Context: an optimization exercise on an open-source flow, tuned for small area, a short achievable clock period and few clock cycles. The choices shown serve that exercise and are no tape-out recipe. RTL that was checked went through simulation tests only; none was proved equivalent to the original. The series may have gaps, and a smaller design here may also do less where the tests do not look. No functional check of the RTL was part of runs 10 and 11.

==> run_1/port_nets.png <==
The bar under the picture is 100 µm long.
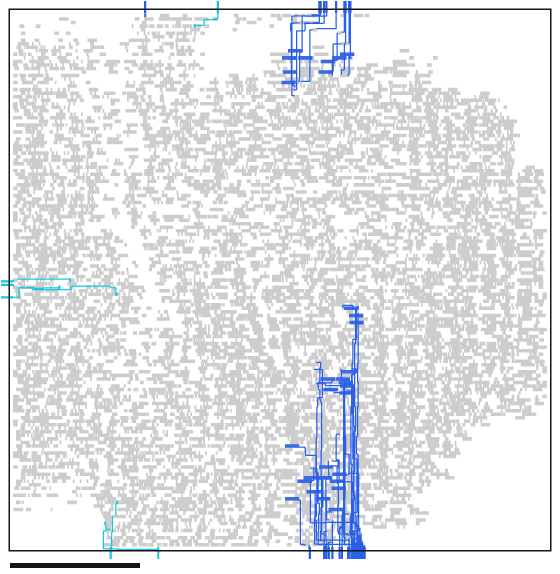
==> run_1/final_congestion.png <==
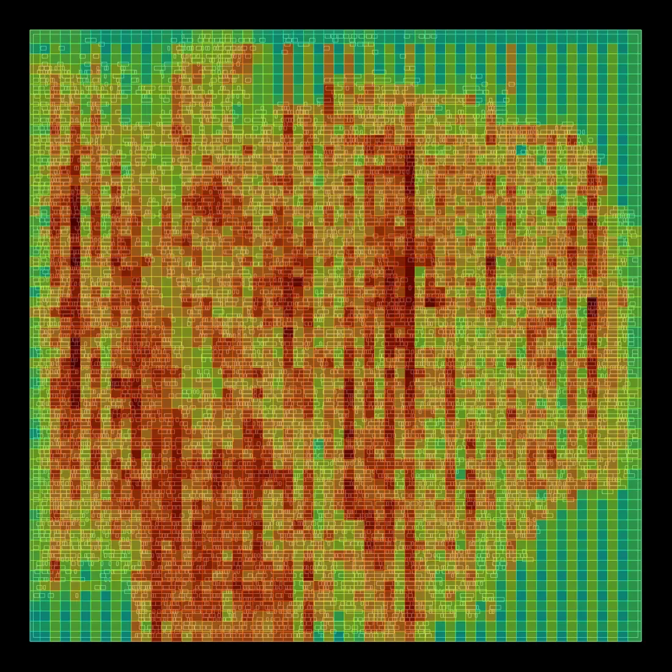
==> run_1/pins.png <==
Pins as bars across the die edge, other pins in grey.
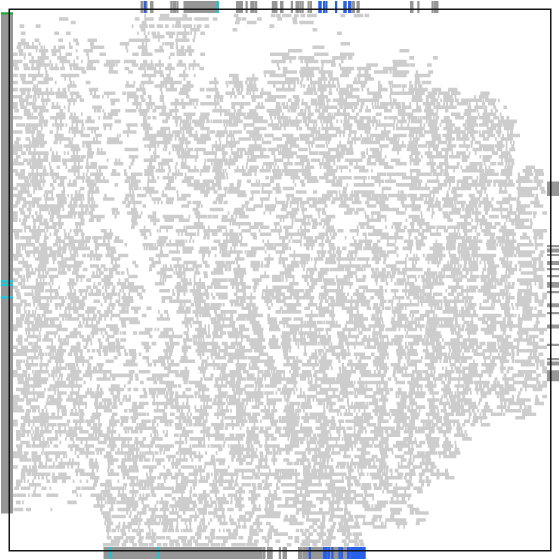
===== design.v =====
module relu_32b4 (a, b);
input [31:0] a;
output [31:0] b;
wire signed [31:0] a;
wire signed [31:0] b;
reg signed [31:0] f;
always @(*) begin
    if (a < 0) begin
      f <= 32'd0;
    end
    else begin
      f <= a;
    end
end
assign b = f;
endmodule
module neuron_4input_baseline (x1, x2, x3, x4,
                               w1, w2, w3, w4,
                               b, f);
input [31:0] x1, x2, x3, x4, w1, w2, w3, w4, b;
output [31:0] f;
wire signed [31:0] x1, x2, x3, x4, w1, w2, w3, w4, b;
wire signed [31:0] f;
wire signed [31:0] w1x1, w2x2, w3x3, w4x4;
assign w1x1 = w1 * x1;
assign w2x2 = w2 * x2; 
assign w3x3 = w3 * x3; 
assign w4x4 = w4 * x4;
wire signed [31:0] output_x1x2, output_x3x4;
assign output_x1x2 = w1x1 + w2x2;
assign output_x3x4 = w3x3 + w4x4;
wire signed [31:0] output_before_bias;
assign output_before_bias = output_x1x2 + output_x3x4;
wire signed [31:0] output_bias;
assign output_bias = output_before_bias + b;
wire signed [31:0] output_relu;
relu_32b4 RELU (output_bias, output_relu);
assign f = output_relu;
endmodule
module mux2to1_128b (a0, b1, s, out);
parameter bitsize = 128;
input [bitsize-1:0] a0, b1;
input s;
output [bitsize-1:0] out;
wire [bitsize-1:0] a0, b1;
wire s;
reg [bitsize-1:0] out;
always @(*)
begin
    if (s == 1'b0) begin
      out <= a0;
    end
    else begin
      out <= b1;
    end
end
endmodule
module weight_mem (En_w_mem, Addr_mem_w, Res, Clock, 
                   w_l1_11, w_l1_12, w_l1_13, w_l1_14, w_l1_21, w_l1_22, w_l1_23, w_l1_24, w_l1_31, w_l1_32, w_l1_33, w_l1_34, w_l1_41, w_l1_42, w_l1_43, w_l1_44,
                   w_l2_11, w_l2_12, w_l2_21, w_l2_22, w_l2_31, w_l2_32, w_l2_41, w_l2_42,
                   w_l3_11, w_l3_21,
                   w_l4_11,
                   w_l5_11,
                   w_l6_11, w_l6_12, b_l6_1, b_l6_2,
                   w_l7_11, w_l7_12, w_l7_13, w_l7_14, w_l7_21, w_l7_22, w_l7_23, w_l7_24,
                   w_l8_11, w_l8_12, w_l8_13, w_l8_14, w_l8_21, w_l8_22, w_l8_23, w_l8_24, w_l8_31, w_l8_32, w_l8_33, w_l8_34, w_l8_41, w_l8_42, w_l8_43, w_l8_44,
                   mem_out);
input En_w_mem, Res, Clock;
input [4:0] Addr_mem_w;
input [31:0] w_l1_11, w_l1_12, w_l1_13, w_l1_14, w_l1_21, w_l1_22, w_l1_23, w_l1_24, w_l1_31, w_l1_32, w_l1_33, w_l1_34, w_l1_41, w_l1_42, w_l1_43, w_l1_44,
             w_l2_11, w_l2_12, w_l2_21, w_l2_22, w_l2_31, w_l2_32, w_l2_41, w_l2_42,
             w_l3_11, w_l3_21,
             w_l4_11,
             w_l5_11,
             w_l6_11, w_l6_12, b_l6_1, b_l6_2,
             w_l7_11, w_l7_12, w_l7_13, w_l7_14, w_l7_21, w_l7_22, w_l7_23, w_l7_24,
             w_l8_11, w_l8_12, w_l8_13, w_l8_14, w_l8_21, w_l8_22, w_l8_23, w_l8_24, w_l8_31, w_l8_32, w_l8_33, w_l8_34, w_l8_41, w_l8_42, w_l8_43, w_l8_44;
output [127:0] mem_out;
wire En_w_mem, Res, Clock;
wire [4:0] Addr_mem_w;
wire signed [31:0] w_l1_11, w_l1_12, w_l1_13, w_l1_14, w_l1_21, w_l1_22, w_l1_23, w_l1_24, w_l1_31, w_l1_32, w_l1_33, w_l1_34, w_l1_41, w_l1_42, w_l1_43, w_l1_44,
             w_l2_11, w_l2_12, w_l2_21, w_l2_22, w_l2_31, w_l2_32, w_l2_41, w_l2_42,
             w_l3_11, w_l3_21,
             w_l4_11,
             w_l5_11,
             w_l6_11, w_l6_12, b_l6_1, b_l6_2,
             w_l7_11, w_l7_12, w_l7_13, w_l7_14, w_l7_21, w_l7_22, w_l7_23, w_l7_24,
             w_l8_11, w_l8_12, w_l8_13, w_l8_14, w_l8_21, w_l8_22, w_l8_23, w_l8_24, w_l8_31, w_l8_32, w_l8_33, w_l8_34, w_l8_41, w_l8_42, w_l8_43, w_l8_44;
wire [127:0] mem_out;
reg [127:0] mem_block [0:18];
integer i;
always @(posedge Clock) begin
    if(!Res) begin
      for (i=0; i<19; i=i+1) begin  
        mem_block[i] <= 128'd0;
      end
    end
    else begin
      if (En_w_mem) begin  
        mem_block[0] <= {w_l1_11, w_l1_21, w_l1_31, w_l1_41};  
        mem_block[1] <= {w_l1_12, w_l1_22, w_l1_32, w_l1_42};
        mem_block[2] <= {w_l1_13, w_l1_23, w_l1_33, w_l1_43};
        mem_block[3] <= {w_l1_14, w_l1_24, w_l1_34, w_l1_44};
        mem_block[4] <= {w_l2_11, w_l2_21, w_l2_31, w_l2_41};  
        mem_block[5] <= {w_l2_12, w_l2_22, w_l2_32, w_l2_42};
        mem_block[6] <= {w_l3_11, w_l3_21, 32'd0, 32'd0};  
        mem_block[7] <= {w_l4_11, 32'd0, 32'd0, 32'd0};  
        mem_block[8] <= {w_l5_11, 32'd0, 32'd0, 32'd0};  
        mem_block[9] <= {w_l6_11, 32'd0, 32'd0, 32'd0};  
        mem_block[10] <= {w_l6_12, 32'd0, 32'd0, 32'd0}; 
        mem_block[11] <= {w_l7_11, w_l7_21, 32'd0, 32'd0};  
        mem_block[12] <= {w_l7_12, w_l7_22, 32'd0, 32'd0};
        mem_block[13] <= {w_l7_13, w_l7_23, 32'd0, 32'd0};
        mem_block[14] <= {w_l7_14, w_l7_24, 32'd0, 32'd0};
        mem_block[15] <= {w_l8_11, w_l8_21, w_l8_31, w_l8_41};  
        mem_block[16] <= {w_l8_12, w_l8_22, w_l8_32, w_l8_42};
        mem_block[17] <= {w_l8_13, w_l8_23, w_l8_33, w_l8_43};
        mem_block[18] <= {w_l8_14, w_l8_24, w_l8_34, w_l8_44};
      end
      else begin
        mem_block[0] <= mem_block[0];  
        mem_block[1] <= mem_block[1];
        mem_block[2] <= mem_block[2];
        mem_block[3] <= mem_block[3];
        mem_block[4] <= mem_block[4];  
        mem_block[5] <= mem_block[5];
        mem_block[6] <= mem_block[6];  
        mem_block[7] <= mem_block[7];  
        mem_block[8] <= mem_block[8];  
        mem_block[9] <= mem_block[9];  
        mem_block[10] <= mem_block[10]; 
        mem_block[11] <= mem_block[11];  
        mem_block[12] <= mem_block[12];
        mem_block[13] <= mem_block[13];
        mem_block[14] <= mem_block[14];
        mem_block[15] <= mem_block[15];  
        mem_block[16] <= mem_block[16];
        mem_block[17] <= mem_block[17];
        mem_block[18] <= mem_block[18];
      end
    end
end
assign mem_out = mem_block[Addr_mem_w];
endmodule
module bias_mem (En_b_mem, Addr_mem_b, Res, Clock,
                 b_l1_1, b_l1_2, b_l1_3, b_l1_4,
                 b_l2_1, b_l2_2,
                 b_l3_1,
                 b_l4_1,
                 b_l5_1,
                 b_l6_1, b_l6_2,
                 b_l7_1, b_l7_2, b_l7_3, b_l7_4,
                 b_l8_1, b_l8_2, b_l8_3, b_l8_4,
                 mem_out);
input En_b_mem, Res, Clock;
input [4:0] Addr_mem_b;
input [31:0] b_l1_1, b_l1_2, b_l1_3, b_l1_4,
             b_l2_1, b_l2_2,
             b_l3_1,
             b_l4_1,
             b_l5_1,
             b_l6_1, b_l6_2,
             b_l7_1, b_l7_2, b_l7_3, b_l7_4,
             b_l8_1, b_l8_2, b_l8_3, b_l8_4;
output [31:0] mem_out;
wire En_b_mem, Res, Clock;
wire [4:0] Addr_mem_b;
wire signed [31:0] b_l1_1, b_l1_2, b_l1_3, b_l1_4,
                   b_l2_1, b_l2_2,
                   b_l3_1,
                   b_l4_1,
                   b_l5_1,
                   b_l6_1, b_l6_2,
                   b_l7_1, b_l7_2, b_l7_3, b_l7_4,
                   b_l8_1, b_l8_2, b_l8_3, b_l8_4;
wire [31:0] mem_out;
reg [31:0] mem_block [0:18];
integer i;
always @(posedge Clock) begin
    if(!Res) begin
      for (i=0; i<19; i=i+1) begin  
        mem_block[i] <= 32'd0;
      end
    end
    else begin
      if (En_b_mem) begin  
        mem_block[0] <= b_l1_1;  
        mem_block[1] <= b_l1_2;
        mem_block[2] <= b_l1_3;
        mem_block[3] <= b_l1_4;
        mem_block[4] <= b_l2_1;  
        mem_block[5] <= b_l2_2;
        mem_block[6] <= b_l3_1;  
        mem_block[7] <= b_l4_1;  
        mem_block[8] <= b_l5_1;  
        mem_block[9] <= b_l6_1;  
        mem_block[10] <= b_l6_2; 
        mem_block[11] <= b_l7_1;  
        mem_block[12] <= b_l7_2;
        mem_block[13] <= b_l7_3;
        mem_block[14] <= b_l7_4;
        mem_block[15] <= b_l8_1;  
        mem_block[16] <= b_l8_2;
        mem_block[17] <= b_l8_3;
        mem_block[18] <= b_l8_4;
      end
      else begin
        mem_block[0] <= mem_block[0];  
        mem_block[1] <= mem_block[1];
        mem_block[2] <= mem_block[2];
        mem_block[3] <= mem_block[3];
        mem_block[4] <= mem_block[4];  
        mem_block[5] <= mem_block[5];
        mem_block[6] <= mem_block[6];  
        mem_block[7] <= mem_block[7];  
        mem_block[8] <= mem_block[8];  
        mem_block[9] <= mem_block[9];  
        mem_block[10] <= mem_block[10]; 
        mem_block[11] <= mem_block[11];  
        mem_block[12] <= mem_block[12];
        mem_block[13] <= mem_block[13];
        mem_block[14] <= mem_block[14];
        mem_block[15] <= mem_block[15];  
        mem_block[16] <= mem_block[16];
        mem_block[17] <= mem_block[17];
        mem_block[18] <= mem_block[18];
      end
    end
end
assign mem_out = mem_block[Addr_mem_b];
endmodule
module output_mem (En_out_mem, Addr_mem_o, Res, Clock,
                   in_data, out_data);
input En_out_mem, Res, Clock;
input [2:0] Addr_mem_o;
input [31:0] in_data;
output [127:0] out_data;
wire En_out_mem, Res, Clock;
wire [2:0] Addr_mem_o;
wire [31:0] in_data;
wire [127:0] out_data;
reg [31:0] mem_block [0:3];
integer i;
always @(posedge Clock) begin
    if(!Res) begin
      for (i=0; i<4; i=i+1) begin
        mem_block[i] <= 32'd0;
      end
    end
    else begin
      if (En_out_mem) begin
        mem_block[Addr_mem_o] <= in_data;
      end
      else begin
        mem_block[Addr_mem_o] <= mem_block[Addr_mem_o];
      end
    end
end
wire [127:0] mem_out;
assign mem_out = {mem_block[0], mem_block[1], mem_block[2], mem_block[3]};
assign out_data = mem_out;
endmodule
module wb_counter (En_wb_count, Res_wb_count, Clock, wb_count_out);
input En_wb_count, Res_wb_count, Clock;
output [4:0] wb_count_out;
wire En_wb_count, Res_wb_count, Clock;
reg [4:0] wb_count_out;
always @(posedge Clock) begin
    if (!Res_wb_count) begin
      wb_count_out <= 5'd0;
    end
    else begin
      if (En_wb_count) begin
        wb_count_out <= wb_count_out + 1;
      end
      else begin
        wb_count_out <= wb_count_out;
      end
    end
end
endmodule
module output_counter (En_o_count, Res_o_count, Clock, o_count_out);
input En_o_count, Res_o_count, Clock;
output [2:0] o_count_out;
wire En_o_count, Res_o_count, Clock;
reg [2:0] o_count_out;
always @(posedge Clock) begin
    if (!Res_o_count) begin
      o_count_out <= 3'd0;
    end
    else begin
      if (En_o_count) begin
        o_count_out <= o_count_out + 1;
      end
      else begin
        o_count_out <= o_count_out;
      end
    end
end
endmodule
module GAN_control_unit (Reset, Start, Wb_count, Clock,
                         Output, Done);
input Reset, Start, Clock;
input [4:0] Wb_count;
output [9:0] Output;
output Done;
wire Reset, Start, Clock;
wire [4:0] Wb_count;
reg [9:0] Output;
parameter state_size = 3;
parameter S1 = 3'b000;
parameter S2 = 3'b001;
parameter S3 = 3'b010;
parameter S4 = 3'b011;
parameter S5 = 3'b100;
parameter S6 = 3'b101;
reg [state_size-1:0] state;
assign Done = (state == S6);
always @(posedge Clock) begin
    if(!Reset) begin
      state <= S1;
    end
    else begin
      case (state)
      S1: begin
        if (Start) begin
          state <= S2;
        end
        else begin
          state <= S1;
        end
      end
      S2: begin
        state <= S3;
      end
      S3: begin
        state <= S4;
      end
      S4: begin
        case (Wb_count)
            3, 5, 6, 7, 8, 10, 14: begin
              state <= S5;
            end
            18: begin
              state <= S6;
            end
            default: begin
              state <= S4;
            end
        endcase   
      end
      S5: begin
        state <= S4;
      end
      S6: begin
        state <= S6;
      end
      default: begin
        state <= S1;
      end
      endcase
    end
end
always @(state) begin
    case (state)
      S1: begin
        Output <= 10'b1000000000;
      end
      S2: begin
        Output <= 10'b1111110011;
      end
      S3: begin
        Output <= 10'b0100011111;
      end
      S4: begin
        Output <= 10'b0100011111;
      end
      S5: begin
        Output <= 10'b0110010110;
      end
      S6: begin
        Output <= 10'b0100000011;
      end
      default:
        Output <= 10'b0000000000;
    endcase
end
endmodule
module GAN_shared_hw (x1, x2, x3, x4,
                     w_l1_11, w_l1_12, w_l1_13, w_l1_14, w_l1_21, w_l1_22, w_l1_23, w_l1_24, w_l1_31, w_l1_32, w_l1_33, w_l1_34, w_l1_41, w_l1_42, w_l1_43, w_l1_44, b_l1_1, b_l1_2, b_l1_3, b_l1_4,
                     w_l2_11, w_l2_12, w_l2_21, w_l2_22, w_l2_31, w_l2_32, w_l2_41, w_l2_42, b_l2_1, b_l2_2,
                     w_l3_11, w_l3_21, b_l3_1,
                     w_l4_11, b_l4_1,
                     w_l5_11, b_l5_1,
                     w_l6_11, w_l6_12, b_l6_1, b_l6_2,
                     w_l7_11, w_l7_12, w_l7_13, w_l7_14, w_l7_21, w_l7_22, w_l7_23, w_l7_24, b_l7_1, b_l7_2, b_l7_3, b_l7_4,
                     w_l8_11, w_l8_12, w_l8_13, w_l8_14, w_l8_21, w_l8_22, w_l8_23, w_l8_24, w_l8_31, w_l8_32, w_l8_33, w_l8_34, w_l8_41, w_l8_42, w_l8_43, w_l8_44, b_l8_1, b_l8_2, b_l8_3, b_l8_4,
                     f1, f2, f3, f4, Done, Start, Reset, Clock);
input Start, Reset, Clock;
input [5:0] x1, x2, x3, x4,
            w_l1_11, w_l1_12, w_l1_13, w_l1_14, w_l1_21, w_l1_22, w_l1_23, w_l1_24, w_l1_31, w_l1_32, w_l1_33, w_l1_34, w_l1_41, w_l1_42, w_l1_43, w_l1_44, b_l1_1, b_l1_2, b_l1_3, b_l1_4,
            w_l2_11, w_l2_12, w_l2_21, w_l2_22, w_l2_31, w_l2_32, w_l2_41, w_l2_42, b_l2_1, b_l2_2,
            w_l3_11, w_l3_21, b_l3_1,
            w_l4_11, b_l4_1,
            w_l5_11, b_l5_1,
            w_l6_11, w_l6_12, b_l6_1, b_l6_2,
            w_l7_11, w_l7_12, w_l7_13, w_l7_14, w_l7_21, w_l7_22, w_l7_23, w_l7_24, b_l7_1, b_l7_2, b_l7_3, b_l7_4,
            w_l8_11, w_l8_12, w_l8_13, w_l8_14, w_l8_21, w_l8_22, w_l8_23, w_l8_24, w_l8_31, w_l8_32, w_l8_33, w_l8_34, w_l8_41, w_l8_42, w_l8_43, w_l8_44, b_l8_1, b_l8_2, b_l8_3, b_l8_4;
output [31:0] f1, f2, f3, f4;
output Done;
wire Start, Reset, Clock;
wire signed [5:0] x1, x2, x3, x4,
            w_l1_11, w_l1_12, w_l1_13, w_l1_14, w_l1_21, w_l1_22, w_l1_23, w_l1_24, w_l1_31, w_l1_32, w_l1_33, w_l1_34, w_l1_41, w_l1_42, w_l1_43, w_l1_44, b_l1_1, b_l1_2, b_l1_3, b_l1_4,
            w_l2_11, w_l2_12, w_l2_21, w_l2_22, w_l2_31, w_l2_32, w_l2_41, w_l2_42, b_l2_1, b_l2_2,
            w_l3_11, w_l3_21, b_l3_1,
            w_l4_11, b_l4_1,
            w_l5_11, b_l5_1,
            w_l6_11, w_l6_12, b_l6_1, b_l6_2,
            w_l7_11, w_l7_12, w_l7_13, w_l7_14, w_l7_21, w_l7_22, w_l7_23, w_l7_24, b_l7_1, b_l7_2, b_l7_3, b_l7_4,
            w_l8_11, w_l8_12, w_l8_13, w_l8_14, w_l8_21, w_l8_22, w_l8_23, w_l8_24, w_l8_31, w_l8_32, w_l8_33, w_l8_34, w_l8_41, w_l8_42, w_l8_43, w_l8_44, b_l8_1, b_l8_2, b_l8_3, b_l8_4;
wire signed [31:0] f1, f2, f3, f4;
wire [9:0] control_signals;
GAN_control_unit CONTROL (
    .Reset(Reset),
    .Start(Start),
    .Clock(Clock),
    .Wb_count(wb_count_out),
    .Output(control_signals),
    .Done(Done)
);
wire [4:0] wb_count_out;
wb_counter WB_COUNT (
    .En_wb_count(control_signals[3]),
    .Res_wb_count(control_signals[1]),
    .Clock(Clock),
    .wb_count_out(wb_count_out)
);
wire [2:0] o_count_out;
output_counter OUTPUT_COUNTER (
    .En_o_count(control_signals[2]),
    .Res_o_count(control_signals[0]),
    .Clock(Clock),
    .o_count_out(o_count_out)
);
wire signed [31:0] x1_concat, x2_concat, x3_concat, x4_concat;
assign x1_concat = x1;
assign x2_concat = x2;
assign x3_concat = x3;
assign x4_concat = x4;
wire signed [127:0] input_concat;
assign input_concat = {x1_concat, x2_concat, x3_concat, x4_concat};
wire [127:0] mux_out;
mux2to1_128b mux_input (
    .a0(output_mem_out),
    .b1(input_concat),
    .s(control_signals[9]),  
    .out(mux_out)
);
reg [127:0] input_reg;
always @(posedge Clock) begin
    if(!control_signals[8]) begin  
      input_reg <= 128'd0;
    end
    else begin
      if (control_signals[7]) begin  
        input_reg <= mux_out;
      end
      else begin
        input_reg <= input_reg;
      end
    end
end
wire [127:0] weight_mem_out;
weight_mem WEIGHT_MEM (
    .En_w_mem(control_signals[6]),
    .Addr_mem_w(wb_count_out),
    .Res(control_signals[8]),
    .Clock(Clock),
    .w_l1_11(w_l1_11), .w_l1_12(w_l1_12), .w_l1_13(w_l1_13), .w_l1_14(w_l1_14), .w_l1_21(w_l1_21), .w_l1_22(w_l1_22), .w_l1_23(w_l1_23), .w_l1_24(w_l1_24), .w_l1_31(w_l1_31), .w_l1_32(w_l1_32), .w_l1_33(w_l1_33), .w_l1_34(w_l1_34), .w_l1_41(w_l1_41), .w_l1_42(w_l1_42), .w_l1_43(w_l1_43), .w_l1_44(w_l1_44),
    .w_l2_11(w_l2_11), .w_l2_12(w_l2_12), .w_l2_21(w_l2_21), .w_l2_22(w_l2_22), .w_l2_31(w_l2_31), .w_l2_32(w_l2_32), .w_l2_41(w_l2_41), .w_l2_42(w_l2_42),
    .w_l3_11(w_l3_11), .w_l3_21(w_l3_21),
    .w_l4_11(w_l4_11),
    .w_l5_11(w_l5_11),
    .w_l6_11(w_l6_11), .w_l6_12(w_l6_12),
    .w_l7_11(w_l7_11), .w_l7_12(w_l7_12), .w_l7_13(w_l7_13), .w_l7_14(w_l7_14), .w_l7_21(w_l7_21), .w_l7_22(w_l7_22), .w_l7_23(w_l7_23), .w_l7_24(w_l7_24),
    .w_l8_11(w_l8_11), .w_l8_12(w_l8_12), .w_l8_13(w_l8_13), .w_l8_14(w_l8_14), .w_l8_21(w_l8_21), .w_l8_22(w_l8_22), .w_l8_23(w_l8_23), .w_l8_24(w_l8_24), .w_l8_31(w_l8_31), .w_l8_32(w_l8_32), .w_l8_33(w_l8_33), .w_l8_34(w_l8_34), .w_l8_41(w_l8_41), .w_l8_42(w_l8_42), .w_l8_43(w_l8_43), .w_l8_44(w_l8_44),
    .mem_out(weight_mem_out)
);
wire [31:0] bias_mem_out;
bias_mem BIAS_MEM (
    .En_b_mem(control_signals[5]),
    .Addr_mem_b(wb_count_out),
    .Res(control_signals[8]),
    .Clock(Clock),
    .b_l1_1(b_l1_1), .b_l1_2(b_l1_2), .b_l1_3(b_l1_3), .b_l1_4(b_l1_4),
    .b_l2_1(b_l2_1), .b_l2_2(b_l2_2),
    .b_l3_1(b_l3_1),
    .b_l4_1(b_l4_1),
    .b_l5_1(b_l5_1),
    .b_l6_1(b_l6_1), .b_l6_2(b_l6_2),
    .b_l7_1(b_l7_1), .b_l7_2(b_l7_2), .b_l7_3(b_l7_3), .b_l7_4(b_l7_4),
    .b_l8_1(b_l8_1), .b_l8_2(b_l8_2), .b_l8_3(b_l8_3), .b_l8_4(b_l8_4),
    .mem_out(bias_mem_out)
);
wire [127:0] output_mem_out;
output_mem OUTPUT_MEM(
    .En_out_mem(control_signals[4]),
    .Addr_mem_o(o_count_out),
    .Res(control_signals[8]),
    .Clock(Clock),
    .in_data(neuron_out),
    .out_data(output_mem_out)
);
wire signed [31:0] neuron_out;
neuron_4input_baseline NEURON (
    .x1(input_reg[127:96]),
    .x2(input_reg[95:64]),
    .x3(input_reg[63:32]),
    .x4(input_reg[31:0]),
    .w1(weight_mem_out[127:96]),
    .w2(weight_mem_out[95:64]),
    .w3(weight_mem_out[63:32]),
    .w4(weight_mem_out[31:0]),
    .b(bias_mem_out),
    .f(neuron_out)
);
assign f1 = output_mem_out[127:96];
assign f2 = output_mem_out[95:64];
assign f3 = output_mem_out[63:32];
assign f4 = output_mem_out[31:0];
endmodule

===== run.sh =====
#!/bin/bash
# synth_recipe.tcl (not shown) runs the flow's synth.tcl, then flattens the netlist and writes it again
# the make line also repeats each setting of config.mk as NAME=value (left out here)
make -C /OpenROAD-flow-scripts/flow DESIGN_CONFIG=/design/flow/config.mk WORK_HOME=/design/flow/orfs CLKGATE_MAP_FILE= SYNTH_SCRIPT=/design/flow/synth_recipe.tcl finish

===== config.mk =====
export PLATFORM = sky130hd
export DESIGN_NAME = GAN_shared_hw
export DESIGN_NICKNAME = GAN_shared_hw
export VERILOG_FILES = /design/flow/design.v
export SDC_FILE = /design/flow/constraint.sdc
export NUM_CORES = 4
export LEC_CHECK = 0
export CAP_MARGIN = 20
export CORE_MARGIN = 2
export CORE_UTILIZATION = 40
export SLEW_MARGIN = 20

===== constraint.sdc =====
create_clock -name core_clock -period 12.5 [get_ports {Clock}]
set_input_delay 2.5000 -clock core_clock [delete_from_list [all_inputs] [get_ports {Clock}]]
set_output_delay 2.5000 -clock core_clock [all_outputs]
set_load 0.01 [all_outputs]

==> out/qor.yml, run 1 <==
logic_synthesis:
  ys_ff_latch: 703
  yosys-mux-area-fraction: 0.00631
  yosysTopAreaCell: "fa_1"
  netlist_instances: 7367
  post-synth-top-count-cell: "inv_1"
  synth_commonest_cells: "inv_1, nand2_1, fa_1"
  syn_area_per_cell_um2: 9.23
  ys_seq_area_frac: 0.225
  synthAdderAreaFrac: 0.415
  synth.distinct_cells: 91
global_route:
  grtUsageMet1: 0.371
  grt_pass1_wl_um: 376000
timing:
  slew_headroom: 0.119
  fin_crit_sh: 0.963
  finalClockSkew_ns: 0.0941
  max_freq_mhz: 83.1
  rsz0062_at_grt: "false"
  setup_viol: 0
  worst_pin_slew_ns: 1.32
critical_path:
  endpoint: "OUTPUT_MEM.mem_block[1][16]"
  criticalPathCategory: "flip-flop to flip-flop"
  rr_startpoint: "WB_COUNT.wb_count_out[0]"
  cp.depth: 39
  arrival_ns: 12.43
  crit_top_cell: "fa_1"
  critPathCaptureType: "flip-flop"
  critPathMaxFanout: 35
placement:
  dp.cells: 10000
  dp_slack_ns: 0.195
clocking:
  cts_setup_buffers: 0
  cts_resized: 0
  tritoncts: "built"
  htreeDepth: 3
  cts_buffers: 82
  cts.sinks: 703
  clockBufferDepth: 3
  clk_latency_ns: 0.77
finish:
  drive_gt1_frac: 0.0499
  finalNonFillerCells: 10200
  area.sequential_um2: 15300
  final_cell_mix: "inv_1, nand2_1, fa_1"
  multi_input_area_um2: 46200
  n_all_inverters: 1381
  final_common_cell: "inv_1"
  fill_cells: 16200
die:
  dieArea_um2: 173000
  core_um2: 169000
detailed_routing:
  firstDrtPassIters: 6
  wl_met1_um: 102000
run:
  maxCapViolCount: 0
status:
  status: "complete, no violations"
Testbench counts for the RTL of run 1, summed over its fixed seeds: cycles 9,280.
-- port_nets.png (at the start) --
Key: w_l1_24 = cyan [direction input, end cells 6, buffers 6, wire 318 µm]; f3 = blue [direction output, end cells 32, buffers 31, wire 3,260 µm]

-- final_congestion.png (at the start) --
gr busiest metal: met2
Core Util, Final: 0.472
M2 GR Usage: 0.497
GRT Util Overall: 0.298
M3 GR Usage: 0.0493

-- pins.png (at the start) --
Key: Clock = green [pins 1, direction input, edge left]; f3 = blue [pins 32, direction output, edge 22 bottom, 10 top]; w_l1_24 = cyan [pins 6, direction input, edge 3 left, 2 bottom, 1 top]
All pins by edge: 284 left, 195 bottom, 80 top, 35 right.

==> run_1/gate_families.png <==
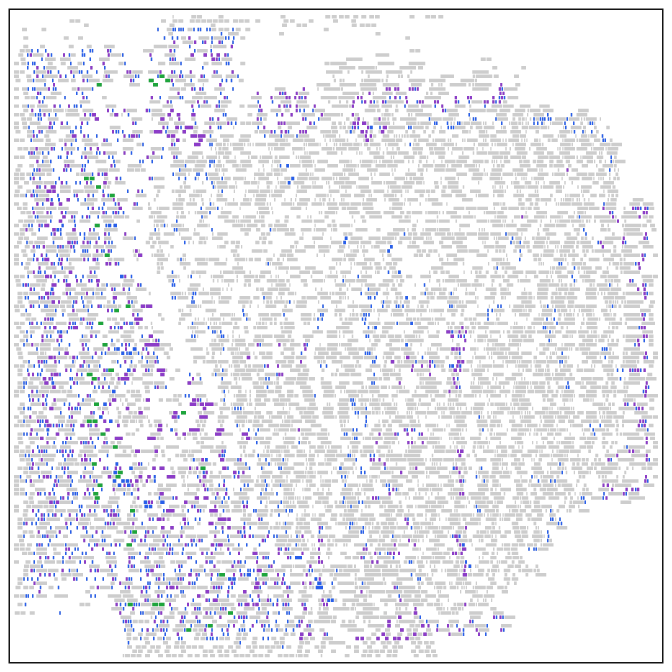

## Run 2: large edit since run 1, in outline
design.v: 531 -> 1634 lines; modules unchanged: 0
  booth_pp: new, 5 lines
  csa_fa: new, 6 lines
  csa_ha: new, 6 lines
  gan_nu: new, 1417 lines
  GAN_shared_hw: edited, 143 -> 200 lines
  removed: relu_32b4, neuron_4input_baseline, mux2to1_128b, weight_mem, bias_mem, output_mem, wb_counter, output_counter, GAN_control_unit
==> module GAN_shared_hw as of run 2 <==
module GAN_shared_hw (x1, x2, x3, x4,
                     w_l1_11, w_l1_12, w_l1_13, w_l1_14, w_l1_21, w_l1_22, w_l1_23, w_l1_24, w_l1_31, w_l1_32, w_l1_33, w_l1_34, w_l1_41, w_l1_42, w_l1_43, w_l1_44, b_l1_1, b_l1_2, b_l1_3, b_l1_4,
                     w_l2_11, w_l2_12, w_l2_21, w_l2_22, w_l2_31, w_l2_32, w_l2_41, w_l2_42, b_l2_1, b_l2_2,
                     w_l3_11, w_l3_21, b_l3_1,
                     w_l4_11, b_l4_1,
                     w_l5_11, b_l5_1,
                     w_l6_11, w_l6_12, b_l6_1, b_l6_2,
                     w_l7_11, w_l7_12, w_l7_13, w_l7_14, w_l7_21, w_l7_22, w_l7_23, w_l7_24, b_l7_1, b_l7_2, b_l7_3, b_l7_4,
                     w_l8_11, w_l8_12, w_l8_13, w_l8_14, w_l8_21, w_l8_22, w_l8_23, w_l8_24, w_l8_31, w_l8_32, w_l8_33, w_l8_34, w_l8_41, w_l8_42, w_l8_43, w_l8_44, b_l8_1, b_l8_2, b_l8_3, b_l8_4,
                     f1, f2, f3, f4, Done, Start, Reset, Clock);
input Start, Reset, Clock;
input [5:0] x1, x2, x3, x4,
            w_l1_11, w_l1_12, w_l1_13, w_l1_14, w_l1_21, w_l1_22, w_l1_23, w_l1_24, w_l1_31, w_l1_32, w_l1_33, w_l1_34, w_l1_41, w_l1_42, w_l1_43, w_l1_44, b_l1_1, b_l1_2, b_l1_3, b_l1_4,
            w_l2_11, w_l2_12, w_l2_21, w_l2_22, w_l2_31, w_l2_32, w_l2_41, w_l2_42, b_l2_1, b_l2_2,
            w_l3_11, w_l3_21, b_l3_1,
            w_l4_11, b_l4_1,
            w_l5_11, b_l5_1,
            w_l6_11, w_l6_12, b_l6_1, b_l6_2,
            w_l7_11, w_l7_12, w_l7_13, w_l7_14, w_l7_21, w_l7_22, w_l7_23, w_l7_24, b_l7_1, b_l7_2, b_l7_3, b_l7_4,
            w_l8_11, w_l8_12, w_l8_13, w_l8_14, w_l8_21, w_l8_22, w_l8_23, w_l8_24, w_l8_31, w_l8_32, w_l8_33, w_l8_34, w_l8_41, w_l8_42, w_l8_43, w_l8_44, b_l8_1, b_l8_2, b_l8_3, b_l8_4;
output [31:0] f1, f2, f3, f4;
output Done;
wire Start, Reset, Clock;
wire [5:0] x1, x2, x3, x4,
            w_l1_11, w_l1_12, w_l1_13, w_l1_14, w_l1_21, w_l1_22, w_l1_23, w_l1_24, w_l1_31, w_l1_32, w_l1_33, w_l1_34, w_l1_41, w_l1_42, w_l1_43, w_l1_44, b_l1_1, b_l1_2, b_l1_3, b_l1_4,
            w_l2_11, w_l2_12, w_l2_21, w_l2_22, w_l2_31, w_l2_32, w_l2_41, w_l2_42, b_l2_1, b_l2_2,
            w_l3_11, w_l3_21, b_l3_1,
            w_l4_11, b_l4_1,
            w_l5_11, b_l5_1,
            w_l6_11, w_l6_12, b_l6_1, b_l6_2,
            w_l7_11, w_l7_12, w_l7_13, w_l7_14, w_l7_21, w_l7_22, w_l7_23, w_l7_24, b_l7_1, b_l7_2, b_l7_3, b_l7_4,
            w_l8_11, w_l8_12, w_l8_13, w_l8_14, w_l8_21, w_l8_22, w_l8_23, w_l8_24, w_l8_31, w_l8_32, w_l8_33, w_l8_34, w_l8_41, w_l8_42, w_l8_43, w_l8_44, b_l8_1, b_l8_2, b_l8_3, b_l8_4;
wire [31:0] f1, f2, f3, f4;
reg [3:0] cyc;      
reg done_r;
wire idle = (cyc == 4'd0) & ~done_r;
assign Done = done_r;
always @(posedge Clock) begin
  if (!Reset) begin
    cyc <= 4'd0;
    done_r <= 1'b0;
  end else if (idle) begin
    if (Start) cyc <= 4'd1;
  end else if (cyc == 4'd11) begin
    cyc <= 4'd0;
    done_r <= 1'b1;
  end else if (cyc != 4'd0) begin
    cyc <= cyc + 4'd1;
  end
end
reg [5:0] s_w2_11, s_w2_12, s_w2_21, s_w2_22, s_w2_31, s_w2_32, s_w2_41, s_w2_42, s_b2_1, s_b2_2;
reg [5:0] s_w3_11, s_w3_21, s_b3_1, s_w4_11, s_b4_1, s_w5_11, s_b5_1;
reg [5:0] s_w6_11, s_w6_12, s_b6_1, s_b6_2;
reg [5:0] s_w7_11, s_w7_12, s_w7_13, s_w7_14, s_w7_21, s_w7_22, s_w7_23, s_w7_24;
reg [5:0] s_b7_1, s_b7_2, s_b7_3, s_b7_4;
reg [5:0] s_w8_11, s_w8_12, s_w8_13, s_w8_14, s_w8_21, s_w8_22, s_w8_23, s_w8_24;
reg [5:0] s_w8_31, s_w8_32, s_w8_33, s_w8_34, s_w8_41, s_w8_42, s_w8_43, s_w8_44;
reg [5:0] s_b8_1, s_b8_2, s_b8_3, s_b8_4;
always @(posedge Clock) begin
  if (idle) begin
    s_w2_11 <= w_l2_11; s_w2_12 <= w_l2_12; s_w2_21 <= w_l2_21; s_w2_22 <= w_l2_22;
    s_w2_31 <= w_l2_31; s_w2_32 <= w_l2_32; s_w2_41 <= w_l2_41; s_w2_42 <= w_l2_42;
    s_b2_1 <= b_l2_1; s_b2_2 <= b_l2_2;
    s_w3_11 <= w_l3_11; s_w3_21 <= w_l3_21; s_b3_1 <= b_l3_1;
    s_w4_11 <= w_l4_11; s_b4_1 <= b_l4_1; s_w5_11 <= w_l5_11; s_b5_1 <= b_l5_1;
    s_w6_11 <= w_l6_11; s_w6_12 <= w_l6_12; s_b6_1 <= b_l6_1; s_b6_2 <= b_l6_2;
    s_w7_11 <= w_l7_11; s_w7_12 <= w_l7_12; s_w7_13 <= w_l7_13; s_w7_14 <= w_l7_14;
    s_w7_21 <= w_l7_21; s_w7_22 <= w_l7_22; s_w7_23 <= w_l7_23; s_w7_24 <= w_l7_24;
    s_b7_1 <= b_l7_1; s_b7_2 <= b_l7_2; s_b7_3 <= b_l7_3; s_b7_4 <= b_l7_4;
    s_w8_11 <= w_l8_11; s_w8_12 <= w_l8_12; s_w8_13 <= w_l8_13; s_w8_14 <= w_l8_14;
    s_w8_21 <= w_l8_21; s_w8_22 <= w_l8_22; s_w8_23 <= w_l8_23; s_w8_24 <= w_l8_24;
    s_w8_31 <= w_l8_31; s_w8_32 <= w_l8_32; s_w8_33 <= w_l8_33; s_w8_34 <= w_l8_34;
    s_w8_41 <= w_l8_41; s_w8_42 <= w_l8_42; s_w8_43 <= w_l8_43; s_w8_44 <= w_l8_44;
    s_b8_1 <= b_l8_1; s_b8_2 <= b_l8_2; s_b8_3 <= b_l8_3; s_b8_4 <= b_l8_4;
  end
end
reg [5:0] n00, n01, n02, n03, nb0, n10, n11, n12, n13, nb1;
always @(*) begin
  case (cyc)
    4'd1: begin  
      n00 = w_l1_13; n01 = w_l1_23; n02 = w_l1_33; n03 = w_l1_43; nb0 = b_l1_3;
      n10 = w_l1_14; n11 = w_l1_24; n12 = w_l1_34; n13 = w_l1_44; nb1 = b_l1_4;
    end
    4'd2: begin  
      n00 = s_w2_11; n01 = s_w2_21; n02 = s_w2_31; n03 = s_w2_41; nb0 = s_b2_1;
      n10 = s_w2_12; n11 = s_w2_22; n12 = s_w2_32; n13 = s_w2_42; nb1 = s_b2_2;
    end
    4'd3: begin  
      n00 = s_w3_11; n01 = s_w3_21; n02 = s_w8_31; n03 = s_w8_41; nb0 = s_b3_1;
      n10 = s_w6_12; n11 = s_w7_22; n12 = s_w8_32; n13 = s_w8_42; nb1 = s_b6_2;
    end
    4'd4: begin  
      n00 = s_w4_11; n01 = s_w7_21; n02 = s_w8_31; n03 = s_w8_41; nb0 = s_b4_1;
      n10 = s_w6_12; n11 = s_w7_22; n12 = s_w8_32; n13 = s_w8_42; nb1 = s_b6_2;
    end
    4'd5: begin  
      n00 = s_w5_11; n01 = s_w7_21; n02 = s_w8_31; n03 = s_w8_41; nb0 = s_b5_1;
      n10 = s_w6_12; n11 = s_w7_22; n12 = s_w8_32; n13 = s_w8_42; nb1 = s_b6_2;
    end
    4'd6: begin  
      n00 = s_w6_11; n01 = s_w7_21; n02 = s_w8_31; n03 = s_w8_41; nb0 = s_b6_1;
      n10 = s_w6_12; n11 = s_w7_22; n12 = s_w8_32; n13 = s_w8_42; nb1 = s_b6_2;
    end
    4'd7: begin  
      n00 = s_w7_11; n01 = s_w7_21; n02 = s_w8_31; n03 = s_w8_41; nb0 = s_b7_1;
      n10 = s_w7_12; n11 = s_w7_22; n12 = s_w8_32; n13 = s_w8_42; nb1 = s_b7_2;
    end
    4'd8: begin  
      n00 = s_w7_13; n01 = s_w7_23; n02 = s_w8_31; n03 = s_w8_41; nb0 = s_b7_3;
      n10 = s_w7_14; n11 = s_w7_24; n12 = s_w8_32; n13 = s_w8_42; nb1 = s_b7_4;
    end
    4'd9: begin  
      n00 = s_w8_11; n01 = s_w8_21; n02 = s_w8_31; n03 = s_w8_41; nb0 = s_b8_1;
      n10 = s_w8_12; n11 = s_w8_22; n12 = s_w8_32; n13 = s_w8_42; nb1 = s_b8_2;
    end
    4'd10: begin  
      n00 = s_w8_13; n01 = s_w8_23; n02 = s_w8_33; n03 = s_w8_43; nb0 = s_b8_3;
      n10 = s_w8_14; n11 = s_w8_24; n12 = s_w8_34; n13 = s_w8_44; nb1 = s_b8_4;
    end
    default: begin  
      n00 = w_l1_11; n01 = w_l1_21; n02 = w_l1_31; n03 = w_l1_41; nb0 = b_l1_1;
      n10 = w_l1_12; n11 = w_l1_22; n12 = w_l1_32; n13 = w_l1_42; nb1 = b_l1_2;
    end
  endcase
end
function [8:0] benc;
  input [5:0] w;
  reg [6:0] x;
  integer d;
  begin
    x = {w, 1'b0};
    for (d = 0; d < 3; d = d + 1) begin
      benc[d]     = x[2*d+1] ^ x[2*d];
      benc[3 + d] = (x[2*d+2] & ~x[2*d+1] & ~x[2*d]) | (~x[2*d+2] & x[2*d+1] & x[2*d]);
      benc[6 + d] = x[2*d+2];
    end
  end
endfunction
function [7:0] negs;
  input [8:0] e;
  begin
    negs = {7'd0, e[6]} + {5'd0, e[7], 2'd0} + {3'd0, e[8], 4'd0};
  end
endfunction
wire [8:0] q00 = benc(n00), q01 = benc(n01), q02 = benc(n02), q03 = benc(n03);
wire [8:0] q10 = benc(n10), q11 = benc(n11), q12 = benc(n12), q13 = benc(n13);
wire [7:0] qk0 = {{2{nb0[5]}}, nb0} + negs(q00) + negs(q01) + negs(q02) + negs(q03);
wire [7:0] qk1 = {{2{nb1[5]}}, nb1} + negs(q10) + negs(q11) + negs(q12) + negs(q13);
reg [8:0] e00, e01, e02, e03, e10, e11, e12, e13;
reg [7:0] k0, k1;
always @(posedge Clock) begin
  e00 <= q00; e01 <= q01; e02 <= q02; e03 <= q03;
  e10 <= q10; e11 <= q11; e12 <= q12; e13 <= q13;
  k0 <= qk0; k1 <= qk1;
end
reg [31:0] act0, act1, act2, act3;
reg [30:0] o0, o1;
wire [30:0] r0, r1;
gan_nu NU0 (.a0(act0), .a1(act1), .a2(act2), .a3(act3),
            .e0(e00), .e1(e01), .e2(e02), .e3(e03), .k(k0), .r(r0));
gan_nu NU1 (.a0(act0), .a1(act1), .a2(act2), .a3(act3),
            .e0(e10), .e1(e11), .e2(e12), .e3(e13), .k(k1), .r(r1));
always @(posedge Clock) begin
  if (idle) begin
    act0 <= {{26{x1[5]}}, x1};
    act1 <= {{26{x2[5]}}, x2};
    act2 <= {{26{x3[5]}}, x3};
    act3 <= {{26{x4[5]}}, x4};
  end else begin
    case (cyc)
      4'd2, 4'd9: begin
        act0 <= {1'b0, o0}; act1 <= {1'b0, o1}; act2 <= {1'b0, r0}; act3 <= {1'b0, r1};
      end
      4'd3: begin
        act0 <= {1'b0, r0}; act1 <= {1'b0, r1}; act2 <= 32'd0; act3 <= 32'd0;
      end
      4'd4: begin
        act0 <= {1'b0, r0}; act1 <= 32'd0;
      end
      4'd5, 4'd6: begin
        act0 <= {1'b0, r0};
      end
      4'd7, 4'd11: begin
        act0 <= {1'b0, r0}; act1 <= {1'b0, r1};
      end
      default: ;
    endcase
  end
end
always @(posedge Clock) begin
  if (cyc == 4'd1 || cyc == 4'd8 || cyc == 4'd10) begin
    o0 <= r0;
    o1 <= r1;
  end
end
assign f1 = {1'b0, o0};
assign f2 = {1'b0, o1};
assign f3 = act0;
assign f4 = act1;
endmodule
==> module booth_pp as of run 2 <==
module booth_pp (one, two, neg, a, am1, pp);
input one, two, neg, a, am1;
output pp;
assign pp = ((one & a) | (two & am1)) ^ neg;
endmodule
==> module csa_ha as of run 2 <==
module csa_ha (a, b, s, co);
input a, b;
output s, co;
assign s = a ^ b;
assign co = a & b;
endmodule
==> module csa_fa as of run 2 <==
module csa_fa (a, b, c, s, co);
input a, b, c;
output s, co;
assign s = a ^ b ^ c;
assign co = (a & b) | (a & c) | (b & c);
endmodule
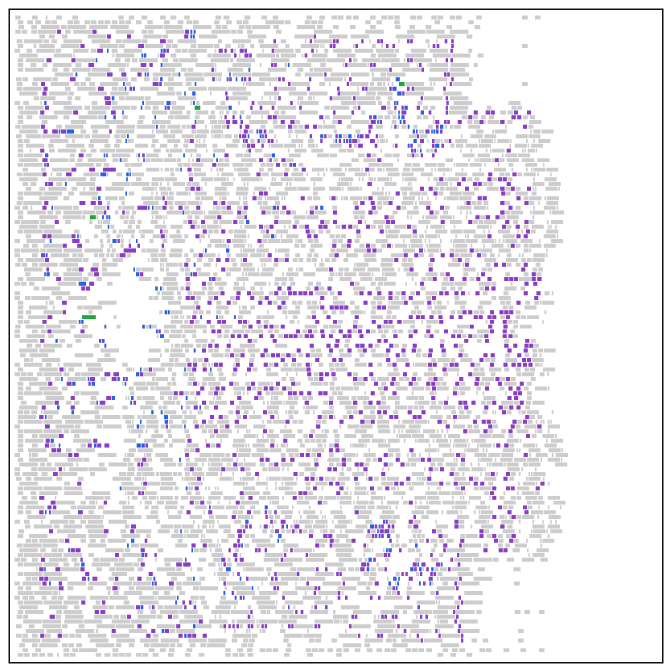
(run_2/gate_families.png)
Key: multiplexers = green [cells 4, most used mux2i_1, where upper left]; inverting AOI/OAI gates = purple [cells 1,229, most used a22oi_1]; NAND gates = blue [cells 244, most used nand2_1]

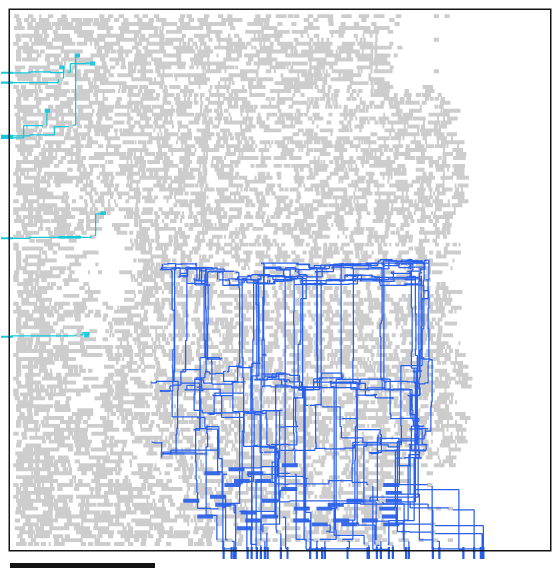
(run_2/port_nets.png)
The bar under the picture is 100 µm long.
Key: f3 = blue [direction output, end cells 32, buffers 34, wire 10,800 µm]; w_l1_24 = cyan [direction input, end cells 6, buffers 6, wire 382 µm]

==> run 2 against run 1 <==
  * Clock skew decreased by 0.034 ns
  * Critical path depth decreased by 17
  * Global-route usage decreased by 1.3 points
  * Setup slack improved by 3.9 ns
  * Die area decreased by 20%
  * Flip-flop and latch count decreased by 102
  * Still clean
  * First-iteration DRC count increased by 3.9%
  * Sequential share of layout area increased by 7.9 points
  * Fmax increased by 48%
==> out/qor.yml, run 2 <==
global_route:
  grt_use_met3: 0.0490  # -0.000228
  grtUsageMet1: 0.336  # -0.0355
  grt_use_total: 0.285  # -0.0127
  top_usage_layer: "met2"
  grt_pass1_wl_um: 294000  # -22%
  use_met2: 0.488  # -0.00810
finish:
  final_cell_mix: "a22oi_1, fa_1, inv_1"
  finalNonFillerCells: 7142  # -30%
  fill_cells: 12500  # -23%
  n_all_inverters: 595  # -57%
  utilization: 0.467  # -0.00519
  drive_gt1_frac: 0.0487  # -0.00117
  area.sequential_um2: 17200  # +12%
  multi_input_area_um2: 32900  # -29%
  final_common_cell: "a22oi_1"
timing:
  fin_crit_sh: 0.653  # -0.310
  max_freq_mhz: 123  # +48%
  setup_tns_ns: 0
  finalClockSkew_ns: 0.0604  # -0.0337 ns
  setup_viol: 0  # unchanged
  slew_headroom: 0.210  # +0.0915
  worst_pin_slew_ns: 1.18  # -0.139 ns
  rsz0062_at_grt: "false"
clocking:
  cts.sinks: 601  # -15%
  clockBufferDepth: 3  # unchanged
  cts_resized: 0  # unchanged
  cts_buffers: 60  # -27%
  cts_setup_buffers: 0  # unchanged
  htreeDepth: 2  # -1
  clk_latency_ns: 0.67  # -0.10 ns
logic_synthesis:
  ys_ff_latch: 601  # -15%
  syn_area_per_cell_um2: 10.7  # +16%
  netlist_instances: 5071  # -31%
  post-synth-top-count-cell: "a22oi_1"
  yosys-mux-area-fraction: 0.000966  # -0.00534
  yosysTopAreaCell: "edfxtp_1"
  synthAdderAreaFrac: 0.255  # -0.159
  ys_seq_area_frac: 0.315  # +0.0894
  synth_commonest_cells: "a22oi_1, fa_1, inv_1"
  synth_edf_count: 508
critical_path:
  rr_startpoint: "e10[2]"
  arrival_ns: 8.49  # -3.94 ns
  timing.rr.end: "act3[30]"
  endpoint: "act3[30]"
  crit_top_cell: "fa_1"
  cp.depth: 22  # -44%
  critPathCaptureType: "flip-flop"
  critPathMaxFanout: 40  # +14%
detailed_routing:
  firstDrtPassIters: 7  # +1
  wl_met1_um: 71800  # -30%
die:
  core_um2: 135000  # -20%
  dieArea_um2: 139000  # -20%
status:
  status: "complete, no violations"
placement:
  dp_slack_ns: 4.39  # +4.20 ns
  dp.cells: 7022  # -30%
run:
  maxCapViolCount: 0  # unchanged
Testbench counts for the RTL of run 2, summed over its fixed seeds: cycles 4,160.
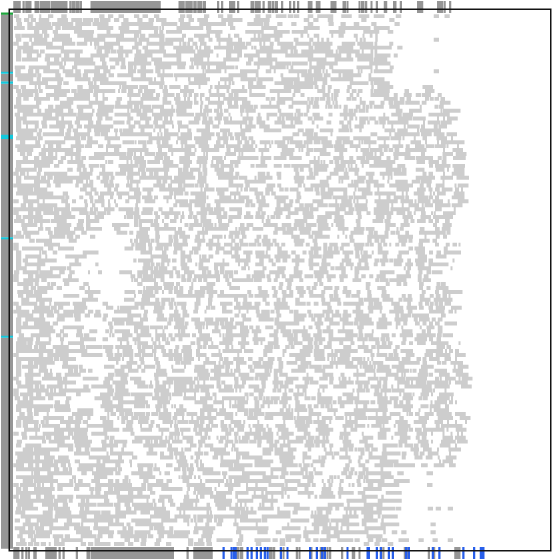
(run_2/pins.png)
Pins as bars across the die edge, other pins in grey.
Key: Clock = green [pins 1, direction input, edge left]; f3 = blue [pins 32, direction output, edge bottom]; w_l1_24 = cyan [pins 6, direction input, edge left]
All pins by edge: 272 left, 163 top, 159 bottom.
IO Port Bufs: 591
Chip Width: 373 µm

==> run 3: changes to the inputs <==
--- a/config.mk
+++ b/config.mk
@@ -7,2 +7,3 @@
 export LEC_CHECK = 0
+export ABC_CLOCK_PERIOD_IN_PS = 4000
 export CAP_MARGIN = 20
@@ -10,2 +11,3 @@
 export CORE_UTILIZATION = 40
-export SLEW_MARGIN = 20
+export SETUP_SLACK_MARGIN = 5
+export SLEW_MARGIN = 60
==> run 3 against run 2 <==
  * Setup slack improved by 1.0 ns
  * Final cell count up 2.2%
  * Via count up 1.7%
  * Synthesized cell count stayed put
  * Critical path depth fell by 1
  * Highest routed layer unchanged
  * Die area stayed put
  * Count of clock-buffer cells in the layout rose by 5
  * Routed wire length increased by 0.64%
  * Synthesized area unchanged
  * Worst hold slack got worse by 0.012 ns
==> out/qor.yml, run 3 <==
finish:
  multi_input_area_um2: 33000  # +0.51%
  final_common_cell: "a22oi_1"
  final_cell_mix: "a22oi_1, fa_1, inv_1"
  fill_cells: 12300  # -1.9%
  area.sequential_um2: 17200  # +0.26%
  drive_gt1_frac: 0.0801  # +0.0313
  finalNonFillerCells: 7299  # +2.2%
  n_all_inverters: 595  # unchanged
logic_synthesis:
  synth_commonest_cells: "a22oi_1, fa_1, inv_1"
  syn_area_per_cell_um2: 10.7  # unchanged
  netlist_instances: 5071  # unchanged
  ys_seq_area_frac: 0.315  # unchanged
  synth_edf_count: 508  # unchanged
  yosysTopAreaCell: "edfxtp_1"
  synthAdderAreaFrac: 0.255  # unchanged
  ys_ff_latch: 601  # unchanged
  yosys-mux-area-fraction: 0.000966  # unchanged
  post-synth-top-count-cell: "a22oi_1"
placement:
  port_buffers: 591  # unchanged
  dp.cells: 7160  # +2.0%
  dp_slack_ns: 5.04  # +0.641 ns
timing:
  slew_headroom: 0.584  # +0.374
  worst_pin_slew_ns: 0.624  # -0.559 ns
  setup_tns_ns: 0  # unchanged
  finalClockSkew_ns: 0.0360  # -0.0244 ns
  rsz0062_at_grt: "false"
  setup_viol: 0  # unchanged
  max_freq_mhz: 141  # +15%
critical_path:
  critPathCaptureType: "flip-flop"
  crit_top_cell: "fa_1"
  endpoint: "act2[5]"
  arrival_ns: 7.46  # -1.03 ns
  timing.rr.end: "act2[5]"
clocking:
  clk_latency_ns: 0.65  # -0.02 ns
  cts.sinks: 601  # unchanged
  clockBufferDepth: 3  # unchanged
  cts_resized: 1  # +1
  cts_buffers: 66  # +10%
  htreeDepth: 3  # +1
die:
  core_um2: 135000  # unchanged
  dieArea_um2: 139000  # unchanged
global_route:
  grtUsageMet1: 0.344  # +0.00773
  grt_pass1_wl_um: 297000  # +1.0%
run:
  maxCapViolCount: 0  # unchanged
status:
  status: "complete, no violations"
detailed_routing:
  wl_met1_um: 72300  # +0.71%
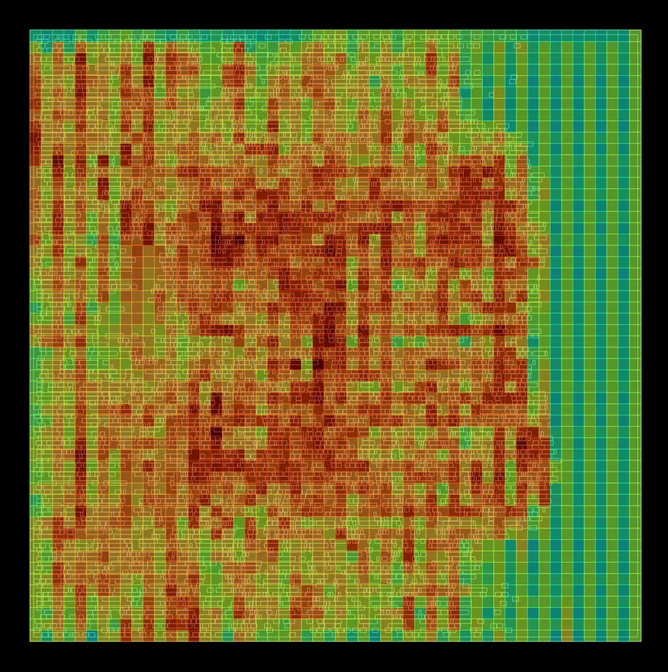
(run_3/final_congestion.png)
Core Util, Final: 0.479
M2 GR Usage: 0.497
M3 GR Usage: 0.0482
Avg WL per Cell: 27.9 µm
GRT Util Overall: 0.288

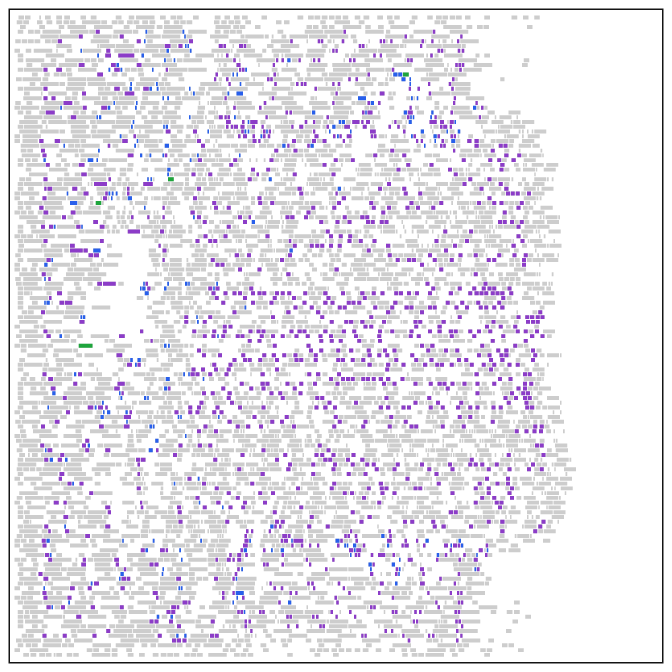
(run_3/gate_families.png)
Key: inverting AOI/OAI gates = purple [cells 1,229, most used a22oi_1]; multiplexers = green [cells 4, most used mux2i_1]; NAND gates = blue [cells 244, most used nand2_1]

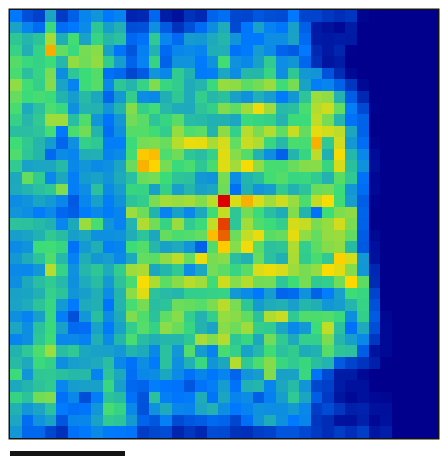
(run_3/wire_density.png)
The bar under the picture is 100 µm long. 37 x 37 tiles, from dark blue (low) to red (high), scaled to the fullest tile. Values are wire area over tile area, all layers added.
21% of the tiles are over half the peak. The mean over all tiles is 0.25. The fullest tile reaches 0.75.
via count: 42,200
DRT Wirelength: 204,000 µm

==> run 4: changes to the inputs <==
--- a/config.mk
+++ b/config.mk
@@ -7,3 +7,2 @@
 export LEC_CHECK = 0
-export ABC_CLOCK_PERIOD_IN_PS = 4000
 export CAP_MARGIN = 20
==> run 4 against run 3 <==
  * Still clean
  * Final area unchanged
  * Worst hold slack did not move
  * Flip-flop and latch count is the same
  * First-iteration DRC count is the same
  * Synthesized cell count unchanged
  * Setup slack unchanged
  * Count of clock-buffer cells in the layout is the same
  * Critical path type unchanged
  * Critical endpoint unchanged
  * Highest routed layer unchanged
==> out/qor.yml, run 4 <==
critical_path:
  critPathCaptureType: "flip-flop"
  endpoint: "act2[5]"
  crit_top_cell: "fa_1"
  timing.rr.end: "act2[5]"
  arrival_ns: 7.46  # about the same
  criticalPathCategory: "flip-flop to flip-flop"
global_route:
  grt_use_met3: 0.0482  # unchanged
  use_met2: 0.497  # unchanged
  grtUsageMet1: 0.344  # unchanged
  grt_use_total: 0.288  # unchanged
logic_synthesis:
  yosysTopAreaCell: "edfxtp_1"
  synth_edf_count: 508  # unchanged
  synth_compound_area_frac: 0.171
  synthAdderAreaFrac: 0.255  # unchanged
  ys_ff_latch: 601  # unchanged
  ys_seq_area_frac: 0.315  # unchanged
  synth_commonest_cells: "a22oi_1, fa_1, inv_1"
  yosys-mux-area-fraction: 0.000966  # unchanged
detailed_routing:
  wl_met1_um: 72300  # unchanged
  wl_um: 204000  # unchanged
  vias: 42200  # unchanged
  dr_wl_met2_um: 102000
  wire_per_inst_um: 27.9  # unchanged
timing:
  finalClockSkew_ns: 0.0360  # unchanged
  slew_headroom: 0.584  # unchanged
  rsz0062_at_grt: "false"
  setup_viol: 0  # unchanged
  setup_tns_ns: 0  # unchanged
  max_freq_mhz: 141  # unchanged
  worst_pin_slew_ns: 0.624  # unchanged
clocking:
  cts_buffers: 66  # unchanged
  clockBufferDepth: 3  # unchanged
  tritoncts: "built"
  clk_latency_ns: 0.65  # about the same
  htreeDepth: 3  # unchanged
  cts.sinks: 601  # unchanged
placement:
  port_buffers: 591  # unchanged
  post_dp_cell_area_um2: 62400
  dp_slack_ns: 5.04  # unchanged
die:
  dieArea_um2: 139000  # unchanged
  core_um2: 135000  # unchanged
finish:
  finalNonFillerCells: 7299  # unchanged
  fill_cells: 12300  # unchanged
  multi_input_area_um2: 33000  # unchanged
  n_all_inverters: 595  # unchanged
  final_cell_mix: "a22oi_1, fa_1, inv_1"
  dominant-cell-class: "multi-input combinational cells"
  area.sequential_um2: 17200  # unchanged
  final_common_cell: "a22oi_1"
  drive_gt1_frac: 0.0801  # unchanged
  nMultiInputCombCells: 3357
status:
  status: "complete, no violations"
run:
  maxCapViolCount: 0  # unchanged
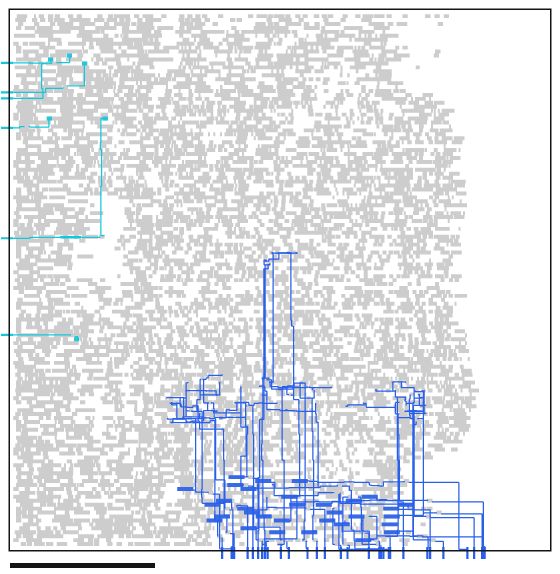
(run_4/port_nets.png)
The bar under the picture is 100 µm long.
num ports: 594

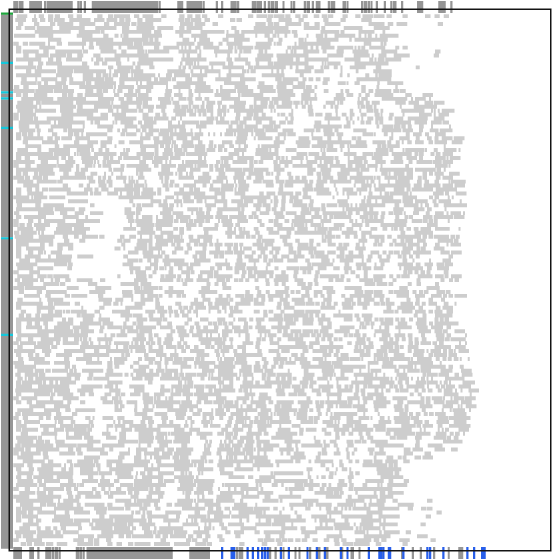
(run_4/pins.png)
Pins as bars across the die edge, other pins in grey.
Key: w_l1_24 = cyan [pins 6, direction input, edge left]; f3 = blue [pins 32, direction output, edge bottom]; Clock = green [pins 1, direction input, edge left]

==> run 5: changes to the inputs <==
==> flow/run.sh (new file) <==
#!/bin/bash
set -euo pipefail
bash standard.sh SETUP_SLACK_MARGIN=7 finish > standard_flow.log 2>&1
==> standard.sh (new file) <==
#!/bin/bash
# synth_recipe.tcl (not shown) runs the flow's synth.tcl, then flattens the netlist and writes it again
# the make line also repeats each setting of config.mk as NAME=value (left out here)
make -C /OpenROAD-flow-scripts/flow DESIGN_CONFIG=/design/flow/config.mk WORK_HOME=/design/flow/orfs CLKGATE_MAP_FILE= SYNTH_SCRIPT=/design/flow/synth_recipe.tcl "${@:-finish}"
--- a/config.mk
+++ b/config.mk
@@ -10,3 +10,2 @@
 export CORE_UTILIZATION = 40
-export SETUP_SLACK_MARGIN = 5
 export SLEW_MARGIN = 60
removed: run.sh
==> run 5 against run 4 <==
  * Global-route usage is 1.6 points higher
  * Largest cell class unchanged
==> out/qor.yml, run 5 <==
logic_synthesis:
  yosysTopAreaCell: "edfxtp_1"
  post-synth-top-count-cell: "a22oi_1"
  ys_ff_latch: 601  # unchanged
  synthSimpleGateAreaFrac: 0.0382
  yosys-mux-area-fraction: 0.000966  # unchanged
  synth_compound_area_frac: 0.171  # unchanged
  ys_top_cells_by_area: "edfxtp_1, fa_1, a22oi_1"
  synthAdderAreaFrac: 0.255  # unchanged
  ys_seq_area_frac: 0.315  # unchanged
  synth_commonest_cells: "a22oi_1, fa_1, inv_1"
run:
  maxCapViolCount: 0  # unchanged
critical_path:
  criticalPathCategory: "flip-flop to flip-flop"
  critPathCaptureType: "flip-flop"
  rr_startpoint: "act1[14]"
  worstPathRequired_ns: 12.91
  timing.rr.end: "act2[24]"
  endpoint: "act2[24]"
  path_cells: "buf_6 -> buf_4 -> a22oi_2 -> xor2_1 -> fa_1 -> inv_1 -> fa_1 -> fa_1 -> fa_1 -> fa_1 -> ha_4 -> and2_4 -> nand4_1 -> a21oi_4 -> a31oi_4 -> o41a_1 -> xnor2_4 -> buf_6 -> buf_16 -> nand2b_4 -> o21ai_2"
  arrival_ns: 6.96  # -0.50 ns
clocking:
  clk_latency_ns: 0.69  # +0.04 ns
  cts.sinks: 601  # unchanged
  htreeDepth: 2  # -1
  clockBufferDepth: 3  # unchanged
  tritoncts: "built"
  cts_buffers: 60  # -9.1%
  cts_setup_buffers: 183
min_path:
  holdPathEnd: "e02[0]"
detailed_routing:
  vias: 44000  # +4.3%
  wl_met1_um: 76100  # +5.2%
  dr_wl_met2_um: 106000  # +3.7%
  wire_per_inst_um: 28.7  # +3.1%
  wl_met3_um: 17700
  wl_um: 217000  # +6.5%
status:
  status: "complete, no violations"
placement:
  port_buffers: 591  # unchanged
  post_dp_cell_area_um2: 62900  # +0.70%
  dp_slack_ns: 5.40  # +0.364 ns
timing:
  finalClockSkew_ns: 0.0638  # +0.0279 ns
  worst_pin_slew_ns: 0.679  # +0.0555 ns
  setup_viol: 0  # unchanged
  hold_slack_ns: 0.542
  slew_headroom: 0.547  # -0.0370
  rsz0062_at_grt: "true"
  setup_tns_ns: 0  # unchanged
finish:
  layout.nets: 6908
  final_common_cell: "a22oi_1"
  final_cell_mix: "a22oi_1, fa_1, clkdlybuf4s50_1"
  multi_input_area_um2: 35400  # +7.3%
  area.sequential_um2: 17200  # about the same
  fill_cells: 11900  # -3.2%
  finalNonFillerCells: 7543  # +3.3%
  nMultiInputCombCells: 3371  # +0.42%
  area_growth_pct: 28.6
  dominant-cell-class: "multi-input combinational cells"
  drive_gt1_frac: 0.186  # +0.106
  multi_input_area_share: 0.507
die:
  rows: 135
  core_um2: 135000  # unchanged
  io_pins: 594  # unchanged
  dieArea_um2: 139000  # unchanged
global_route:
  grt_use_total: 0.305  # +0.0163
  grtUsageMet1: 0.356  # +0.0122
  grt_use_met3: 0.0541  # +0.00590
  use_met2: 0.520  # +0.0225
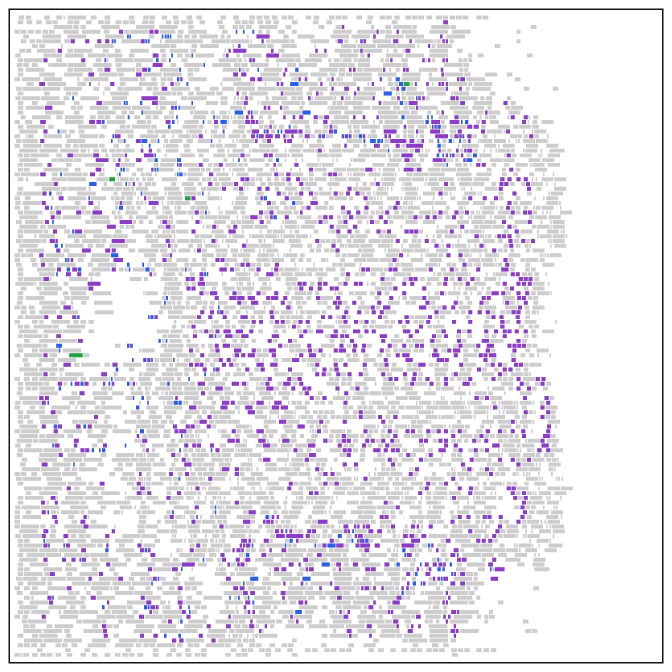
(run_5/gate_families.png)
Key: NAND gates = blue [cells 250, most used nand2_1]; inverting AOI/OAI gates = purple [cells 1,229, most used a22oi_1]; multiplexers = green [cells 4, most used mux2i_1]

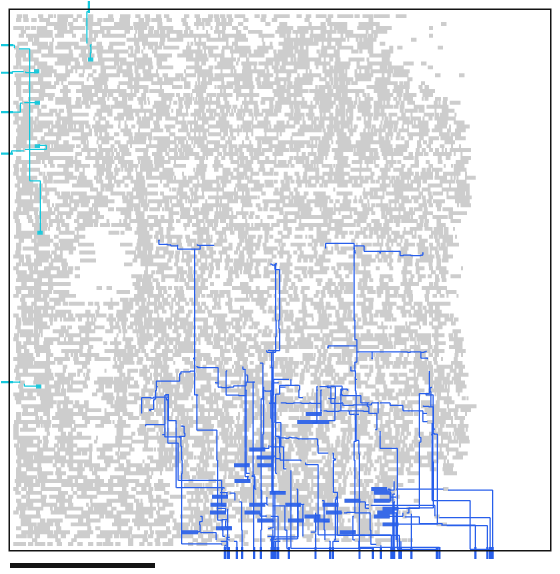
(run_5/port_nets.png)
The bar under the picture is 100 µm long.

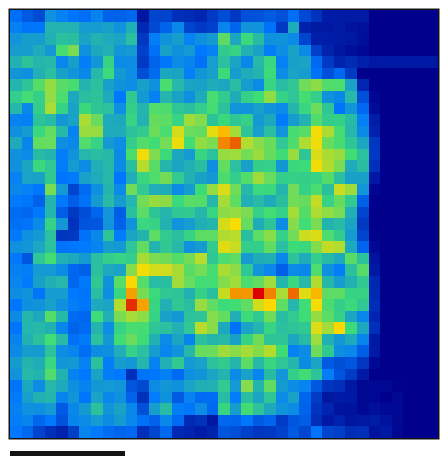
(run_5/wire_density.png)
The bar under the picture is 100 µm long. 37 x 37 tiles, from dark blue (low) to red (high), scaled to the fullest tile. Values are wire area over tile area, all layers added.
18% of the tiles are over half the peak. The densest ninth of the die: centre. The fullest tile reaches 0.84. The mean over all tiles is 0.27. 15% of the tiles are nearly empty.

==> run 6: changes to the inputs <==
==> run.sh (new file) <==
#!/bin/bash
# synth_recipe.tcl (not shown) runs the flow's synth.tcl, then flattens the netlist and writes it again
# the make line also repeats each setting of config.mk as NAME=value (left out here)
make -C /OpenROAD-flow-scripts/flow DESIGN_CONFIG=/design/flow/config.mk WORK_HOME=/design/flow/orfs CLKGATE_MAP_FILE= SYNTH_SCRIPT=/design/flow/synth_recipe.tcl finish
--- a/config.mk
+++ b/config.mk
@@ -10,2 +10,3 @@
 export CORE_UTILIZATION = 40
-export SLEW_MARGIN = 60
+export SLEW_MARGIN = 20
+export SYNTH_HIERARCHICAL = 1
removed: flow/run.sh
removed: standard.sh
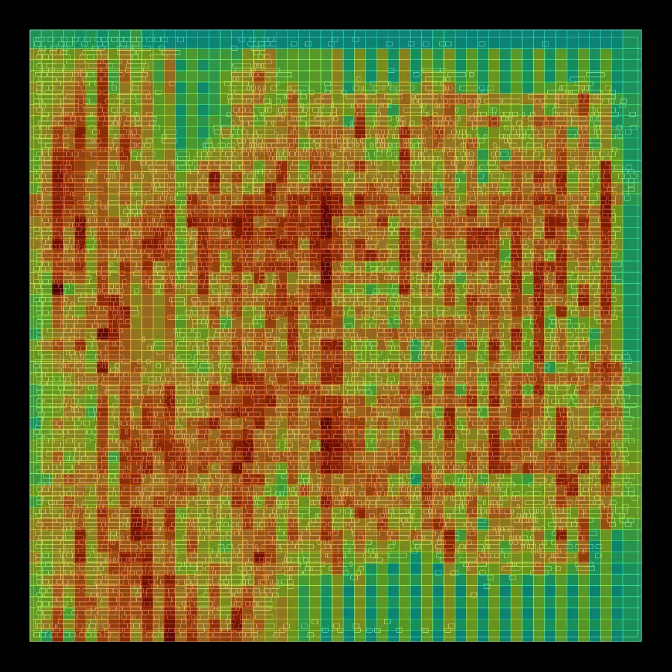
(run_6/final_congestion.png)
M3 GR Usage: 0.0479
Core Util, Final: 0.483
M1 GR Usage: 0.358
GRT Util Overall: 0.293

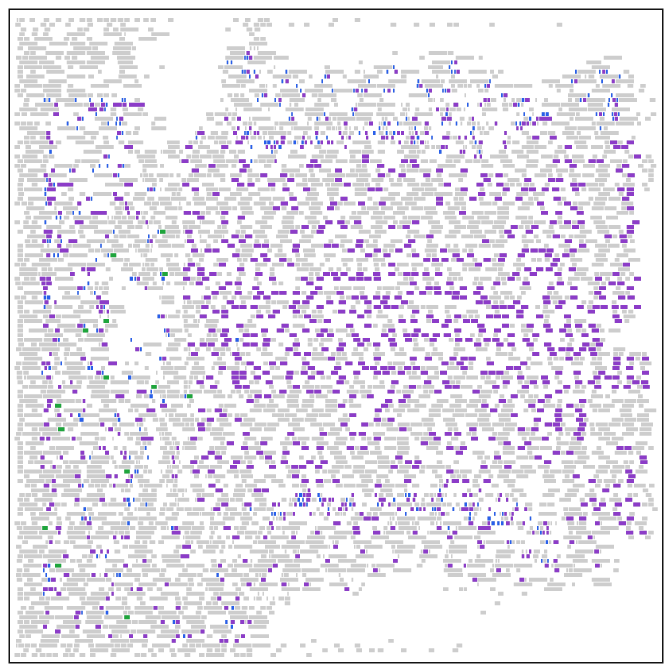
(run_6/gate_families.png)
multi-input combinational area share: 0.568
most common cell after layout, fill and taps aside: xnor2_1

==> run 6 against run 5 <==
  * Register-to-register slack worse by 1.4 ns
  * Setup slack worse by 1.4 ns
  * Critical path depth decreased by 4
  * Critical endpoint is now act0[24]
==> out/qor.yml, run 6 <==
placement:
  routabilityCongestion: 0.920
  port_buffers: 591  # unchanged
  post_dp_cell_area_um2: 64200  # +2.1%
  dp_slack_ns: 4.80  # -0.595 ns
clocking:
  tritoncts: "built"
  htreeDepth: 3  # +1
  clk_latency_ns: 0.69  # about the same
  clockBufferDepth: 3  # unchanged
  cts_setup_buffers: 0  # -100%
  clk_pin_slew_ns: 0.06
  cts.sinks: 601  # unchanged
  cts_buffers: 71  # +18%
timing:
  setup_tns_ns: 0  # unchanged
  worst_pin_slew_ns: 1.26  # +0.584 ns
  finalClockSkew_ns: 0.0475  # -0.0163 ns
  slew_headroom: 0.152  # -0.396
  rsz0062_at_grt: "false"
  hold_slack_ns: 0.546  # +0.00377 ns
  setup_viol: 0  # unchanged
  max_freq_mhz: 126
die:
  dieArea_um2: 142000  # +2.3%
  core_um2: 138000  # +1.9%
  io_pins: 594  # unchanged
  tap_cells: 1794
  rows: 136  # +0.74%
critical_path:
  worstPathRequired_ns: 13.02  # +0.11 ns
  critPathCaptureType: "flip-flop"
  max_stage_delay_ns: 1.04
  path_cells: "a22oi_2 -> xnor2_1 -> fa_1 -> fa_1 -> fa_1 -> fa_1 -> fa_1 -> ha_1 -> and2_1 -> nand3_1 -> nor3_1 -> o211ai_1 -> a21oi_1 -> o211ai_4 -> nor3b_1 -> nand2_1 -> a31oi_1"
  criticalPathCategory: "flip-flop to flip-flop"
  timing.rr.end: "act0[24]"
  cp_slowest_cell: "dfxtp_2"
  rr_startpoint: "e01[0]"
  arrival_ns: 8.45  # +1.49 ns
  endpoint: "act0[24]"
  r2r_slack_ns: 4.58
  startpoint: "e01[0]"
global_route:
  use_met2: 0.512  # -0.00723
  grt_max_degree: 175
  grt_pass1_vias: 41900
detailed_routing:
  wire_per_inst_um: 31.0  # +7.7%
  drcViolationCount: 0
  drt-vias-per-instance: 5.99
  wl_met3_um: 13200  # -25%
  vias: 40400  # -8.1%
  wl_um: 209000  # -3.7%
  wl_met1_um: 79700  # +4.6%
  dr_wl_met2_um: 107000  # +1.5%
finish:
  dominant-cell-class: "multi-input combinational cells"
  area_growth_pct: 19.6
  fill_cells: 12400  # +3.8%
  clockNetworkAreaShare: 0.0358
  nNonClkBuffers: 697
  final_area_um2: 66600
  area.sequential_um2: 17200  # -0.12%
  drive_gt1_frac: 0.215  # +0.0289
  final_cell_mix: "xnor2_1, a22oi_2, fa_1"
  nClkBuffers: 81
  finalNonFillerCells: 6747  # -11%
  nMultiInputCombCells: 3461  # +2.7%
  diodes: 15
  multi_input_area_um2: 37800  # +6.7%
  layout.nets: 6108  # -12%
logic_synthesis:
  synthAdderAreaFrac: 0.258  # +0.00286
  post-synth-top-count-cell: "xnor2_1"
  synth_top_cell_area_share: 0.274
  ys_top_cells_by_area: "edfxtp_1, fa_1, a22oi_2"
  yosys-mux-area-fraction: 0.00258  # +0.00162
  synth_top_family_by_area: "adder cells"
  ys_ff_latch: 601  # unchanged
  synth_commonest_cells: "xnor2_1, a22oi_2, fa_1"
  synth_compound_area_frac: 0.248  # +0.0765
  synth_edf_count: 508
  yosysTopAreaCell: "edfxtp_1"
  ys_seq_area_frac: 0.307  # -0.00722
  ys_async_sr_fraction: 0
  synthSimpleGateAreaFrac: 0.0447  # +0.00658
run:
  maxCapViolCount: 0  # unchanged
status:
  status: "complete, no violations"
min_path:
  holdPathEnd: "done_r"
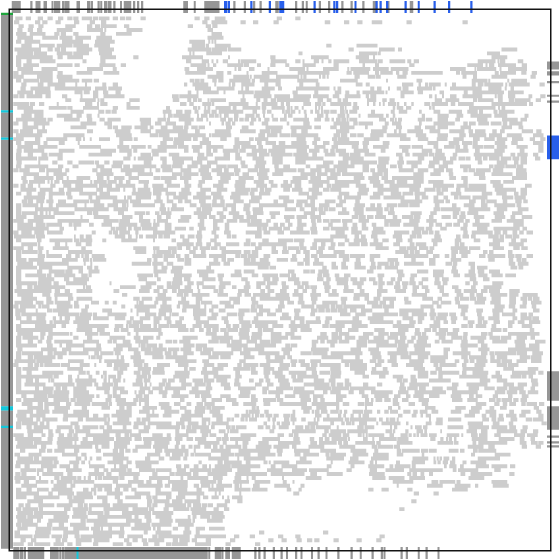
(run_6/pins.png)
Pins as bars across the die edge, other pins in grey.
Key: f3 = blue [pins 32, direction output, edge 20 top, 12 right]; Clock = green [pins 1, direction input, edge left]; w_l1_24 = cyan [pins 6, direction input, edge 5 left, 1 bottom]
All pins by edge: 275 left, 172 bottom, 96 top, 51 right.
DIE HEIGHT: 377 µm
Chip Width: 377 µm

==> run 7: changes to the inputs <==
==> flow/run.sh (new file) <==
#!/bin/bash
# The standard layout (synthesis included), with the port buffers made
# of the smallest buffer cell.
set -euo pipefail
export BUFFER_PORTS_ARGS="-buffer_cell sky130_fd_sc_hd__buf_1"
bash standard.sh finish > standard_flow.log 2>&1
==> standard.sh (new file) <==
#!/bin/bash
# synth_recipe.tcl (not shown) runs the flow's synth.tcl, then flattens the netlist and writes it again
# the make line also repeats each setting of config.mk as NAME=value (left out here)
make -C /OpenROAD-flow-scripts/flow DESIGN_CONFIG=/design/flow/config.mk WORK_HOME=/design/flow/orfs CLKGATE_MAP_FILE= SYNTH_SCRIPT=/design/flow/synth_recipe.tcl "${@:-finish}"
--- a/config.mk
+++ b/config.mk
@@ -7,2 +7,3 @@
 export LEC_CHECK = 0
+export ABC_AREA = 1
 export CAP_MARGIN = 20
@@ -10,3 +11,3 @@
 export CORE_UTILIZATION = 40
-export SLEW_MARGIN = 20
-export SYNTH_HIERARCHICAL = 1
+export SETUP_SLACK_MARGIN = 5
+export SLEW_MARGIN = 60
removed: run.sh
==> run 7 against run 6 <==
  * Count of clock-buffer cells in the layout grew 1
  * Core utilization shrank 3.9 points
  * Worst hold slack lost 0.0059 ns
  * Die area grew 1.7%
  * Highest routed layer unchanged
==> out/qor.yml, run 7 <==
logic_synthesis:
  synth_edf_count: 508  # unchanged
  yosys-mux-area-fraction: 0.000707  # -0.00188
  synthSimpleGateAreaFrac: 0.0955  # +0.0508
  ys_top_cells_by_area: "edfxtp_1, fa_1, xor2_1"
  ys_seq_area_frac: 0.302  # -0.00519
  yosysTopAreaCell: "edfxtp_1"
  synth.distinct_cells: 61
  post-synth-top-count-cell: "inv_1"
  synth_top_cell_area_share: 0.269  # -0.00462
  synth_top_family_by_area: "adder cells"
  synthAdderAreaFrac: 0.245  # -0.0129
  ys_async_sr_fraction: 0  # unchanged
  synth_compound_area_frac: 0.125  # -0.123
  synth_commonest_cells: "inv_1, nand2_1, xor2_1"
  ys_ff_latch: 601  # unchanged
die:
  rows: 138  # +1.5%
  dieArea_um2: 145000  # +1.7%
  core_um2: 141000  # +2.3%
  tap_cells: 1890  # +5.4%
  io_pins: 594  # unchanged
detailed_routing:
  dr_wl_met2_um: 103000  # -3.7%
  drcViolationCount: 0  # unchanged
  vias: 46100  # +14%
  wl_met1_um: 79200  # -0.56%
  wire_per_inst_um: 26.0  # -16%
  wl_um: 215000  # +2.8%
  wl_met3_um: 16500  # +25%
  drt-vias-per-instance: 5.57  # -7.0%
finish:
  nNonClkBuffers: 675  # -3.2%
  finalNonFillerCells: 8265  # +22%
  layout.nets: 7520  # +23%
  drive_gt1_frac: 0.0647  # -0.150
  area.sequential_um2: 17100  # -0.29%
  clockNetworkAreaShare: 0.0372  # +0.00141
  final_common_cell: "inv_1"
  dominant-cell-class: "multi-input combinational cells"
  final_cell_mix: "inv_1, nand2_1, xor2_1"
  multi_input_area_share: 0.536  # -0.0314
  multi_input_area_um2: 33600  # -11%
  fill_cells: 13700  # +11%
  nMultiInputCombCells: 3882  # +12%
  final_area_um2: 62600  # -6.0%
  area_growth_pct: 10.5
  nClkBuffers: 82  # +1.2%
  diodes: 7  # -8
timing:
  setup_viol: 0  # unchanged
  hold_violations: 0
  rsz0062_at_grt: "true"
  setup_tns_ns: 0  # unchanged
  finalClockSkew_ns: 0.0653  # +0.0178 ns
  worst_pin_slew_ns: 0.636  # -0.627 ns
  max_freq_mhz: 137  # +8.3%
  hold_slack_ns: 0.540  # -0.00592 ns
  slew_headroom: 0.575  # +0.424
placement:
  routabilityCongestion: 0.947  # +2.9%
  port_buffers: 591  # unchanged
  post_dp_cell_area_um2: 60100  # -6.3%
  dp_slack_ns: 5.25  # +0.444 ns
clocking:
  cts_setup_buffers: 0  # unchanged
  clockRootBuffer: "clkbuf_16"
  cts_buffers: 67  # -5.6%
  htreeDepth: 3  # unchanged
  cts.sinks: 601  # unchanged
  clk_pin_slew_ns: 0.06  # about the same
  clockBufferDepth: 3  # unchanged
  hold_buffers: 0
  tritoncts: "built"
  clk_latency_ns: 0.69  # about the same
global_route:
  overflow: 0
  grt_use_total: 0.292  # -0.000751
  grt_pass1_vias: 46100  # +10%
  grt_max_degree: 77  # -56%
  grtUsageMet1: 0.358  # about the same
min_path:
  holdPathEnd: "e02[8]"
  hp-class: "flip-flop to flip-flop"
run:
  maxCapViolCount: 0  # unchanged
status:
  status: "complete, no violations"
critical_path:
  cp_slowest_cell: "fa_1"
  timing.critical_path.buf_inv: 4
  criticalPathCategory: "flip-flop to flip-flop"
  endpoint: "act3[26]"
  critPathCaptureType: "flip-flop"
  timing.rr.end: "act3[26]"
  r2r_slack_ns: 5.18  # +0.61 ns
  arrival_ns: 7.82  # -0.63 ns
  rr_startpoint: "act2[11]"
  max_stage_delay_ns: 0.55  # -0.49 ns
  path_cells: "clkinv_1 -> o22ai_1 -> xor2_1 -> fa_1 -> inv_1 -> fa_1 -> inv_1 -> fa_1 -> fa_1 -> fa_1 -> ha_1 -> a21oi_1 -> nor2_1 -> nor2_1 -> o21ai_0 -> a21o_1 -> a21oi_1 -> inv_1 -> nand2_4 -> nand2_8 -> a21oi_1 -> nand2_1 -> nand2_1"
  startpoint: "act2[11]"
  worstPathRequired_ns: 13.01  # about the same
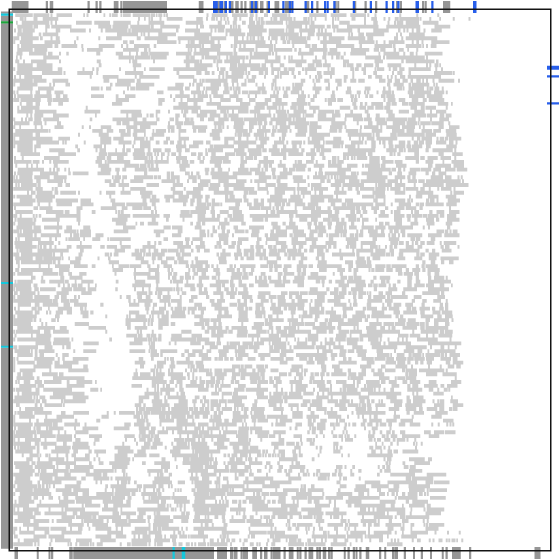
(run_7/pins.png)
Pins as bars across the die edge, other pins in grey.
Key: f3 = blue [pins 32, direction output, edge 28 top, 4 right]; w_l1_24 = cyan [pins 6, direction input, edge 3 bottom, 3 left]; Clock = green [pins 1, direction input, edge left]
All pins by edge: 278 left, 186 bottom, 126 top, 4 right.
Chip Width: 380 µm
DIE HEIGHT: 380 µm

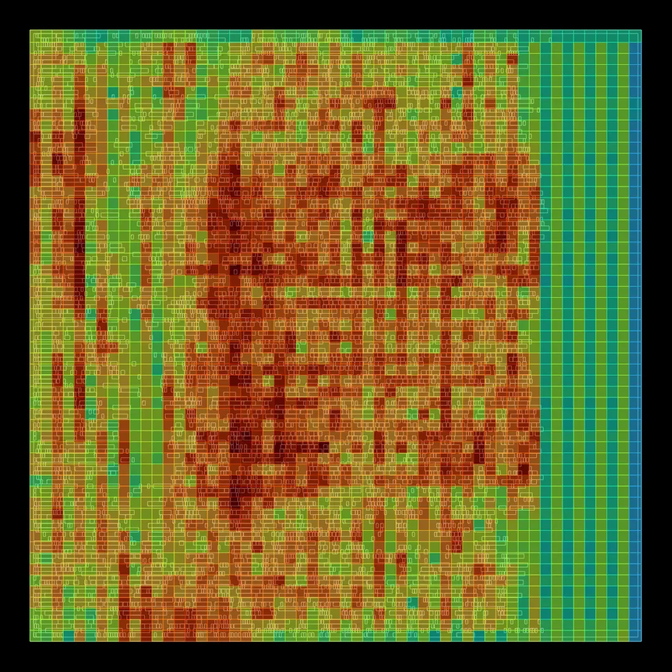
(run_7/final_congestion.png)
M3 GR Usage: 0.0446
M2 GR Usage: 0.485
Core Util, Final: 0.444

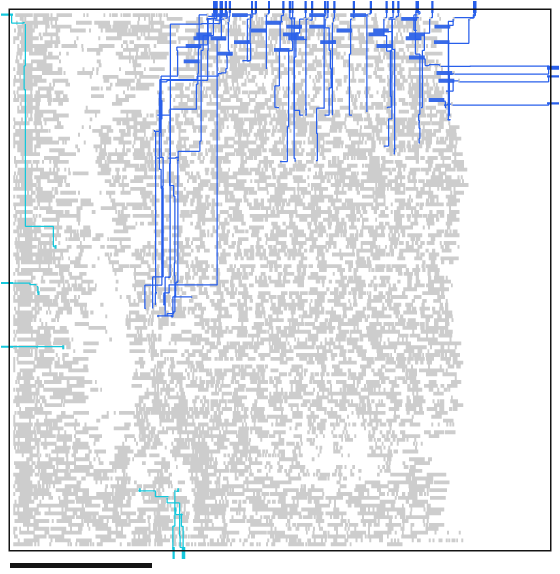
(run_7/port_nets.png)
The bar under the picture is 100 µm long.
Key: w_l1_24 = cyan [direction input, end cells 6, buffers 6, wire 411 µm]; f3 = blue [direction output, end cells 32, buffers 32, wire 3,930 µm]

==> run_7/gate_families.png <==
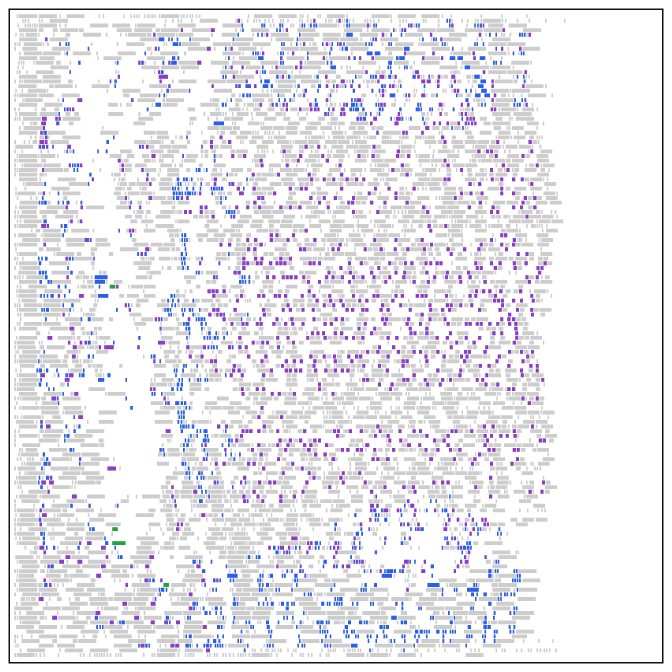

==> run 8: changes to the inputs <==
--- a/config.mk
+++ b/config.mk
@@ -7,3 +7,2 @@
 export LEC_CHECK = 0
-export ABC_AREA = 1
 export CAP_MARGIN = 20
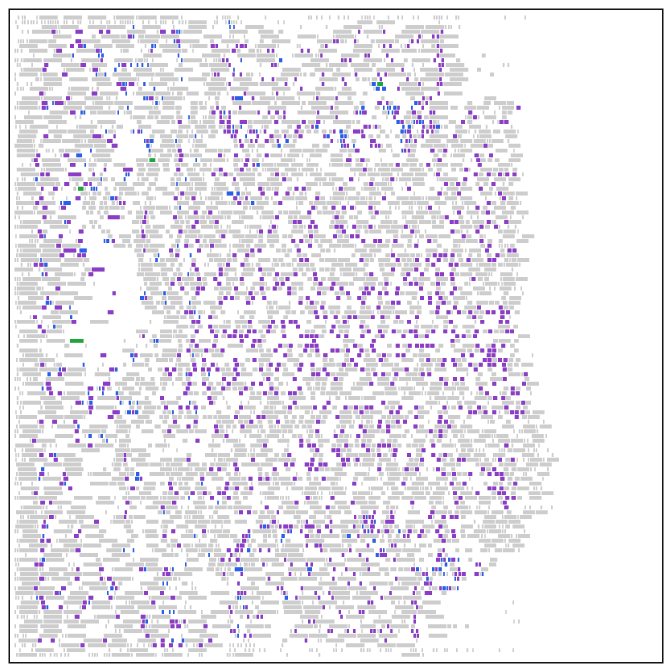
(run_8/gate_families.png)
Key: multiplexers = green [cells 4, most used mux2i_1, where upper left]; inverting AOI/OAI gates = purple [cells 1,229, most used a22oi_1]; NAND gates = blue [cells 245, most used nand2_1]
most common cell after layout, fill and taps aside: a22oi_1
Final Instance Count excl. Fillers: 7,294
multi-input combinational area share: 0.542

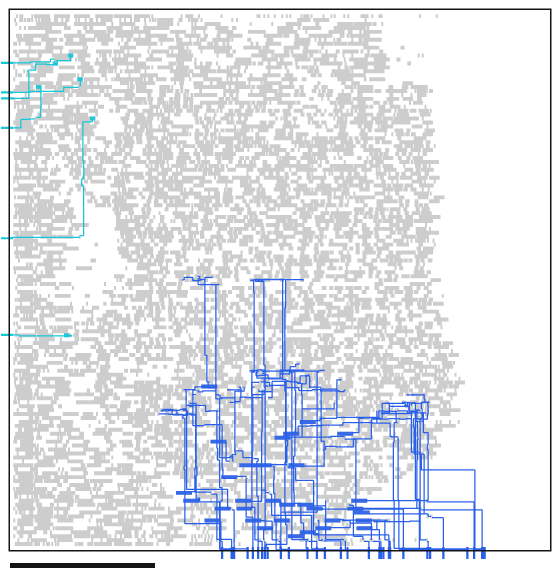
(run_8/port_nets.png)
The bar under the picture is 100 µm long.
Key: w_l1_24 = cyan [direction input, end cells 6, buffers 6, wire 395 µm]; f3 = blue [direction output, end cells 32, buffers 36, wire 5,820 µm]

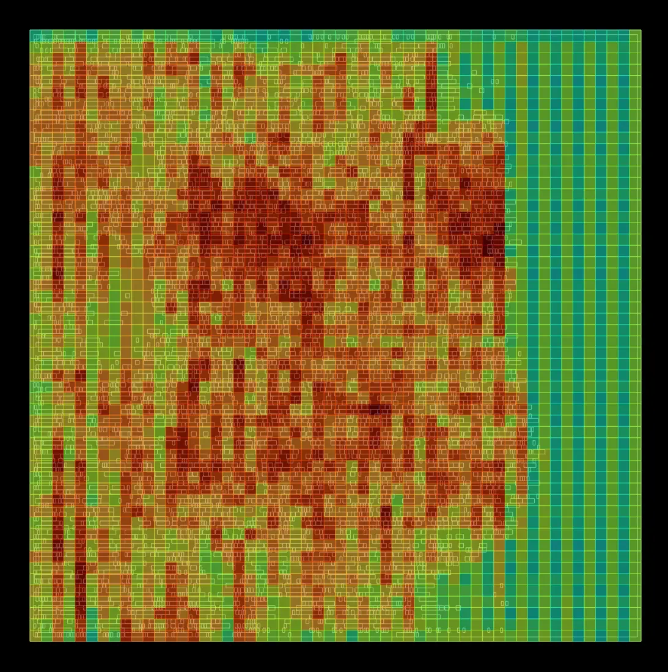
(run_8/final_congestion.png)
Core Util, Final: 0.451
M2 GR Usage: 0.498
Avg WL per Cell: 28.0 µm
M1 GR Usage: 0.342

==> run 8 against run 7 <==
  * Still clean on timing, DRC and antenna
  * Critical endpoint is now act1[13]
  * Synthesized cell count down 16%
  * Register-to-register slack better by 0.13 ns
  * Worst hold slack gained 0.039 ns
  * Critical path type unchanged
  * First-iteration DRC count is 7.1% lower
  * Synthesized area down 3.9%
  * Largest cell class unchanged
  * Final area decreased by 2.6%
  * Sequential share of layout area up 0.76 points
  * Highest routed layer unchanged
==> out/qor.yml, run 8 <==
critical_path:
  timing.critical_path.buf_inv: 6  # +2
  rr_startpoint: "act0[5]"
  startpoint: "act0[5]"
  critPathCaptureType: "flip-flop"
  worstPathRequired_ns: 12.94  # -0.07 ns
  endpoint: "act1[13]"
  timing.rr.end: "act1[13]"
  cp_slowest_cell: "fa_1"
  path_cells: "buf_4 -> a22oi_1 -> xnor2_1 -> fa_1 -> inv_1 -> fa_1 -> inv_1 -> fa_1 -> inv_1 -> fa_1 -> inv_1 -> fa_1 -> ha_1 -> a211oi_1 -> o211ai_1 -> a31oi_2 -> o211ai_1 -> nand2_1 -> o21ai_0 -> xnor2_2 -> buf_4 -> or3_4 -> o21ai_0"
finish:
  multi_input_area_um2: 33000  # -1.5%
  final_area_um2: 61000  # -2.6%
  clockNetworkAreaShare: 0.0314  # -0.00579
  drive_gt1_frac: 0.0781  # +0.0134
  area.sequential_um2: 17200  # +0.14%
  nNonClkBuffers: 846  # +25%
  final_cell_mix: "a22oi_1, fa_1, inv_1"
  fill_cells: 12700  # -7.3%
clocking:
  clk_latency_ns: 0.69  # about the same
  clk_pin_slew_ns: 0.07  # about the same
  cts_setup_buffers: 4  # +4
  htreeDepth: 2  # -1
  hold_buffers: 0  # unchanged
  tritoncts: "built"
  clockRootBuffer: "clkbuf_16"
  clockBufferDepth: 3  # unchanged
logic_synthesis:
  synth_top_family_by_area: "adder cells"
  synth_edf_count: 508  # unchanged
  yosysTopAreaCell: "edfxtp_1"
  ys_seq_area_frac: 0.315  # +0.0124
  ys_async_sr_fraction: 0  # unchanged
  synthSimpleGateAreaFrac: 0.0382  # -0.0574
  post-synth-top-count-cell: "a22oi_1"
  ys_top_cells_by_area: "edfxtp_1, fa_1, a22oi_1"
  ys_ff_latch: 601  # unchanged
  yosys-mux-area-fraction: 0.000966  # +0.000259
detailed_routing:
  drt-vias-per-instance: 5.83  # +4.6%
  drcViolationCount: 0  # unchanged
  vias: 42500  # -7.7%
  wl_um: 205000  # -4.7%
  dr_wl_met2_um: 102000  # -1.5%
timing:
  setup_viol: 0  # unchanged
  max_freq_mhz: 139  # +1.8%
  rsz0062_at_grt: "false"
  slew_headroom: 0.580  # +0.00457
  setup_tns_ns: 0  # unchanged
  hold_slack_ns: 0.579  # +0.0387 ns
placement:
  post_dp_cell_area_um2: 58800  # -2.2%
  port_buffers: 591  # unchanged
  dp_slack_ns: 4.98  # -0.269 ns
  routabilityCongestion: 0.934  # -1.4%
die:
  io_pins: 594  # unchanged
  rows: 135  # -2.2%
  tap_cells: 1781  # -5.8%
  die_w_um: 373  # -2.0%
  dieHeight_um: 373  # -2.0%
status:
  status: "complete, no violations"
run:
  maxCapViolCount: 0  # unchanged
global_route:
  grt_use_met3: 0.0396  # -0.00505
  overflow: 0  # unchanged
  grt_max_degree: 71  # -7.8%
min_path:
  holdPathEnd: "act1[15]"
==> run 9: changes to the inputs <==
--- a/config.mk
+++ b/config.mk
@@ -9,3 +9,4 @@
 export CORE_MARGIN = 2
-export CORE_UTILIZATION = 40
+export CORE_UTILIZATION = 60
+export CTS_BUF_LIST = sky130_fd_sc_hd__clkbuf_8
 export SETUP_SLACK_MARGIN = 5
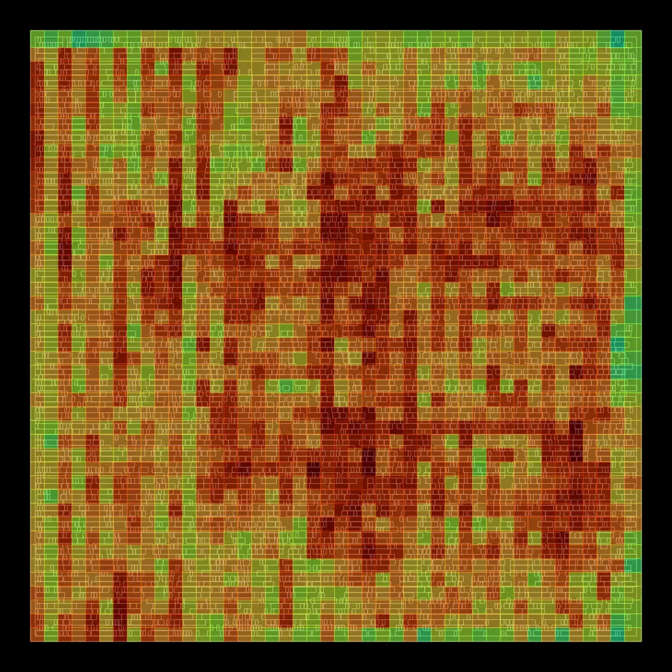
(run_9/final_congestion.png)
M1 GR Usage: 0.524
M3 GR Usage: 0.0727
Core Util, Final: 0.668

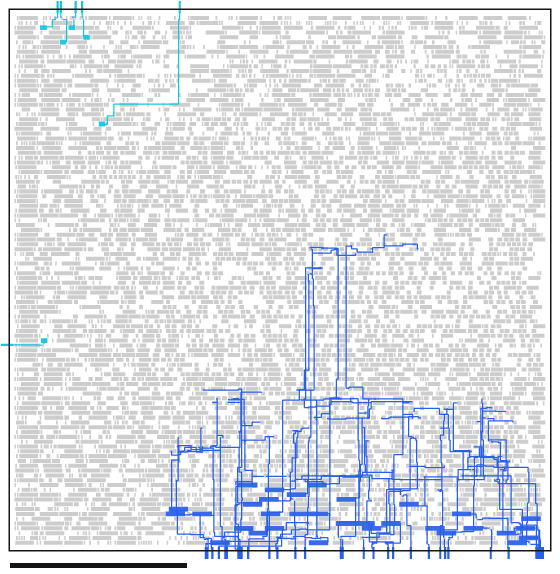
(run_9/port_nets.png)
The bar under the picture is 100 µm long.

==> run 9 against run 8 <==
  * Still clean
  * Flip-flop and latch count unchanged
  * Via count rose by 0.61%
  * Count of clock-buffer cells in the layout rose by 26
  * Routed wire length decreased by 6.8%
  * Register-to-register slack better by 0.06 ns
  * First-iteration DRC count up 14%
  * Setup slack gained 0.064 ns
  * Critical path depth shrank 2
  * Clock skew increased by 0.013 ns
  * Sequential share of layout area grew 0.48 points
  * Largest cell class unchanged
==> out/qor.yml, run 9 <==
logic_synthesis:
  synthSimpleGateAreaFrac: 0.0382  # unchanged
  synth_compound_area_frac: 0.171
  ys_ff_latch: 601  # unchanged
  synth_top_family_by_area: "adder cells"
  yosysTopAreaCell: "edfxtp_1"
  post-synth-top-count-cell: "a22oi_1"
  synth_top_cell_area_share: 0.280
  synth-main-ff-cell: "edfxtp_1"
  synth_edf_count: 508  # unchanged
  syn_area_per_cell_um2: 10.7
  synth_commonest_cells: "a22oi_1, fa_1, inv_1"
  synth_xor_area_frac: 0.137
  synthAdderAreaFrac: 0.255
  synth_warnings: 1
  ys_top_cells_by_area: "edfxtp_1, fa_1, a22oi_1"
  ys_async_sr_fraction: 0  # unchanged
  yosys-mux-area-fraction: 0.000966  # unchanged
  ys_seq_area_frac: 0.315  # unchanged
die:
  dieHeight_um: 305  # -18%
  dieArea_um2: 93100
  core_um2: 89900
  tap_cells: 1176  # -34%
  rows: 110  # -19%
  die_w_um: 305  # -18%
  io_pins: 594  # unchanged
timing:
  slew_headroom: 0.591  # +0.0114
  finalClockSkew_ns: 0.0731
  fin_crit_sh: 0.570
  hold_slack_ns: 0.532  # -0.0468 ns
  setup_tns_ns: 0  # unchanged
  rsz0062_at_grt: "true"
  layout_setup_ws_ns: 5.38
  finalCriticalPeriod_ns: 7.12
  worst_pin_slew_ns: 0.613
  max_freq_mhz: 140  # +0.89%
  hold_violations: 0
  setup_viol: 0  # unchanged
clocking:
  cts_setup_buffers: 0  # -4
  hold_buffers: 0  # unchanged
  cts.sinks: 601
  cts_resized: 0
  clockBufferDepth: 3  # unchanged
  clk_latency_ns: 0.79  # +0.10 ns
  clockRootBuffer: "clkbuf_8"
  htreeDepth: 3  # +1
  tritoncts: "built"
  clk_pin_slew_ns: 0.06  # about the same
finish:
  fill_cells: 7279  # -43%
  clockNetworkAreaShare: 0.0327  # +0.00124
  area.sequential_um2: 17200  # about the same
  final_common_cell: "a22oi_1"
  area_growth_pct: 10.3
  seq_cells: 601
  multi_input_area_share: 0.550  # +0.00830
  finalNonFillerCells: 6731  # -7.7%
  dominant-cell-class: "multi-input combinational cells"
  final_cell_mix: "a22oi_1, fa_1, inv_1"
  final_area_um2: 60000  # -1.6%
  drive_gt1_frac: 0.0794  # +0.00137
  seq_share: 0.286
  layout.nets: 6665
  multi_input_area_um2: 33000  # -0.10%
  diodes: 15
  nNonClkBuffers: 807  # -4.6%
placement:
  routabilityCongestion: 0.965  # +3.3%
  post_dp_cell_area_um2: 57700  # -1.8%
  port_buffers: 591  # unchanged
  dp.cells: 6523
  dp_slack_ns: 5.14  # +0.161 ns
  place_hpwl_um: 144000
detailed_routing:
  wl_met1_um: 68700
  drcViolationCount: 0  # unchanged
  dr_wl_met2_um: 89200  # -12%
  drt_iter0_markers: 5446
  firstDrtPassIters: 8
  drt-vias-per-instance: 6.35  # +9.0%
  highest-signal-layer: "met5"
  ant_nets: 0
global_route:
  use_met2: 0.649  # +0.152
  overflow: 0  # unchanged
  grt_max_degree: 79  # +11%
  top_usage_layer: "met2"
min_path:
  hp-class: "flip-flop to flip-flop"
  holdPathEnd: "e03[0]"
critical_path:
  startpoint: "e02[1]"
  rr_startpoint: "e02[1]"
  worstPathRequired_ns: 12.94  # about the same
  cp.depth: 21
  path_cells: "buf_4 -> a22oi_1 -> xnor2_1 -> fa_1 -> inv_1 -> fa_1 -> inv_1 -> fa_1 -> fa_1 -> fa_1 -> ha_1 -> and3_1 -> and3_1 -> nand4_1 -> a21oi_1 -> a31oi_1 -> o41a_1 -> xnor2_2 -> buf_6 -> nand2b_2 -> o21ai_0"
  arrival_ns: 7.56
  critPathCaptureType: "flip-flop"
  endpoint: "act2[6]"
  timing.critical_path.buf_inv: 4  # -2
  worstSetupStartpointType: "flip-flop"
  timing.rr.end: "act2[6]"
  cp_slowest_cell: "fa_1"
run:
  maxCapViolCount: 0  # unchanged
status:
  status: "complete, no violations"
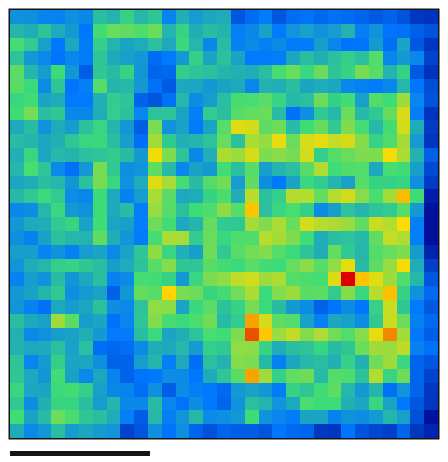
(run_9/wire_density.png)
The bar under the picture is 100 µm long. 31 x 31 tiles, from dark blue (low) to red (high), scaled to the fullest tile. Values are wire area over tile area, all layers added.
The mean over all tiles is 0.36. The fullest tile reaches 0.86. 28% of the tiles are over half the peak.
DRT Wirelength: 191,000 µm
Avg WL per Cell: 28.3 µm
GRT Util Overall: 0.409
via count: 42,800

==> run 10: changes to the inputs <==
--- a/design.v
+++ b/design.v
@@ -21,3 +21,3 @@
 input [7:0] k;
-output [30:0] r;
+output [31:0] r;
 wire [31:0] pp0_0;
@@ -1431,4 +1431,3 @@
 assign s1[31] = t646;
-wire [31:0] sum = s0 + s1;
-assign r = sum[31] ? 31'd0 : sum[30:0];
+assign r = s0 + s1;
 endmodule
@@ -1584,2 +1583,3 @@
 reg [7:0] k0, k1;
+reg rmode;    
 always @(posedge Clock) begin
@@ -1588,16 +1588,28 @@
   k0 <= qk0; k1 <= qk1;
+  if (idle) rmode <= 1'b0;
+  else if (cyc == 4'd2) rmode <= 1'b1;
 end
-reg [31:0] act0, act1, act2, act3;
-reg [30:0] o0, o1;
-wire [30:0] r0, r1;
+wire [31:0] act0, act1, act2, act3;
+wire z0 = rmode & act0[31], z1 = rmode & act1[31], z2 = rmode & act2[31], z3 = rmode & act3[31];
+wire [8:0] d00 = {e00[8:6], e00[5:0] & {6{~z0}}}, d01 = {e01[8:6], e01[5:0] & {6{~z1}}};
+wire [8:0] d02 = {e02[8:6], e02[5:0] & {6{~z2}}}, d03 = {e03[8:6], e03[5:0] & {6{~z3}}};
+wire [8:0] d10 = {e10[8:6], e10[5:0] & {6{~z0}}}, d11 = {e11[8:6], e11[5:0] & {6{~z1}}};
+wire [8:0] d12 = {e12[8:6], e12[5:0] & {6{~z2}}}, d13 = {e13[8:6], e13[5:0] & {6{~z3}}};
+reg [31:0] a0_r, a1_r, a2_r, a3_r;
+reg [31:0] o0, o1;
+wire [31:0] r0, r1;
+assign act0 = a0_r;
+assign act1 = a1_r;
+assign act2 = a2_r;
+assign act3 = a3_r;
 gan_nu NU0 (.a0(act0), .a1(act1), .a2(act2), .a3(act3),
-            .e0(e00), .e1(e01), .e2(e02), .e3(e03), .k(k0), .r(r0));
+            .e0(d00), .e1(d01), .e2(d02), .e3(d03), .k(k0), .r(r0));
 gan_nu NU1 (.a0(act0), .a1(act1), .a2(act2), .a3(act3),
-            .e0(e10), .e1(e11), .e2(e12), .e3(e13), .k(k1), .r(r1));
+            .e0(d10), .e1(d11), .e2(d12), .e3(d13), .k(k1), .r(r1));
 always @(posedge Clock) begin
   if (idle) begin
-    act0 <= {{26{x1[5]}}, x1};
-    act1 <= {{26{x2[5]}}, x2};
-    act2 <= {{26{x3[5]}}, x3};
-    act3 <= {{26{x4[5]}}, x4};
+    a0_r <= {{26{x1[5]}}, x1};
+    a1_r <= {{26{x2[5]}}, x2};
+    a2_r <= {{26{x3[5]}}, x3};
+    a3_r <= {{26{x4[5]}}, x4};
   end else begin
@@ -1605,15 +1617,15 @@
       4'd2, 4'd9: begin
-        act0 <= {1'b0, o0}; act1 <= {1'b0, o1}; act2 <= {1'b0, r0}; act3 <= {1'b0, r1};
+        a0_r <= o0; a1_r <= o1; a2_r <= r0; a3_r <= r1;
       end
       4'd3: begin
-        act0 <= {1'b0, r0}; act1 <= {1'b0, r1}; act2 <= 32'd0; act3 <= 32'd0;
+        a0_r <= r0; a1_r <= r1; a2_r <= 32'd0; a3_r <= 32'd0;
       end
       4'd4: begin
-        act0 <= {1'b0, r0}; act1 <= 32'd0;
+        a0_r <= r0; a1_r <= 32'd0;
       end
       4'd5, 4'd6: begin
-        act0 <= {1'b0, r0};
+        a0_r <= r0;
       end
       4'd7, 4'd11: begin
-        act0 <= {1'b0, r0}; act1 <= {1'b0, r1};
+        a0_r <= r0; a1_r <= r1;
       end
@@ -1629,6 +1641,6 @@
 end
-assign f1 = {1'b0, o0};
-assign f2 = {1'b0, o1};
-assign f3 = act0;
-assign f4 = act1;
+assign f1 = {1'b0, o0[30:0] & {31{~o0[31]}}};
+assign f2 = {1'b0, o1[30:0] & {31{~o1[31]}}};
+assign f3 = {1'b0, act0[30:0] & {31{~act0[31]}}};
+assign f4 = {1'b0, act1[30:0] & {31{~act1[31]}}};
 endmodule
==> run.sh (new file) <==
#!/bin/bash
# synth_recipe.tcl (not shown) runs the flow's synth.tcl, then flattens the netlist and writes it again
# the make line also repeats each setting of config.mk as NAME=value (left out here)
make -C /OpenROAD-flow-scripts/flow DESIGN_CONFIG=/design/flow/config.mk WORK_HOME=/design/flow/orfs CLKGATE_MAP_FILE= SYNTH_SCRIPT=/design/flow/synth_recipe.tcl finish
--- a/config.mk
+++ b/config.mk
@@ -9,4 +9,3 @@
 export CORE_MARGIN = 2
-export CORE_UTILIZATION = 60
-export CTS_BUF_LIST = sky130_fd_sc_hd__clkbuf_8
+export CORE_UTILIZATION = 40
 export SETUP_SLACK_MARGIN = 5
removed: flow/run.sh
removed: standard.sh
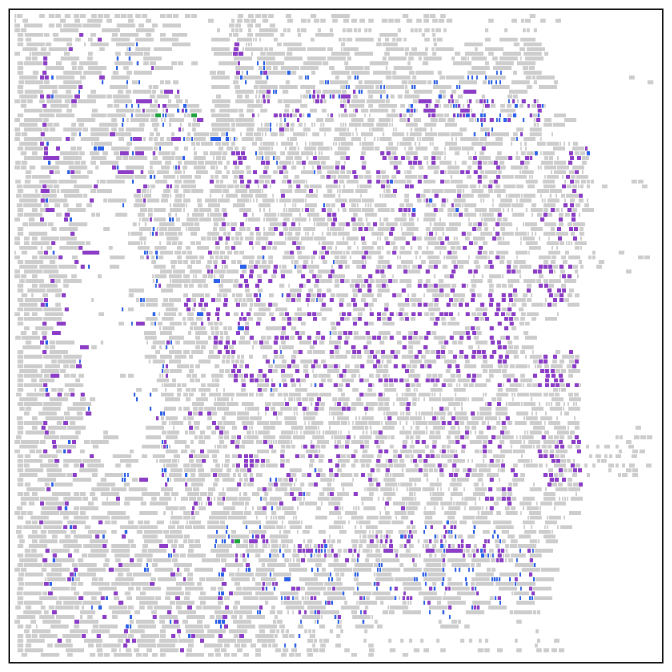
(run_10/gate_families.png)
Key: multiplexers = green [cells 3, most used mux2i_1]; inverting AOI/OAI gates = purple [cells 1,082, most used a22oi_1, where spread over the die]; NAND gates = blue [cells 354, most used nand2_1]
multi-input combinational area share: 0.510
Final Instance Count excl. Fillers: 7,514

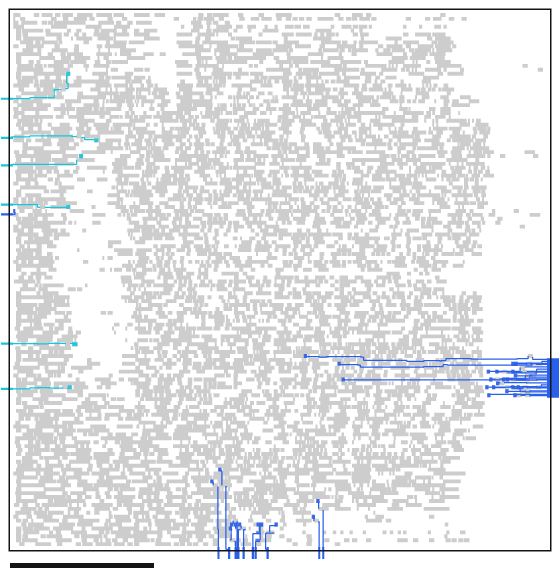
(run_10/port_nets.png)
The bar under the picture is 100 µm long.
Key: f3 = blue [direction output, end cells 32, buffers 31, wire 1,260 µm]; w_l1_24 = cyan [direction input, end cells 6, buffers 6, wire 281 µm]

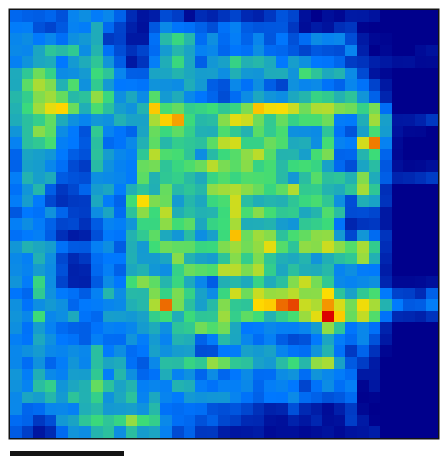
(run_10/wire_density.png)
The bar under the picture is 100 µm long. 37 x 37 tiles, from dark blue (low) to red (high), scaled to the fullest tile. Values are wire area over tile area, all layers added.
Avg WL per Cell: 28.0 µm
via count: 43,200
DRT Wirelength: 210,000 µm
GRT Util Overall: 0.296

==> run 10 against run 9 <==
  * Largest cell class unchanged
  * Flip-flop and latch count rose by 3
  * Still clean
  * Clock skew decreased by 0.037 ns
  * Routed wire length is 10% higher
  * First-iteration DRC count down 12%
  * Final cell count is 12% higher
==> out/qor.yml, run 10 <==
critical_path:
  cp_slowest_cell: "fa_1"
  timing.rr.end: "a1_r[20]"
  endpoint: "a1_r[20]"
  rr_startpoint: "a0_r[31]"
  startpoint: "a0_r[31]"
  critPathCaptureType: "flip-flop"
  worstSetupStartpointType: "flip-flop"
  arrival_ns: 7.74  # +0.18 ns
timing:
  layout_setup_ws_ns: 5.17  # -0.206 ns
  finalCriticalPeriod_ns: 7.33  # +0.206 ns
  setup_viol: 0  # unchanged
  slew_headroom: 0.581  # -0.0100
  fin_crit_sh: 0.586  # +0.0165
  setup_tns_ns: 0  # unchanged
  rsz0062_at_grt: "false"
  finalClockSkew_ns: 0.0362  # -0.0369 ns
  worst_pin_slew_ns: 0.628  # +0.0150 ns
die:
  core_um2: 137000  # +52%
  dieHeight_um: 375  # +23%
  tap_cells: 1794  # +53%
  io_pins: 594  # unchanged
  die_w_um: 375  # +23%
  dieArea_um2: 140000  # +51%
logic_synthesis:
  synthSimpleGateAreaFrac: 0.0581  # +0.0200
  ys_seq_area_frac: 0.313  # -0.00178
  yosysTopAreaCell: "edfxtp_1"
  synthAdderAreaFrac: 0.253  # -0.00263
  ys_ff_latch: 604  # +0.50%
  synth-main-ff-cell: "edfxtp_1"
  synth_xor_area_frac: 0.136  # -0.00157
  synth_edf_count: 510  # +0.39%
  ys_top_cells_by_area: "edfxtp_1, fa_1, a22oi_1"
  post-synth-top-count-cell: "a22oi_1"
finish:
  nNonClkBuffers: 880  # +9.0%
  final_area_um2: 66600  # +11%
  layout.nets: 6858  # +2.9%
  final_cell_mix: "a22oi_1, inv_1, fa_1"
  seq_cells: 604  # +0.50%
  diodes: 13  # -2
  area.sequential_um2: 17200  # +0.26%
  drive_gt1_frac: 0.0822  # +0.00276
  area_growth_pct: 21.2
  final_common_cell: "a22oi_1"
  seq_share: 0.258  # -0.0278
detailed_routing:
  highest-signal-layer: "met5"
  firstDrtPassIters: 9  # +1
  drt-vias-per-instance: 5.75  # -9.5%
  dr_wl_met2_um: 102000  # +14%
  ant_nets: 0  # unchanged
  drt_iter0_markers: 4814  # -12%
status:
  status: "complete, no violations"
global_route:
  overflow: 0  # unchanged
  grtUsageMet1: 0.363  # -0.161
  top_usage_layer: "met2"
  use_met2: 0.494  # -0.156
clocking:
  clockBufferDepth: 3  # unchanged
  clk_pin_slew_ns: 0.06  # about the same
  clockRootBuffer: "clkbuf_16"
  hold_buffers: 0  # unchanged
  cts_resized: 15  # +15
placement:
  port_buffers: 589  # -0.34%
  dp.cells: 7362  # +13%
==> run 11: changes to the inputs <==
==> flow/run.sh (new file) <==
#!/bin/bash
# The standard layout (synthesis included), with the port buffers made
# of the smallest buffer cell.
set -euo pipefail
export BUFFER_PORTS_ARGS="-buffer_cell sky130_fd_sc_hd__buf_1"
bash standard.sh finish > standard_flow.log 2>&1
==> standard.sh (new file) <==
#!/bin/bash
# synth_recipe.tcl (not shown) runs the flow's synth.tcl, then flattens the netlist and writes it again
# the make line also repeats each setting of config.mk as NAME=value (left out here)
make -C /OpenROAD-flow-scripts/flow DESIGN_CONFIG=/design/flow/config.mk WORK_HOME=/design/flow/orfs CLKGATE_MAP_FILE= SYNTH_SCRIPT=/design/flow/synth_recipe.tcl "${@:-finish}"
removed: run.sh
==> run 11 against run 10 <==
  * Via count decreased by 0.15%
  * Non-clock buffer count decreased by 10
  * Final cell count fell by 0.21%
  * Sequential share of layout area up 1.6 points
  * Fmax up 0.35%
  * Largest cell class unchanged
  * Highest routed layer unchanged
==> out/qor.yml, run 11 <==
finish:
  final_area_um2: 62800  # -5.7%
  seq_share: 0.274  # +0.0157
  area.sequential_um2: 17200  # about the same
  multi_input_area_share: 0.542  # +0.0319
  layout.nets: 6848  # -0.15%
  final_cell_mix: "a22oi_1, inv_1, fa_1"
  seq_cells: 604  # unchanged
  diodes: 8  # -5
  drive_gt1_frac: 0.0813  # -0.000895
  nNonClkBuffers: 870  # -1.1%
  finalNonFillerCells: 7498  # -0.21%
logic_synthesis:
  synthSimpleGateAreaFrac: 0.0581  # unchanged
  synth-main-ff-cell: "edfxtp_1"
  ys_seq_area_frac: 0.313  # unchanged
  ys_ff_latch: 604  # unchanged
  synth_xor_area_frac: 0.136  # unchanged
  synthAdderAreaFrac: 0.253  # unchanged
  yosysTopAreaCell: "edfxtp_1"
clocking:
  cts_resized: 20  # +5
  hold_buffers: 0  # unchanged
  clockRootBuffer: "clkbuf_16"
die:
  dieArea_um2: 140000  # unchanged
  tap_cells: 1794  # unchanged
  dieHeight_um: 375  # unchanged
  core_um2: 137000  # unchanged
  die_w_um: 375  # unchanged
critical_path:
  critPathCaptureType: "flip-flop"
  rr_startpoint: "a2_r[31]"
  endpoint: "a1_r[31]"
  worstSetupStartpointType: "flip-flop"
  timing.rr.end: "a1_r[31]"
  startpoint: "a2_r[31]"
global_route:
  grtUsageMet1: 0.355  # -0.00732
detailed_routing:
  firstDrtPassIters: 6  # -3
  dr_wl_met2_um: 99600  # -2.4%
  wl_um: 208000  # -1.2%
status:
  status: "complete, no violations"
timing:
  setup_tns_ns: 0  # unchanged
  setup_viol: 0  # unchanged
  finalCriticalPeriod_ns: 7.30  # -0.0257 ns
  worst_pin_slew_ns: 0.627  # -0.000355 ns
  finalClockSkew_ns: 0.0681  # +0.0320 ns
placement:
  dp.cells: 7355  # -0.095%
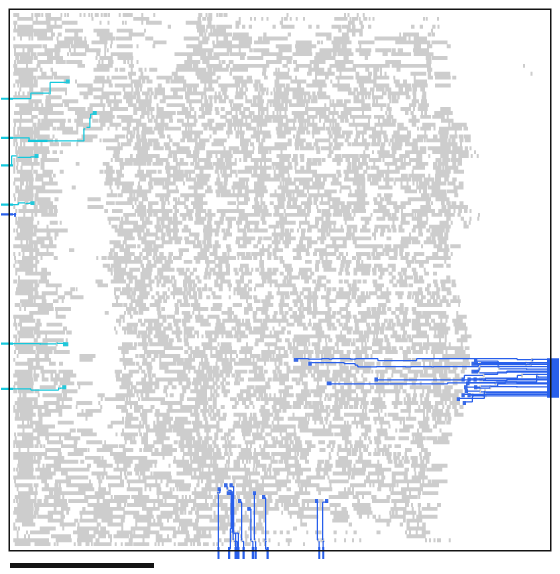
(run_11/port_nets.png)
The bar under the picture is 100 µm long.
Key: f3 = blue [direction output, end cells 32, buffers 31, wire 1,950 µm]; w_l1_24 = cyan [direction input, end cells 6, buffers 6, wire 242 µm]

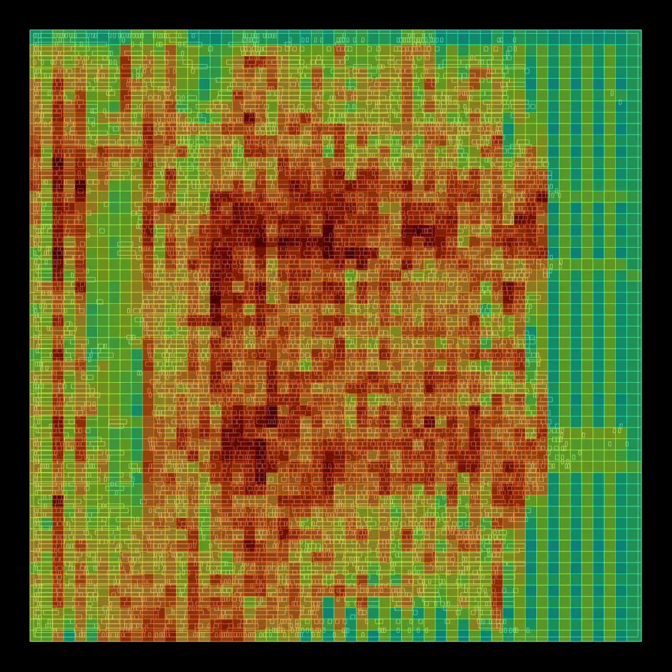
(run_11/final_congestion.png)
Avg WL per Cell: 27.7 µm
GRT Util Overall: 0.292
M2 GR Usage: 0.481

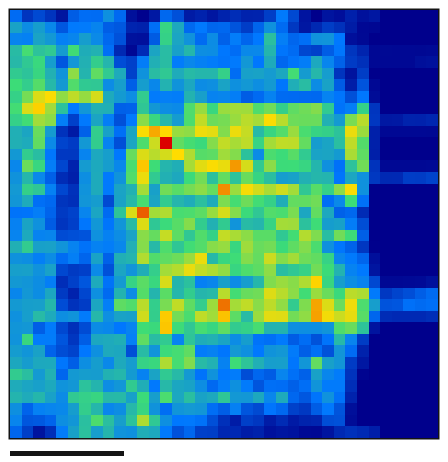
(run_11/wire_density.png)
The bar under the picture is 100 µm long. 37 x 37 tiles, from dark blue (low) to red (high), scaled to the fullest tile. Values are wire area over tile area, all layers added.
14% of the tiles are nearly empty. 21% of the tiles are over half the peak. The mean over all tiles is 0.25. The fullest tile reaches 0.80. The densest ninth of the die: centre.

--- run 12: outline of the changes from run 11 ---
design.v: 1646 -> 1629 lines; modules unchanged: 2
  gan_nu: edited, 1416 -> 1417 lines
  GAN_shared_hw: edited, 213 -> 200 lines
  removed: booth_pp
--- a/config.mk
+++ b/config.mk
@@ -11,2 +11,3 @@
 export SETUP_SLACK_MARGIN = 5
 export SLEW_MARGIN = 60
+export SYNTH_HIERARCHICAL = 1
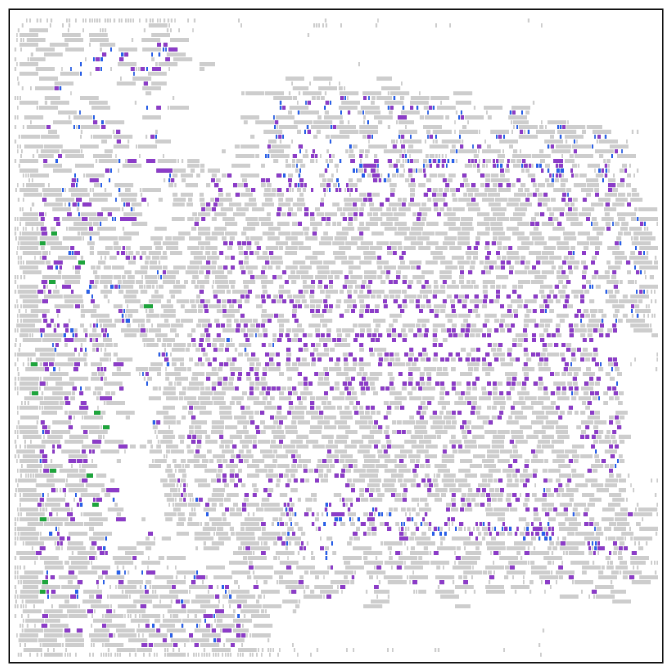
(run_12/gate_families.png)
Key: NAND gates = blue [cells 285, most used nand2_1, where spread over the die]; multiplexers = green [cells 15, most used mux2_2]; inverting AOI/OAI gates = purple [cells 1,147, most used a22oi_1]
Final Instance Count excl. Fillers: 6,803
multi-input combinational area share: 0.563

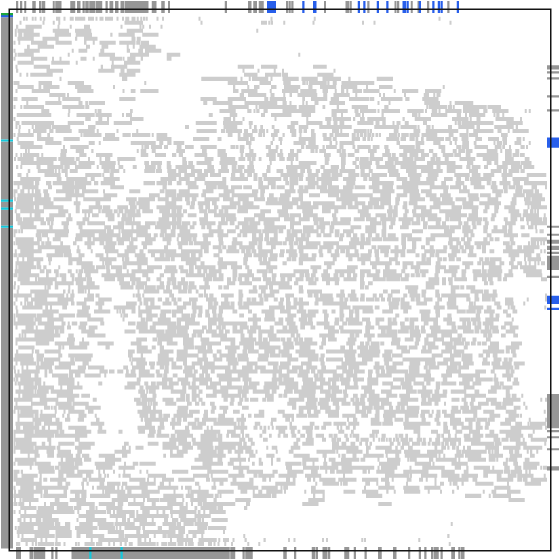
(run_12/pins.png)
Pins as bars across the die edge, other pins in grey.
Key: f3 = blue [pins 32, direction output, edge 21 top, 10 right, 1 left]; Clock = green [pins 1, direction input, edge left]; w_l1_24 = cyan [pins 6, direction input, edge 4 left, 2 bottom]
All pins by edge: 267 left, 172 bottom, 102 top, 53 right.

==> run 12 against run 11 <==
  * Flip-flop and latch count down 3
  * Non-clock buffer count fell by 18
  * Routed wire length fell by 5.0%
==> out/qor.yml, run 12 <==
finish:
  nNonClkBuffers: 852  # -2.1%
  drive_gt1_frac: 0.0955  # +0.0142
  bufAreaShareNonClock: 0.0723
  final_area_um2: 60300  # -3.9%
  final_cell_mix: "a22oi_1, xnor2_1, fa_1"
  final_common_cell: "a22oi_1"
  area.sequential_um2: 17100  # -0.40%
  layout.nets: 6225  # -9.1%
  multi_input_area_um2: 34000
  diodes: 3  # -5
  dominant-cell-class: "multi-input combinational cells"
  fill_cells: 12200
  seq_share: 0.284  # +0.0101
  utilization: 0.464
  seq_cells: 601  # -0.50%
logic_synthesis:
  synth_xor_area_frac: 0.131  # -0.00515
  ys_top_cells_by_area: "edfxtp_1, fa_1, xnor2_1"
  yosysTopAreaCell: "edfxtp_1"
  synth_compound_area_frac: 0.187
  ys_ff_latch: 601  # -0.50%
  synth_commonest_cells: "a22oi_1, xnor2_1, fa_1"
  synthAdderAreaFrac: 0.274  # +0.0211
  syn_area_um2: 52500
  synth-main-ff-cell: "edfxtp_1"
  ys_async_sr_fraction: 0
  ys_seq_area_frac: 0.326  # +0.0131
  post-synth-top-count-cell: "a22oi_1"
  netlist_instances: 4425
  synthSimpleGateAreaFrac: 0.0476  # -0.0105
detailed_routing:
  wl_um: 197000  # -5.0%
  drt-vias-per-instance: 6.07
  drcViolationCount: 0
  firstDrtPassIters: 7  # +1
  wl_met3_um: 14200
  wire_per_inst_um: 29.0  # +4.7%
  dr_wl_met2_um: 99700  # +0.15%
  highest-signal-layer: "met5"
clocking:
  htreeDepth: 3
  cts.sinks: 601
  cts_setup_buffers: 0
  tritoncts: "built"
  hold_buffers: 0  # unchanged
  cts_buffers: 72
  clockRootBuffer: "clkbuf_16"
  clk_pin_slew_ns: 0.06
  cts_resized: 0  # -100%
  clk_latency_ns: 0.71
global_route:
  grtUsageMet1: 0.361  # +0.00558
  grt_pass1_wl_um: 289000
  grt_pass1_vias: 42200
  use_met2: 0.501  # +0.0202
  grt_use_total: 0.291  # -0.000393
status:
  status: "complete, no violations"
critical_path:
  endpoint: "act1[5]"
  crit_family: "adder cells"
  max_stage_delay_ns: 0.59
  cp_slowest_cell: "fa_1"
  startpoint: "act0[25]"
  worstSetupStartpointType: "flip-flop"
  cp.depth: 21
  path_cells: "buf_4 -> buf_4 -> a22oi_1 -> xnor2_1 -> fa_1 -> fa_1 -> fa_1 -> fa_1 -> fa_1 -> ha_1 -> and2_1 -> nand3_1 -> nor3_2 -> o211ai_1 -> a211o_1 -> o211ai_4 -> buf_6 -> buf_4 -> nor3_1 -> a221oi_1 -> nor2_1"
  arrival_ns: 7.55
  rr_startpoint: "act0[25]"
  worstPathRequired_ns: 12.89
  timing.rr.end: "act1[5]"
  critPathCaptureType: "flip-flop"
timing:
  setup_tns_ns: 0  # unchanged
  slew_violations: 0
  finalCriticalPeriod_ns: 7.16  # -0.140 ns
  finalClockSkew_ns: 0.0680  # -0.000121 ns
  max_freq_mhz: 140
  slew_headroom: 0.602
  hold_slack_ns: 0.544
  fin_crit_sh: 0.573
  setup_viol: 0  # unchanged
  worst_pin_slew_ns: 0.596  # -0.0310 ns
die:
  dieArea_um2: 134000  # -4.4%
  die_w_um: 366  # -2.2%
  dieHeight_um: 366  # -2.2%
  core_um2: 130000  # -5.1%
  tap_cells: 1742  # -2.9%
placement:
  port_buffers: 591
  routabilityCongestion: 0.916
  post_dp_cell_area_um2: 57600
  dp.cells: 6647  # -9.6%
  dp_slack_ns: 5.34
min_path:
  hp-class: "flip-flop to flip-flop"
run:
  maxCapViolCount: 0
Testbench counts for the RTL of run 12, summed over its fixed seeds: cycles 4,160.
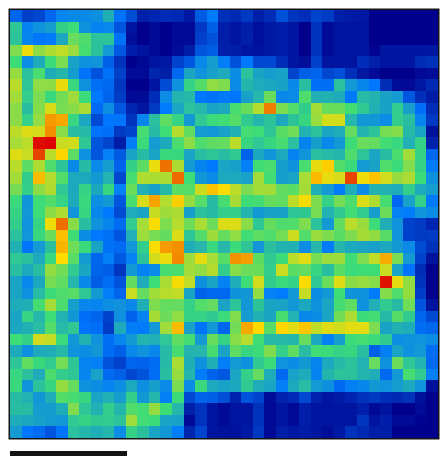
(run_12/wire_density.png)
The bar under the picture is 100 µm long. 37 x 37 tiles, from dark blue (low) to red (high), scaled to the fullest tile. Values are wire area over tile area, all layers added.
The mean over all tiles is 0.25. 27% of the tiles are over half the peak. 3.4% of the tiles are nearly empty. The emptiest ninth of the die: upper right.

## what the ideal ports hide
How much do the figures lean on ideal ports? The routed layouts below were timed once more, with nothing changed but the port constraints.
Step 1: set_driving_cell puts a clkbuf_16 on Clock and a buf_2 on each other input, an assumption about the parent block.
Step 2 times the ports against the registers' clock, not the clock port: input delays grow and output delays shrink by t, the midpoint of the rising clock arrivals with the driver on.
a / b / c = no drivers / after step 1 / after step 2; a / b = the first two.
run	shift t [ns]	setup WS [ns]	slew at the worst register clock pin (ns)
run 1	0.814	0.460 / 0.460 / 0.460	0.08 / 0.08
run 2	0.728	4.340 / 4.340 / 4.340	0.07 / 0.07
run 3	0.715	5.383 / 5.383 / 5.383	0.07 / 0.07
run 4	0.715	5.383 / 5.383 / 5.383	0.07 / 0.07
run 5	0.740	5.951 / 5.951 / 5.951	0.10 / 0.10
run 6	0.744	4.578 / 4.578 / 4.578	0.07 / 0.07
run 7	0.740	5.184 / 5.184 / 5.184	0.07 / 0.07
run 8	0.736	5.314 / 5.314 / 5.314	0.07 / 0.07
run 9	0.833	5.378 / 5.378 / 5.378	0.09 / 0.09
run 10	0.734	5.171 / 5.171 / 5.171	0.06 / 0.06
run 11	0.743	5.197 / 5.197 / 5.197	0.07 / 0.07
run 12	0.760	5.337 / 5.337 / 5.337	0.08 / 0.08
After both steps every run listed still meets setup and hold.
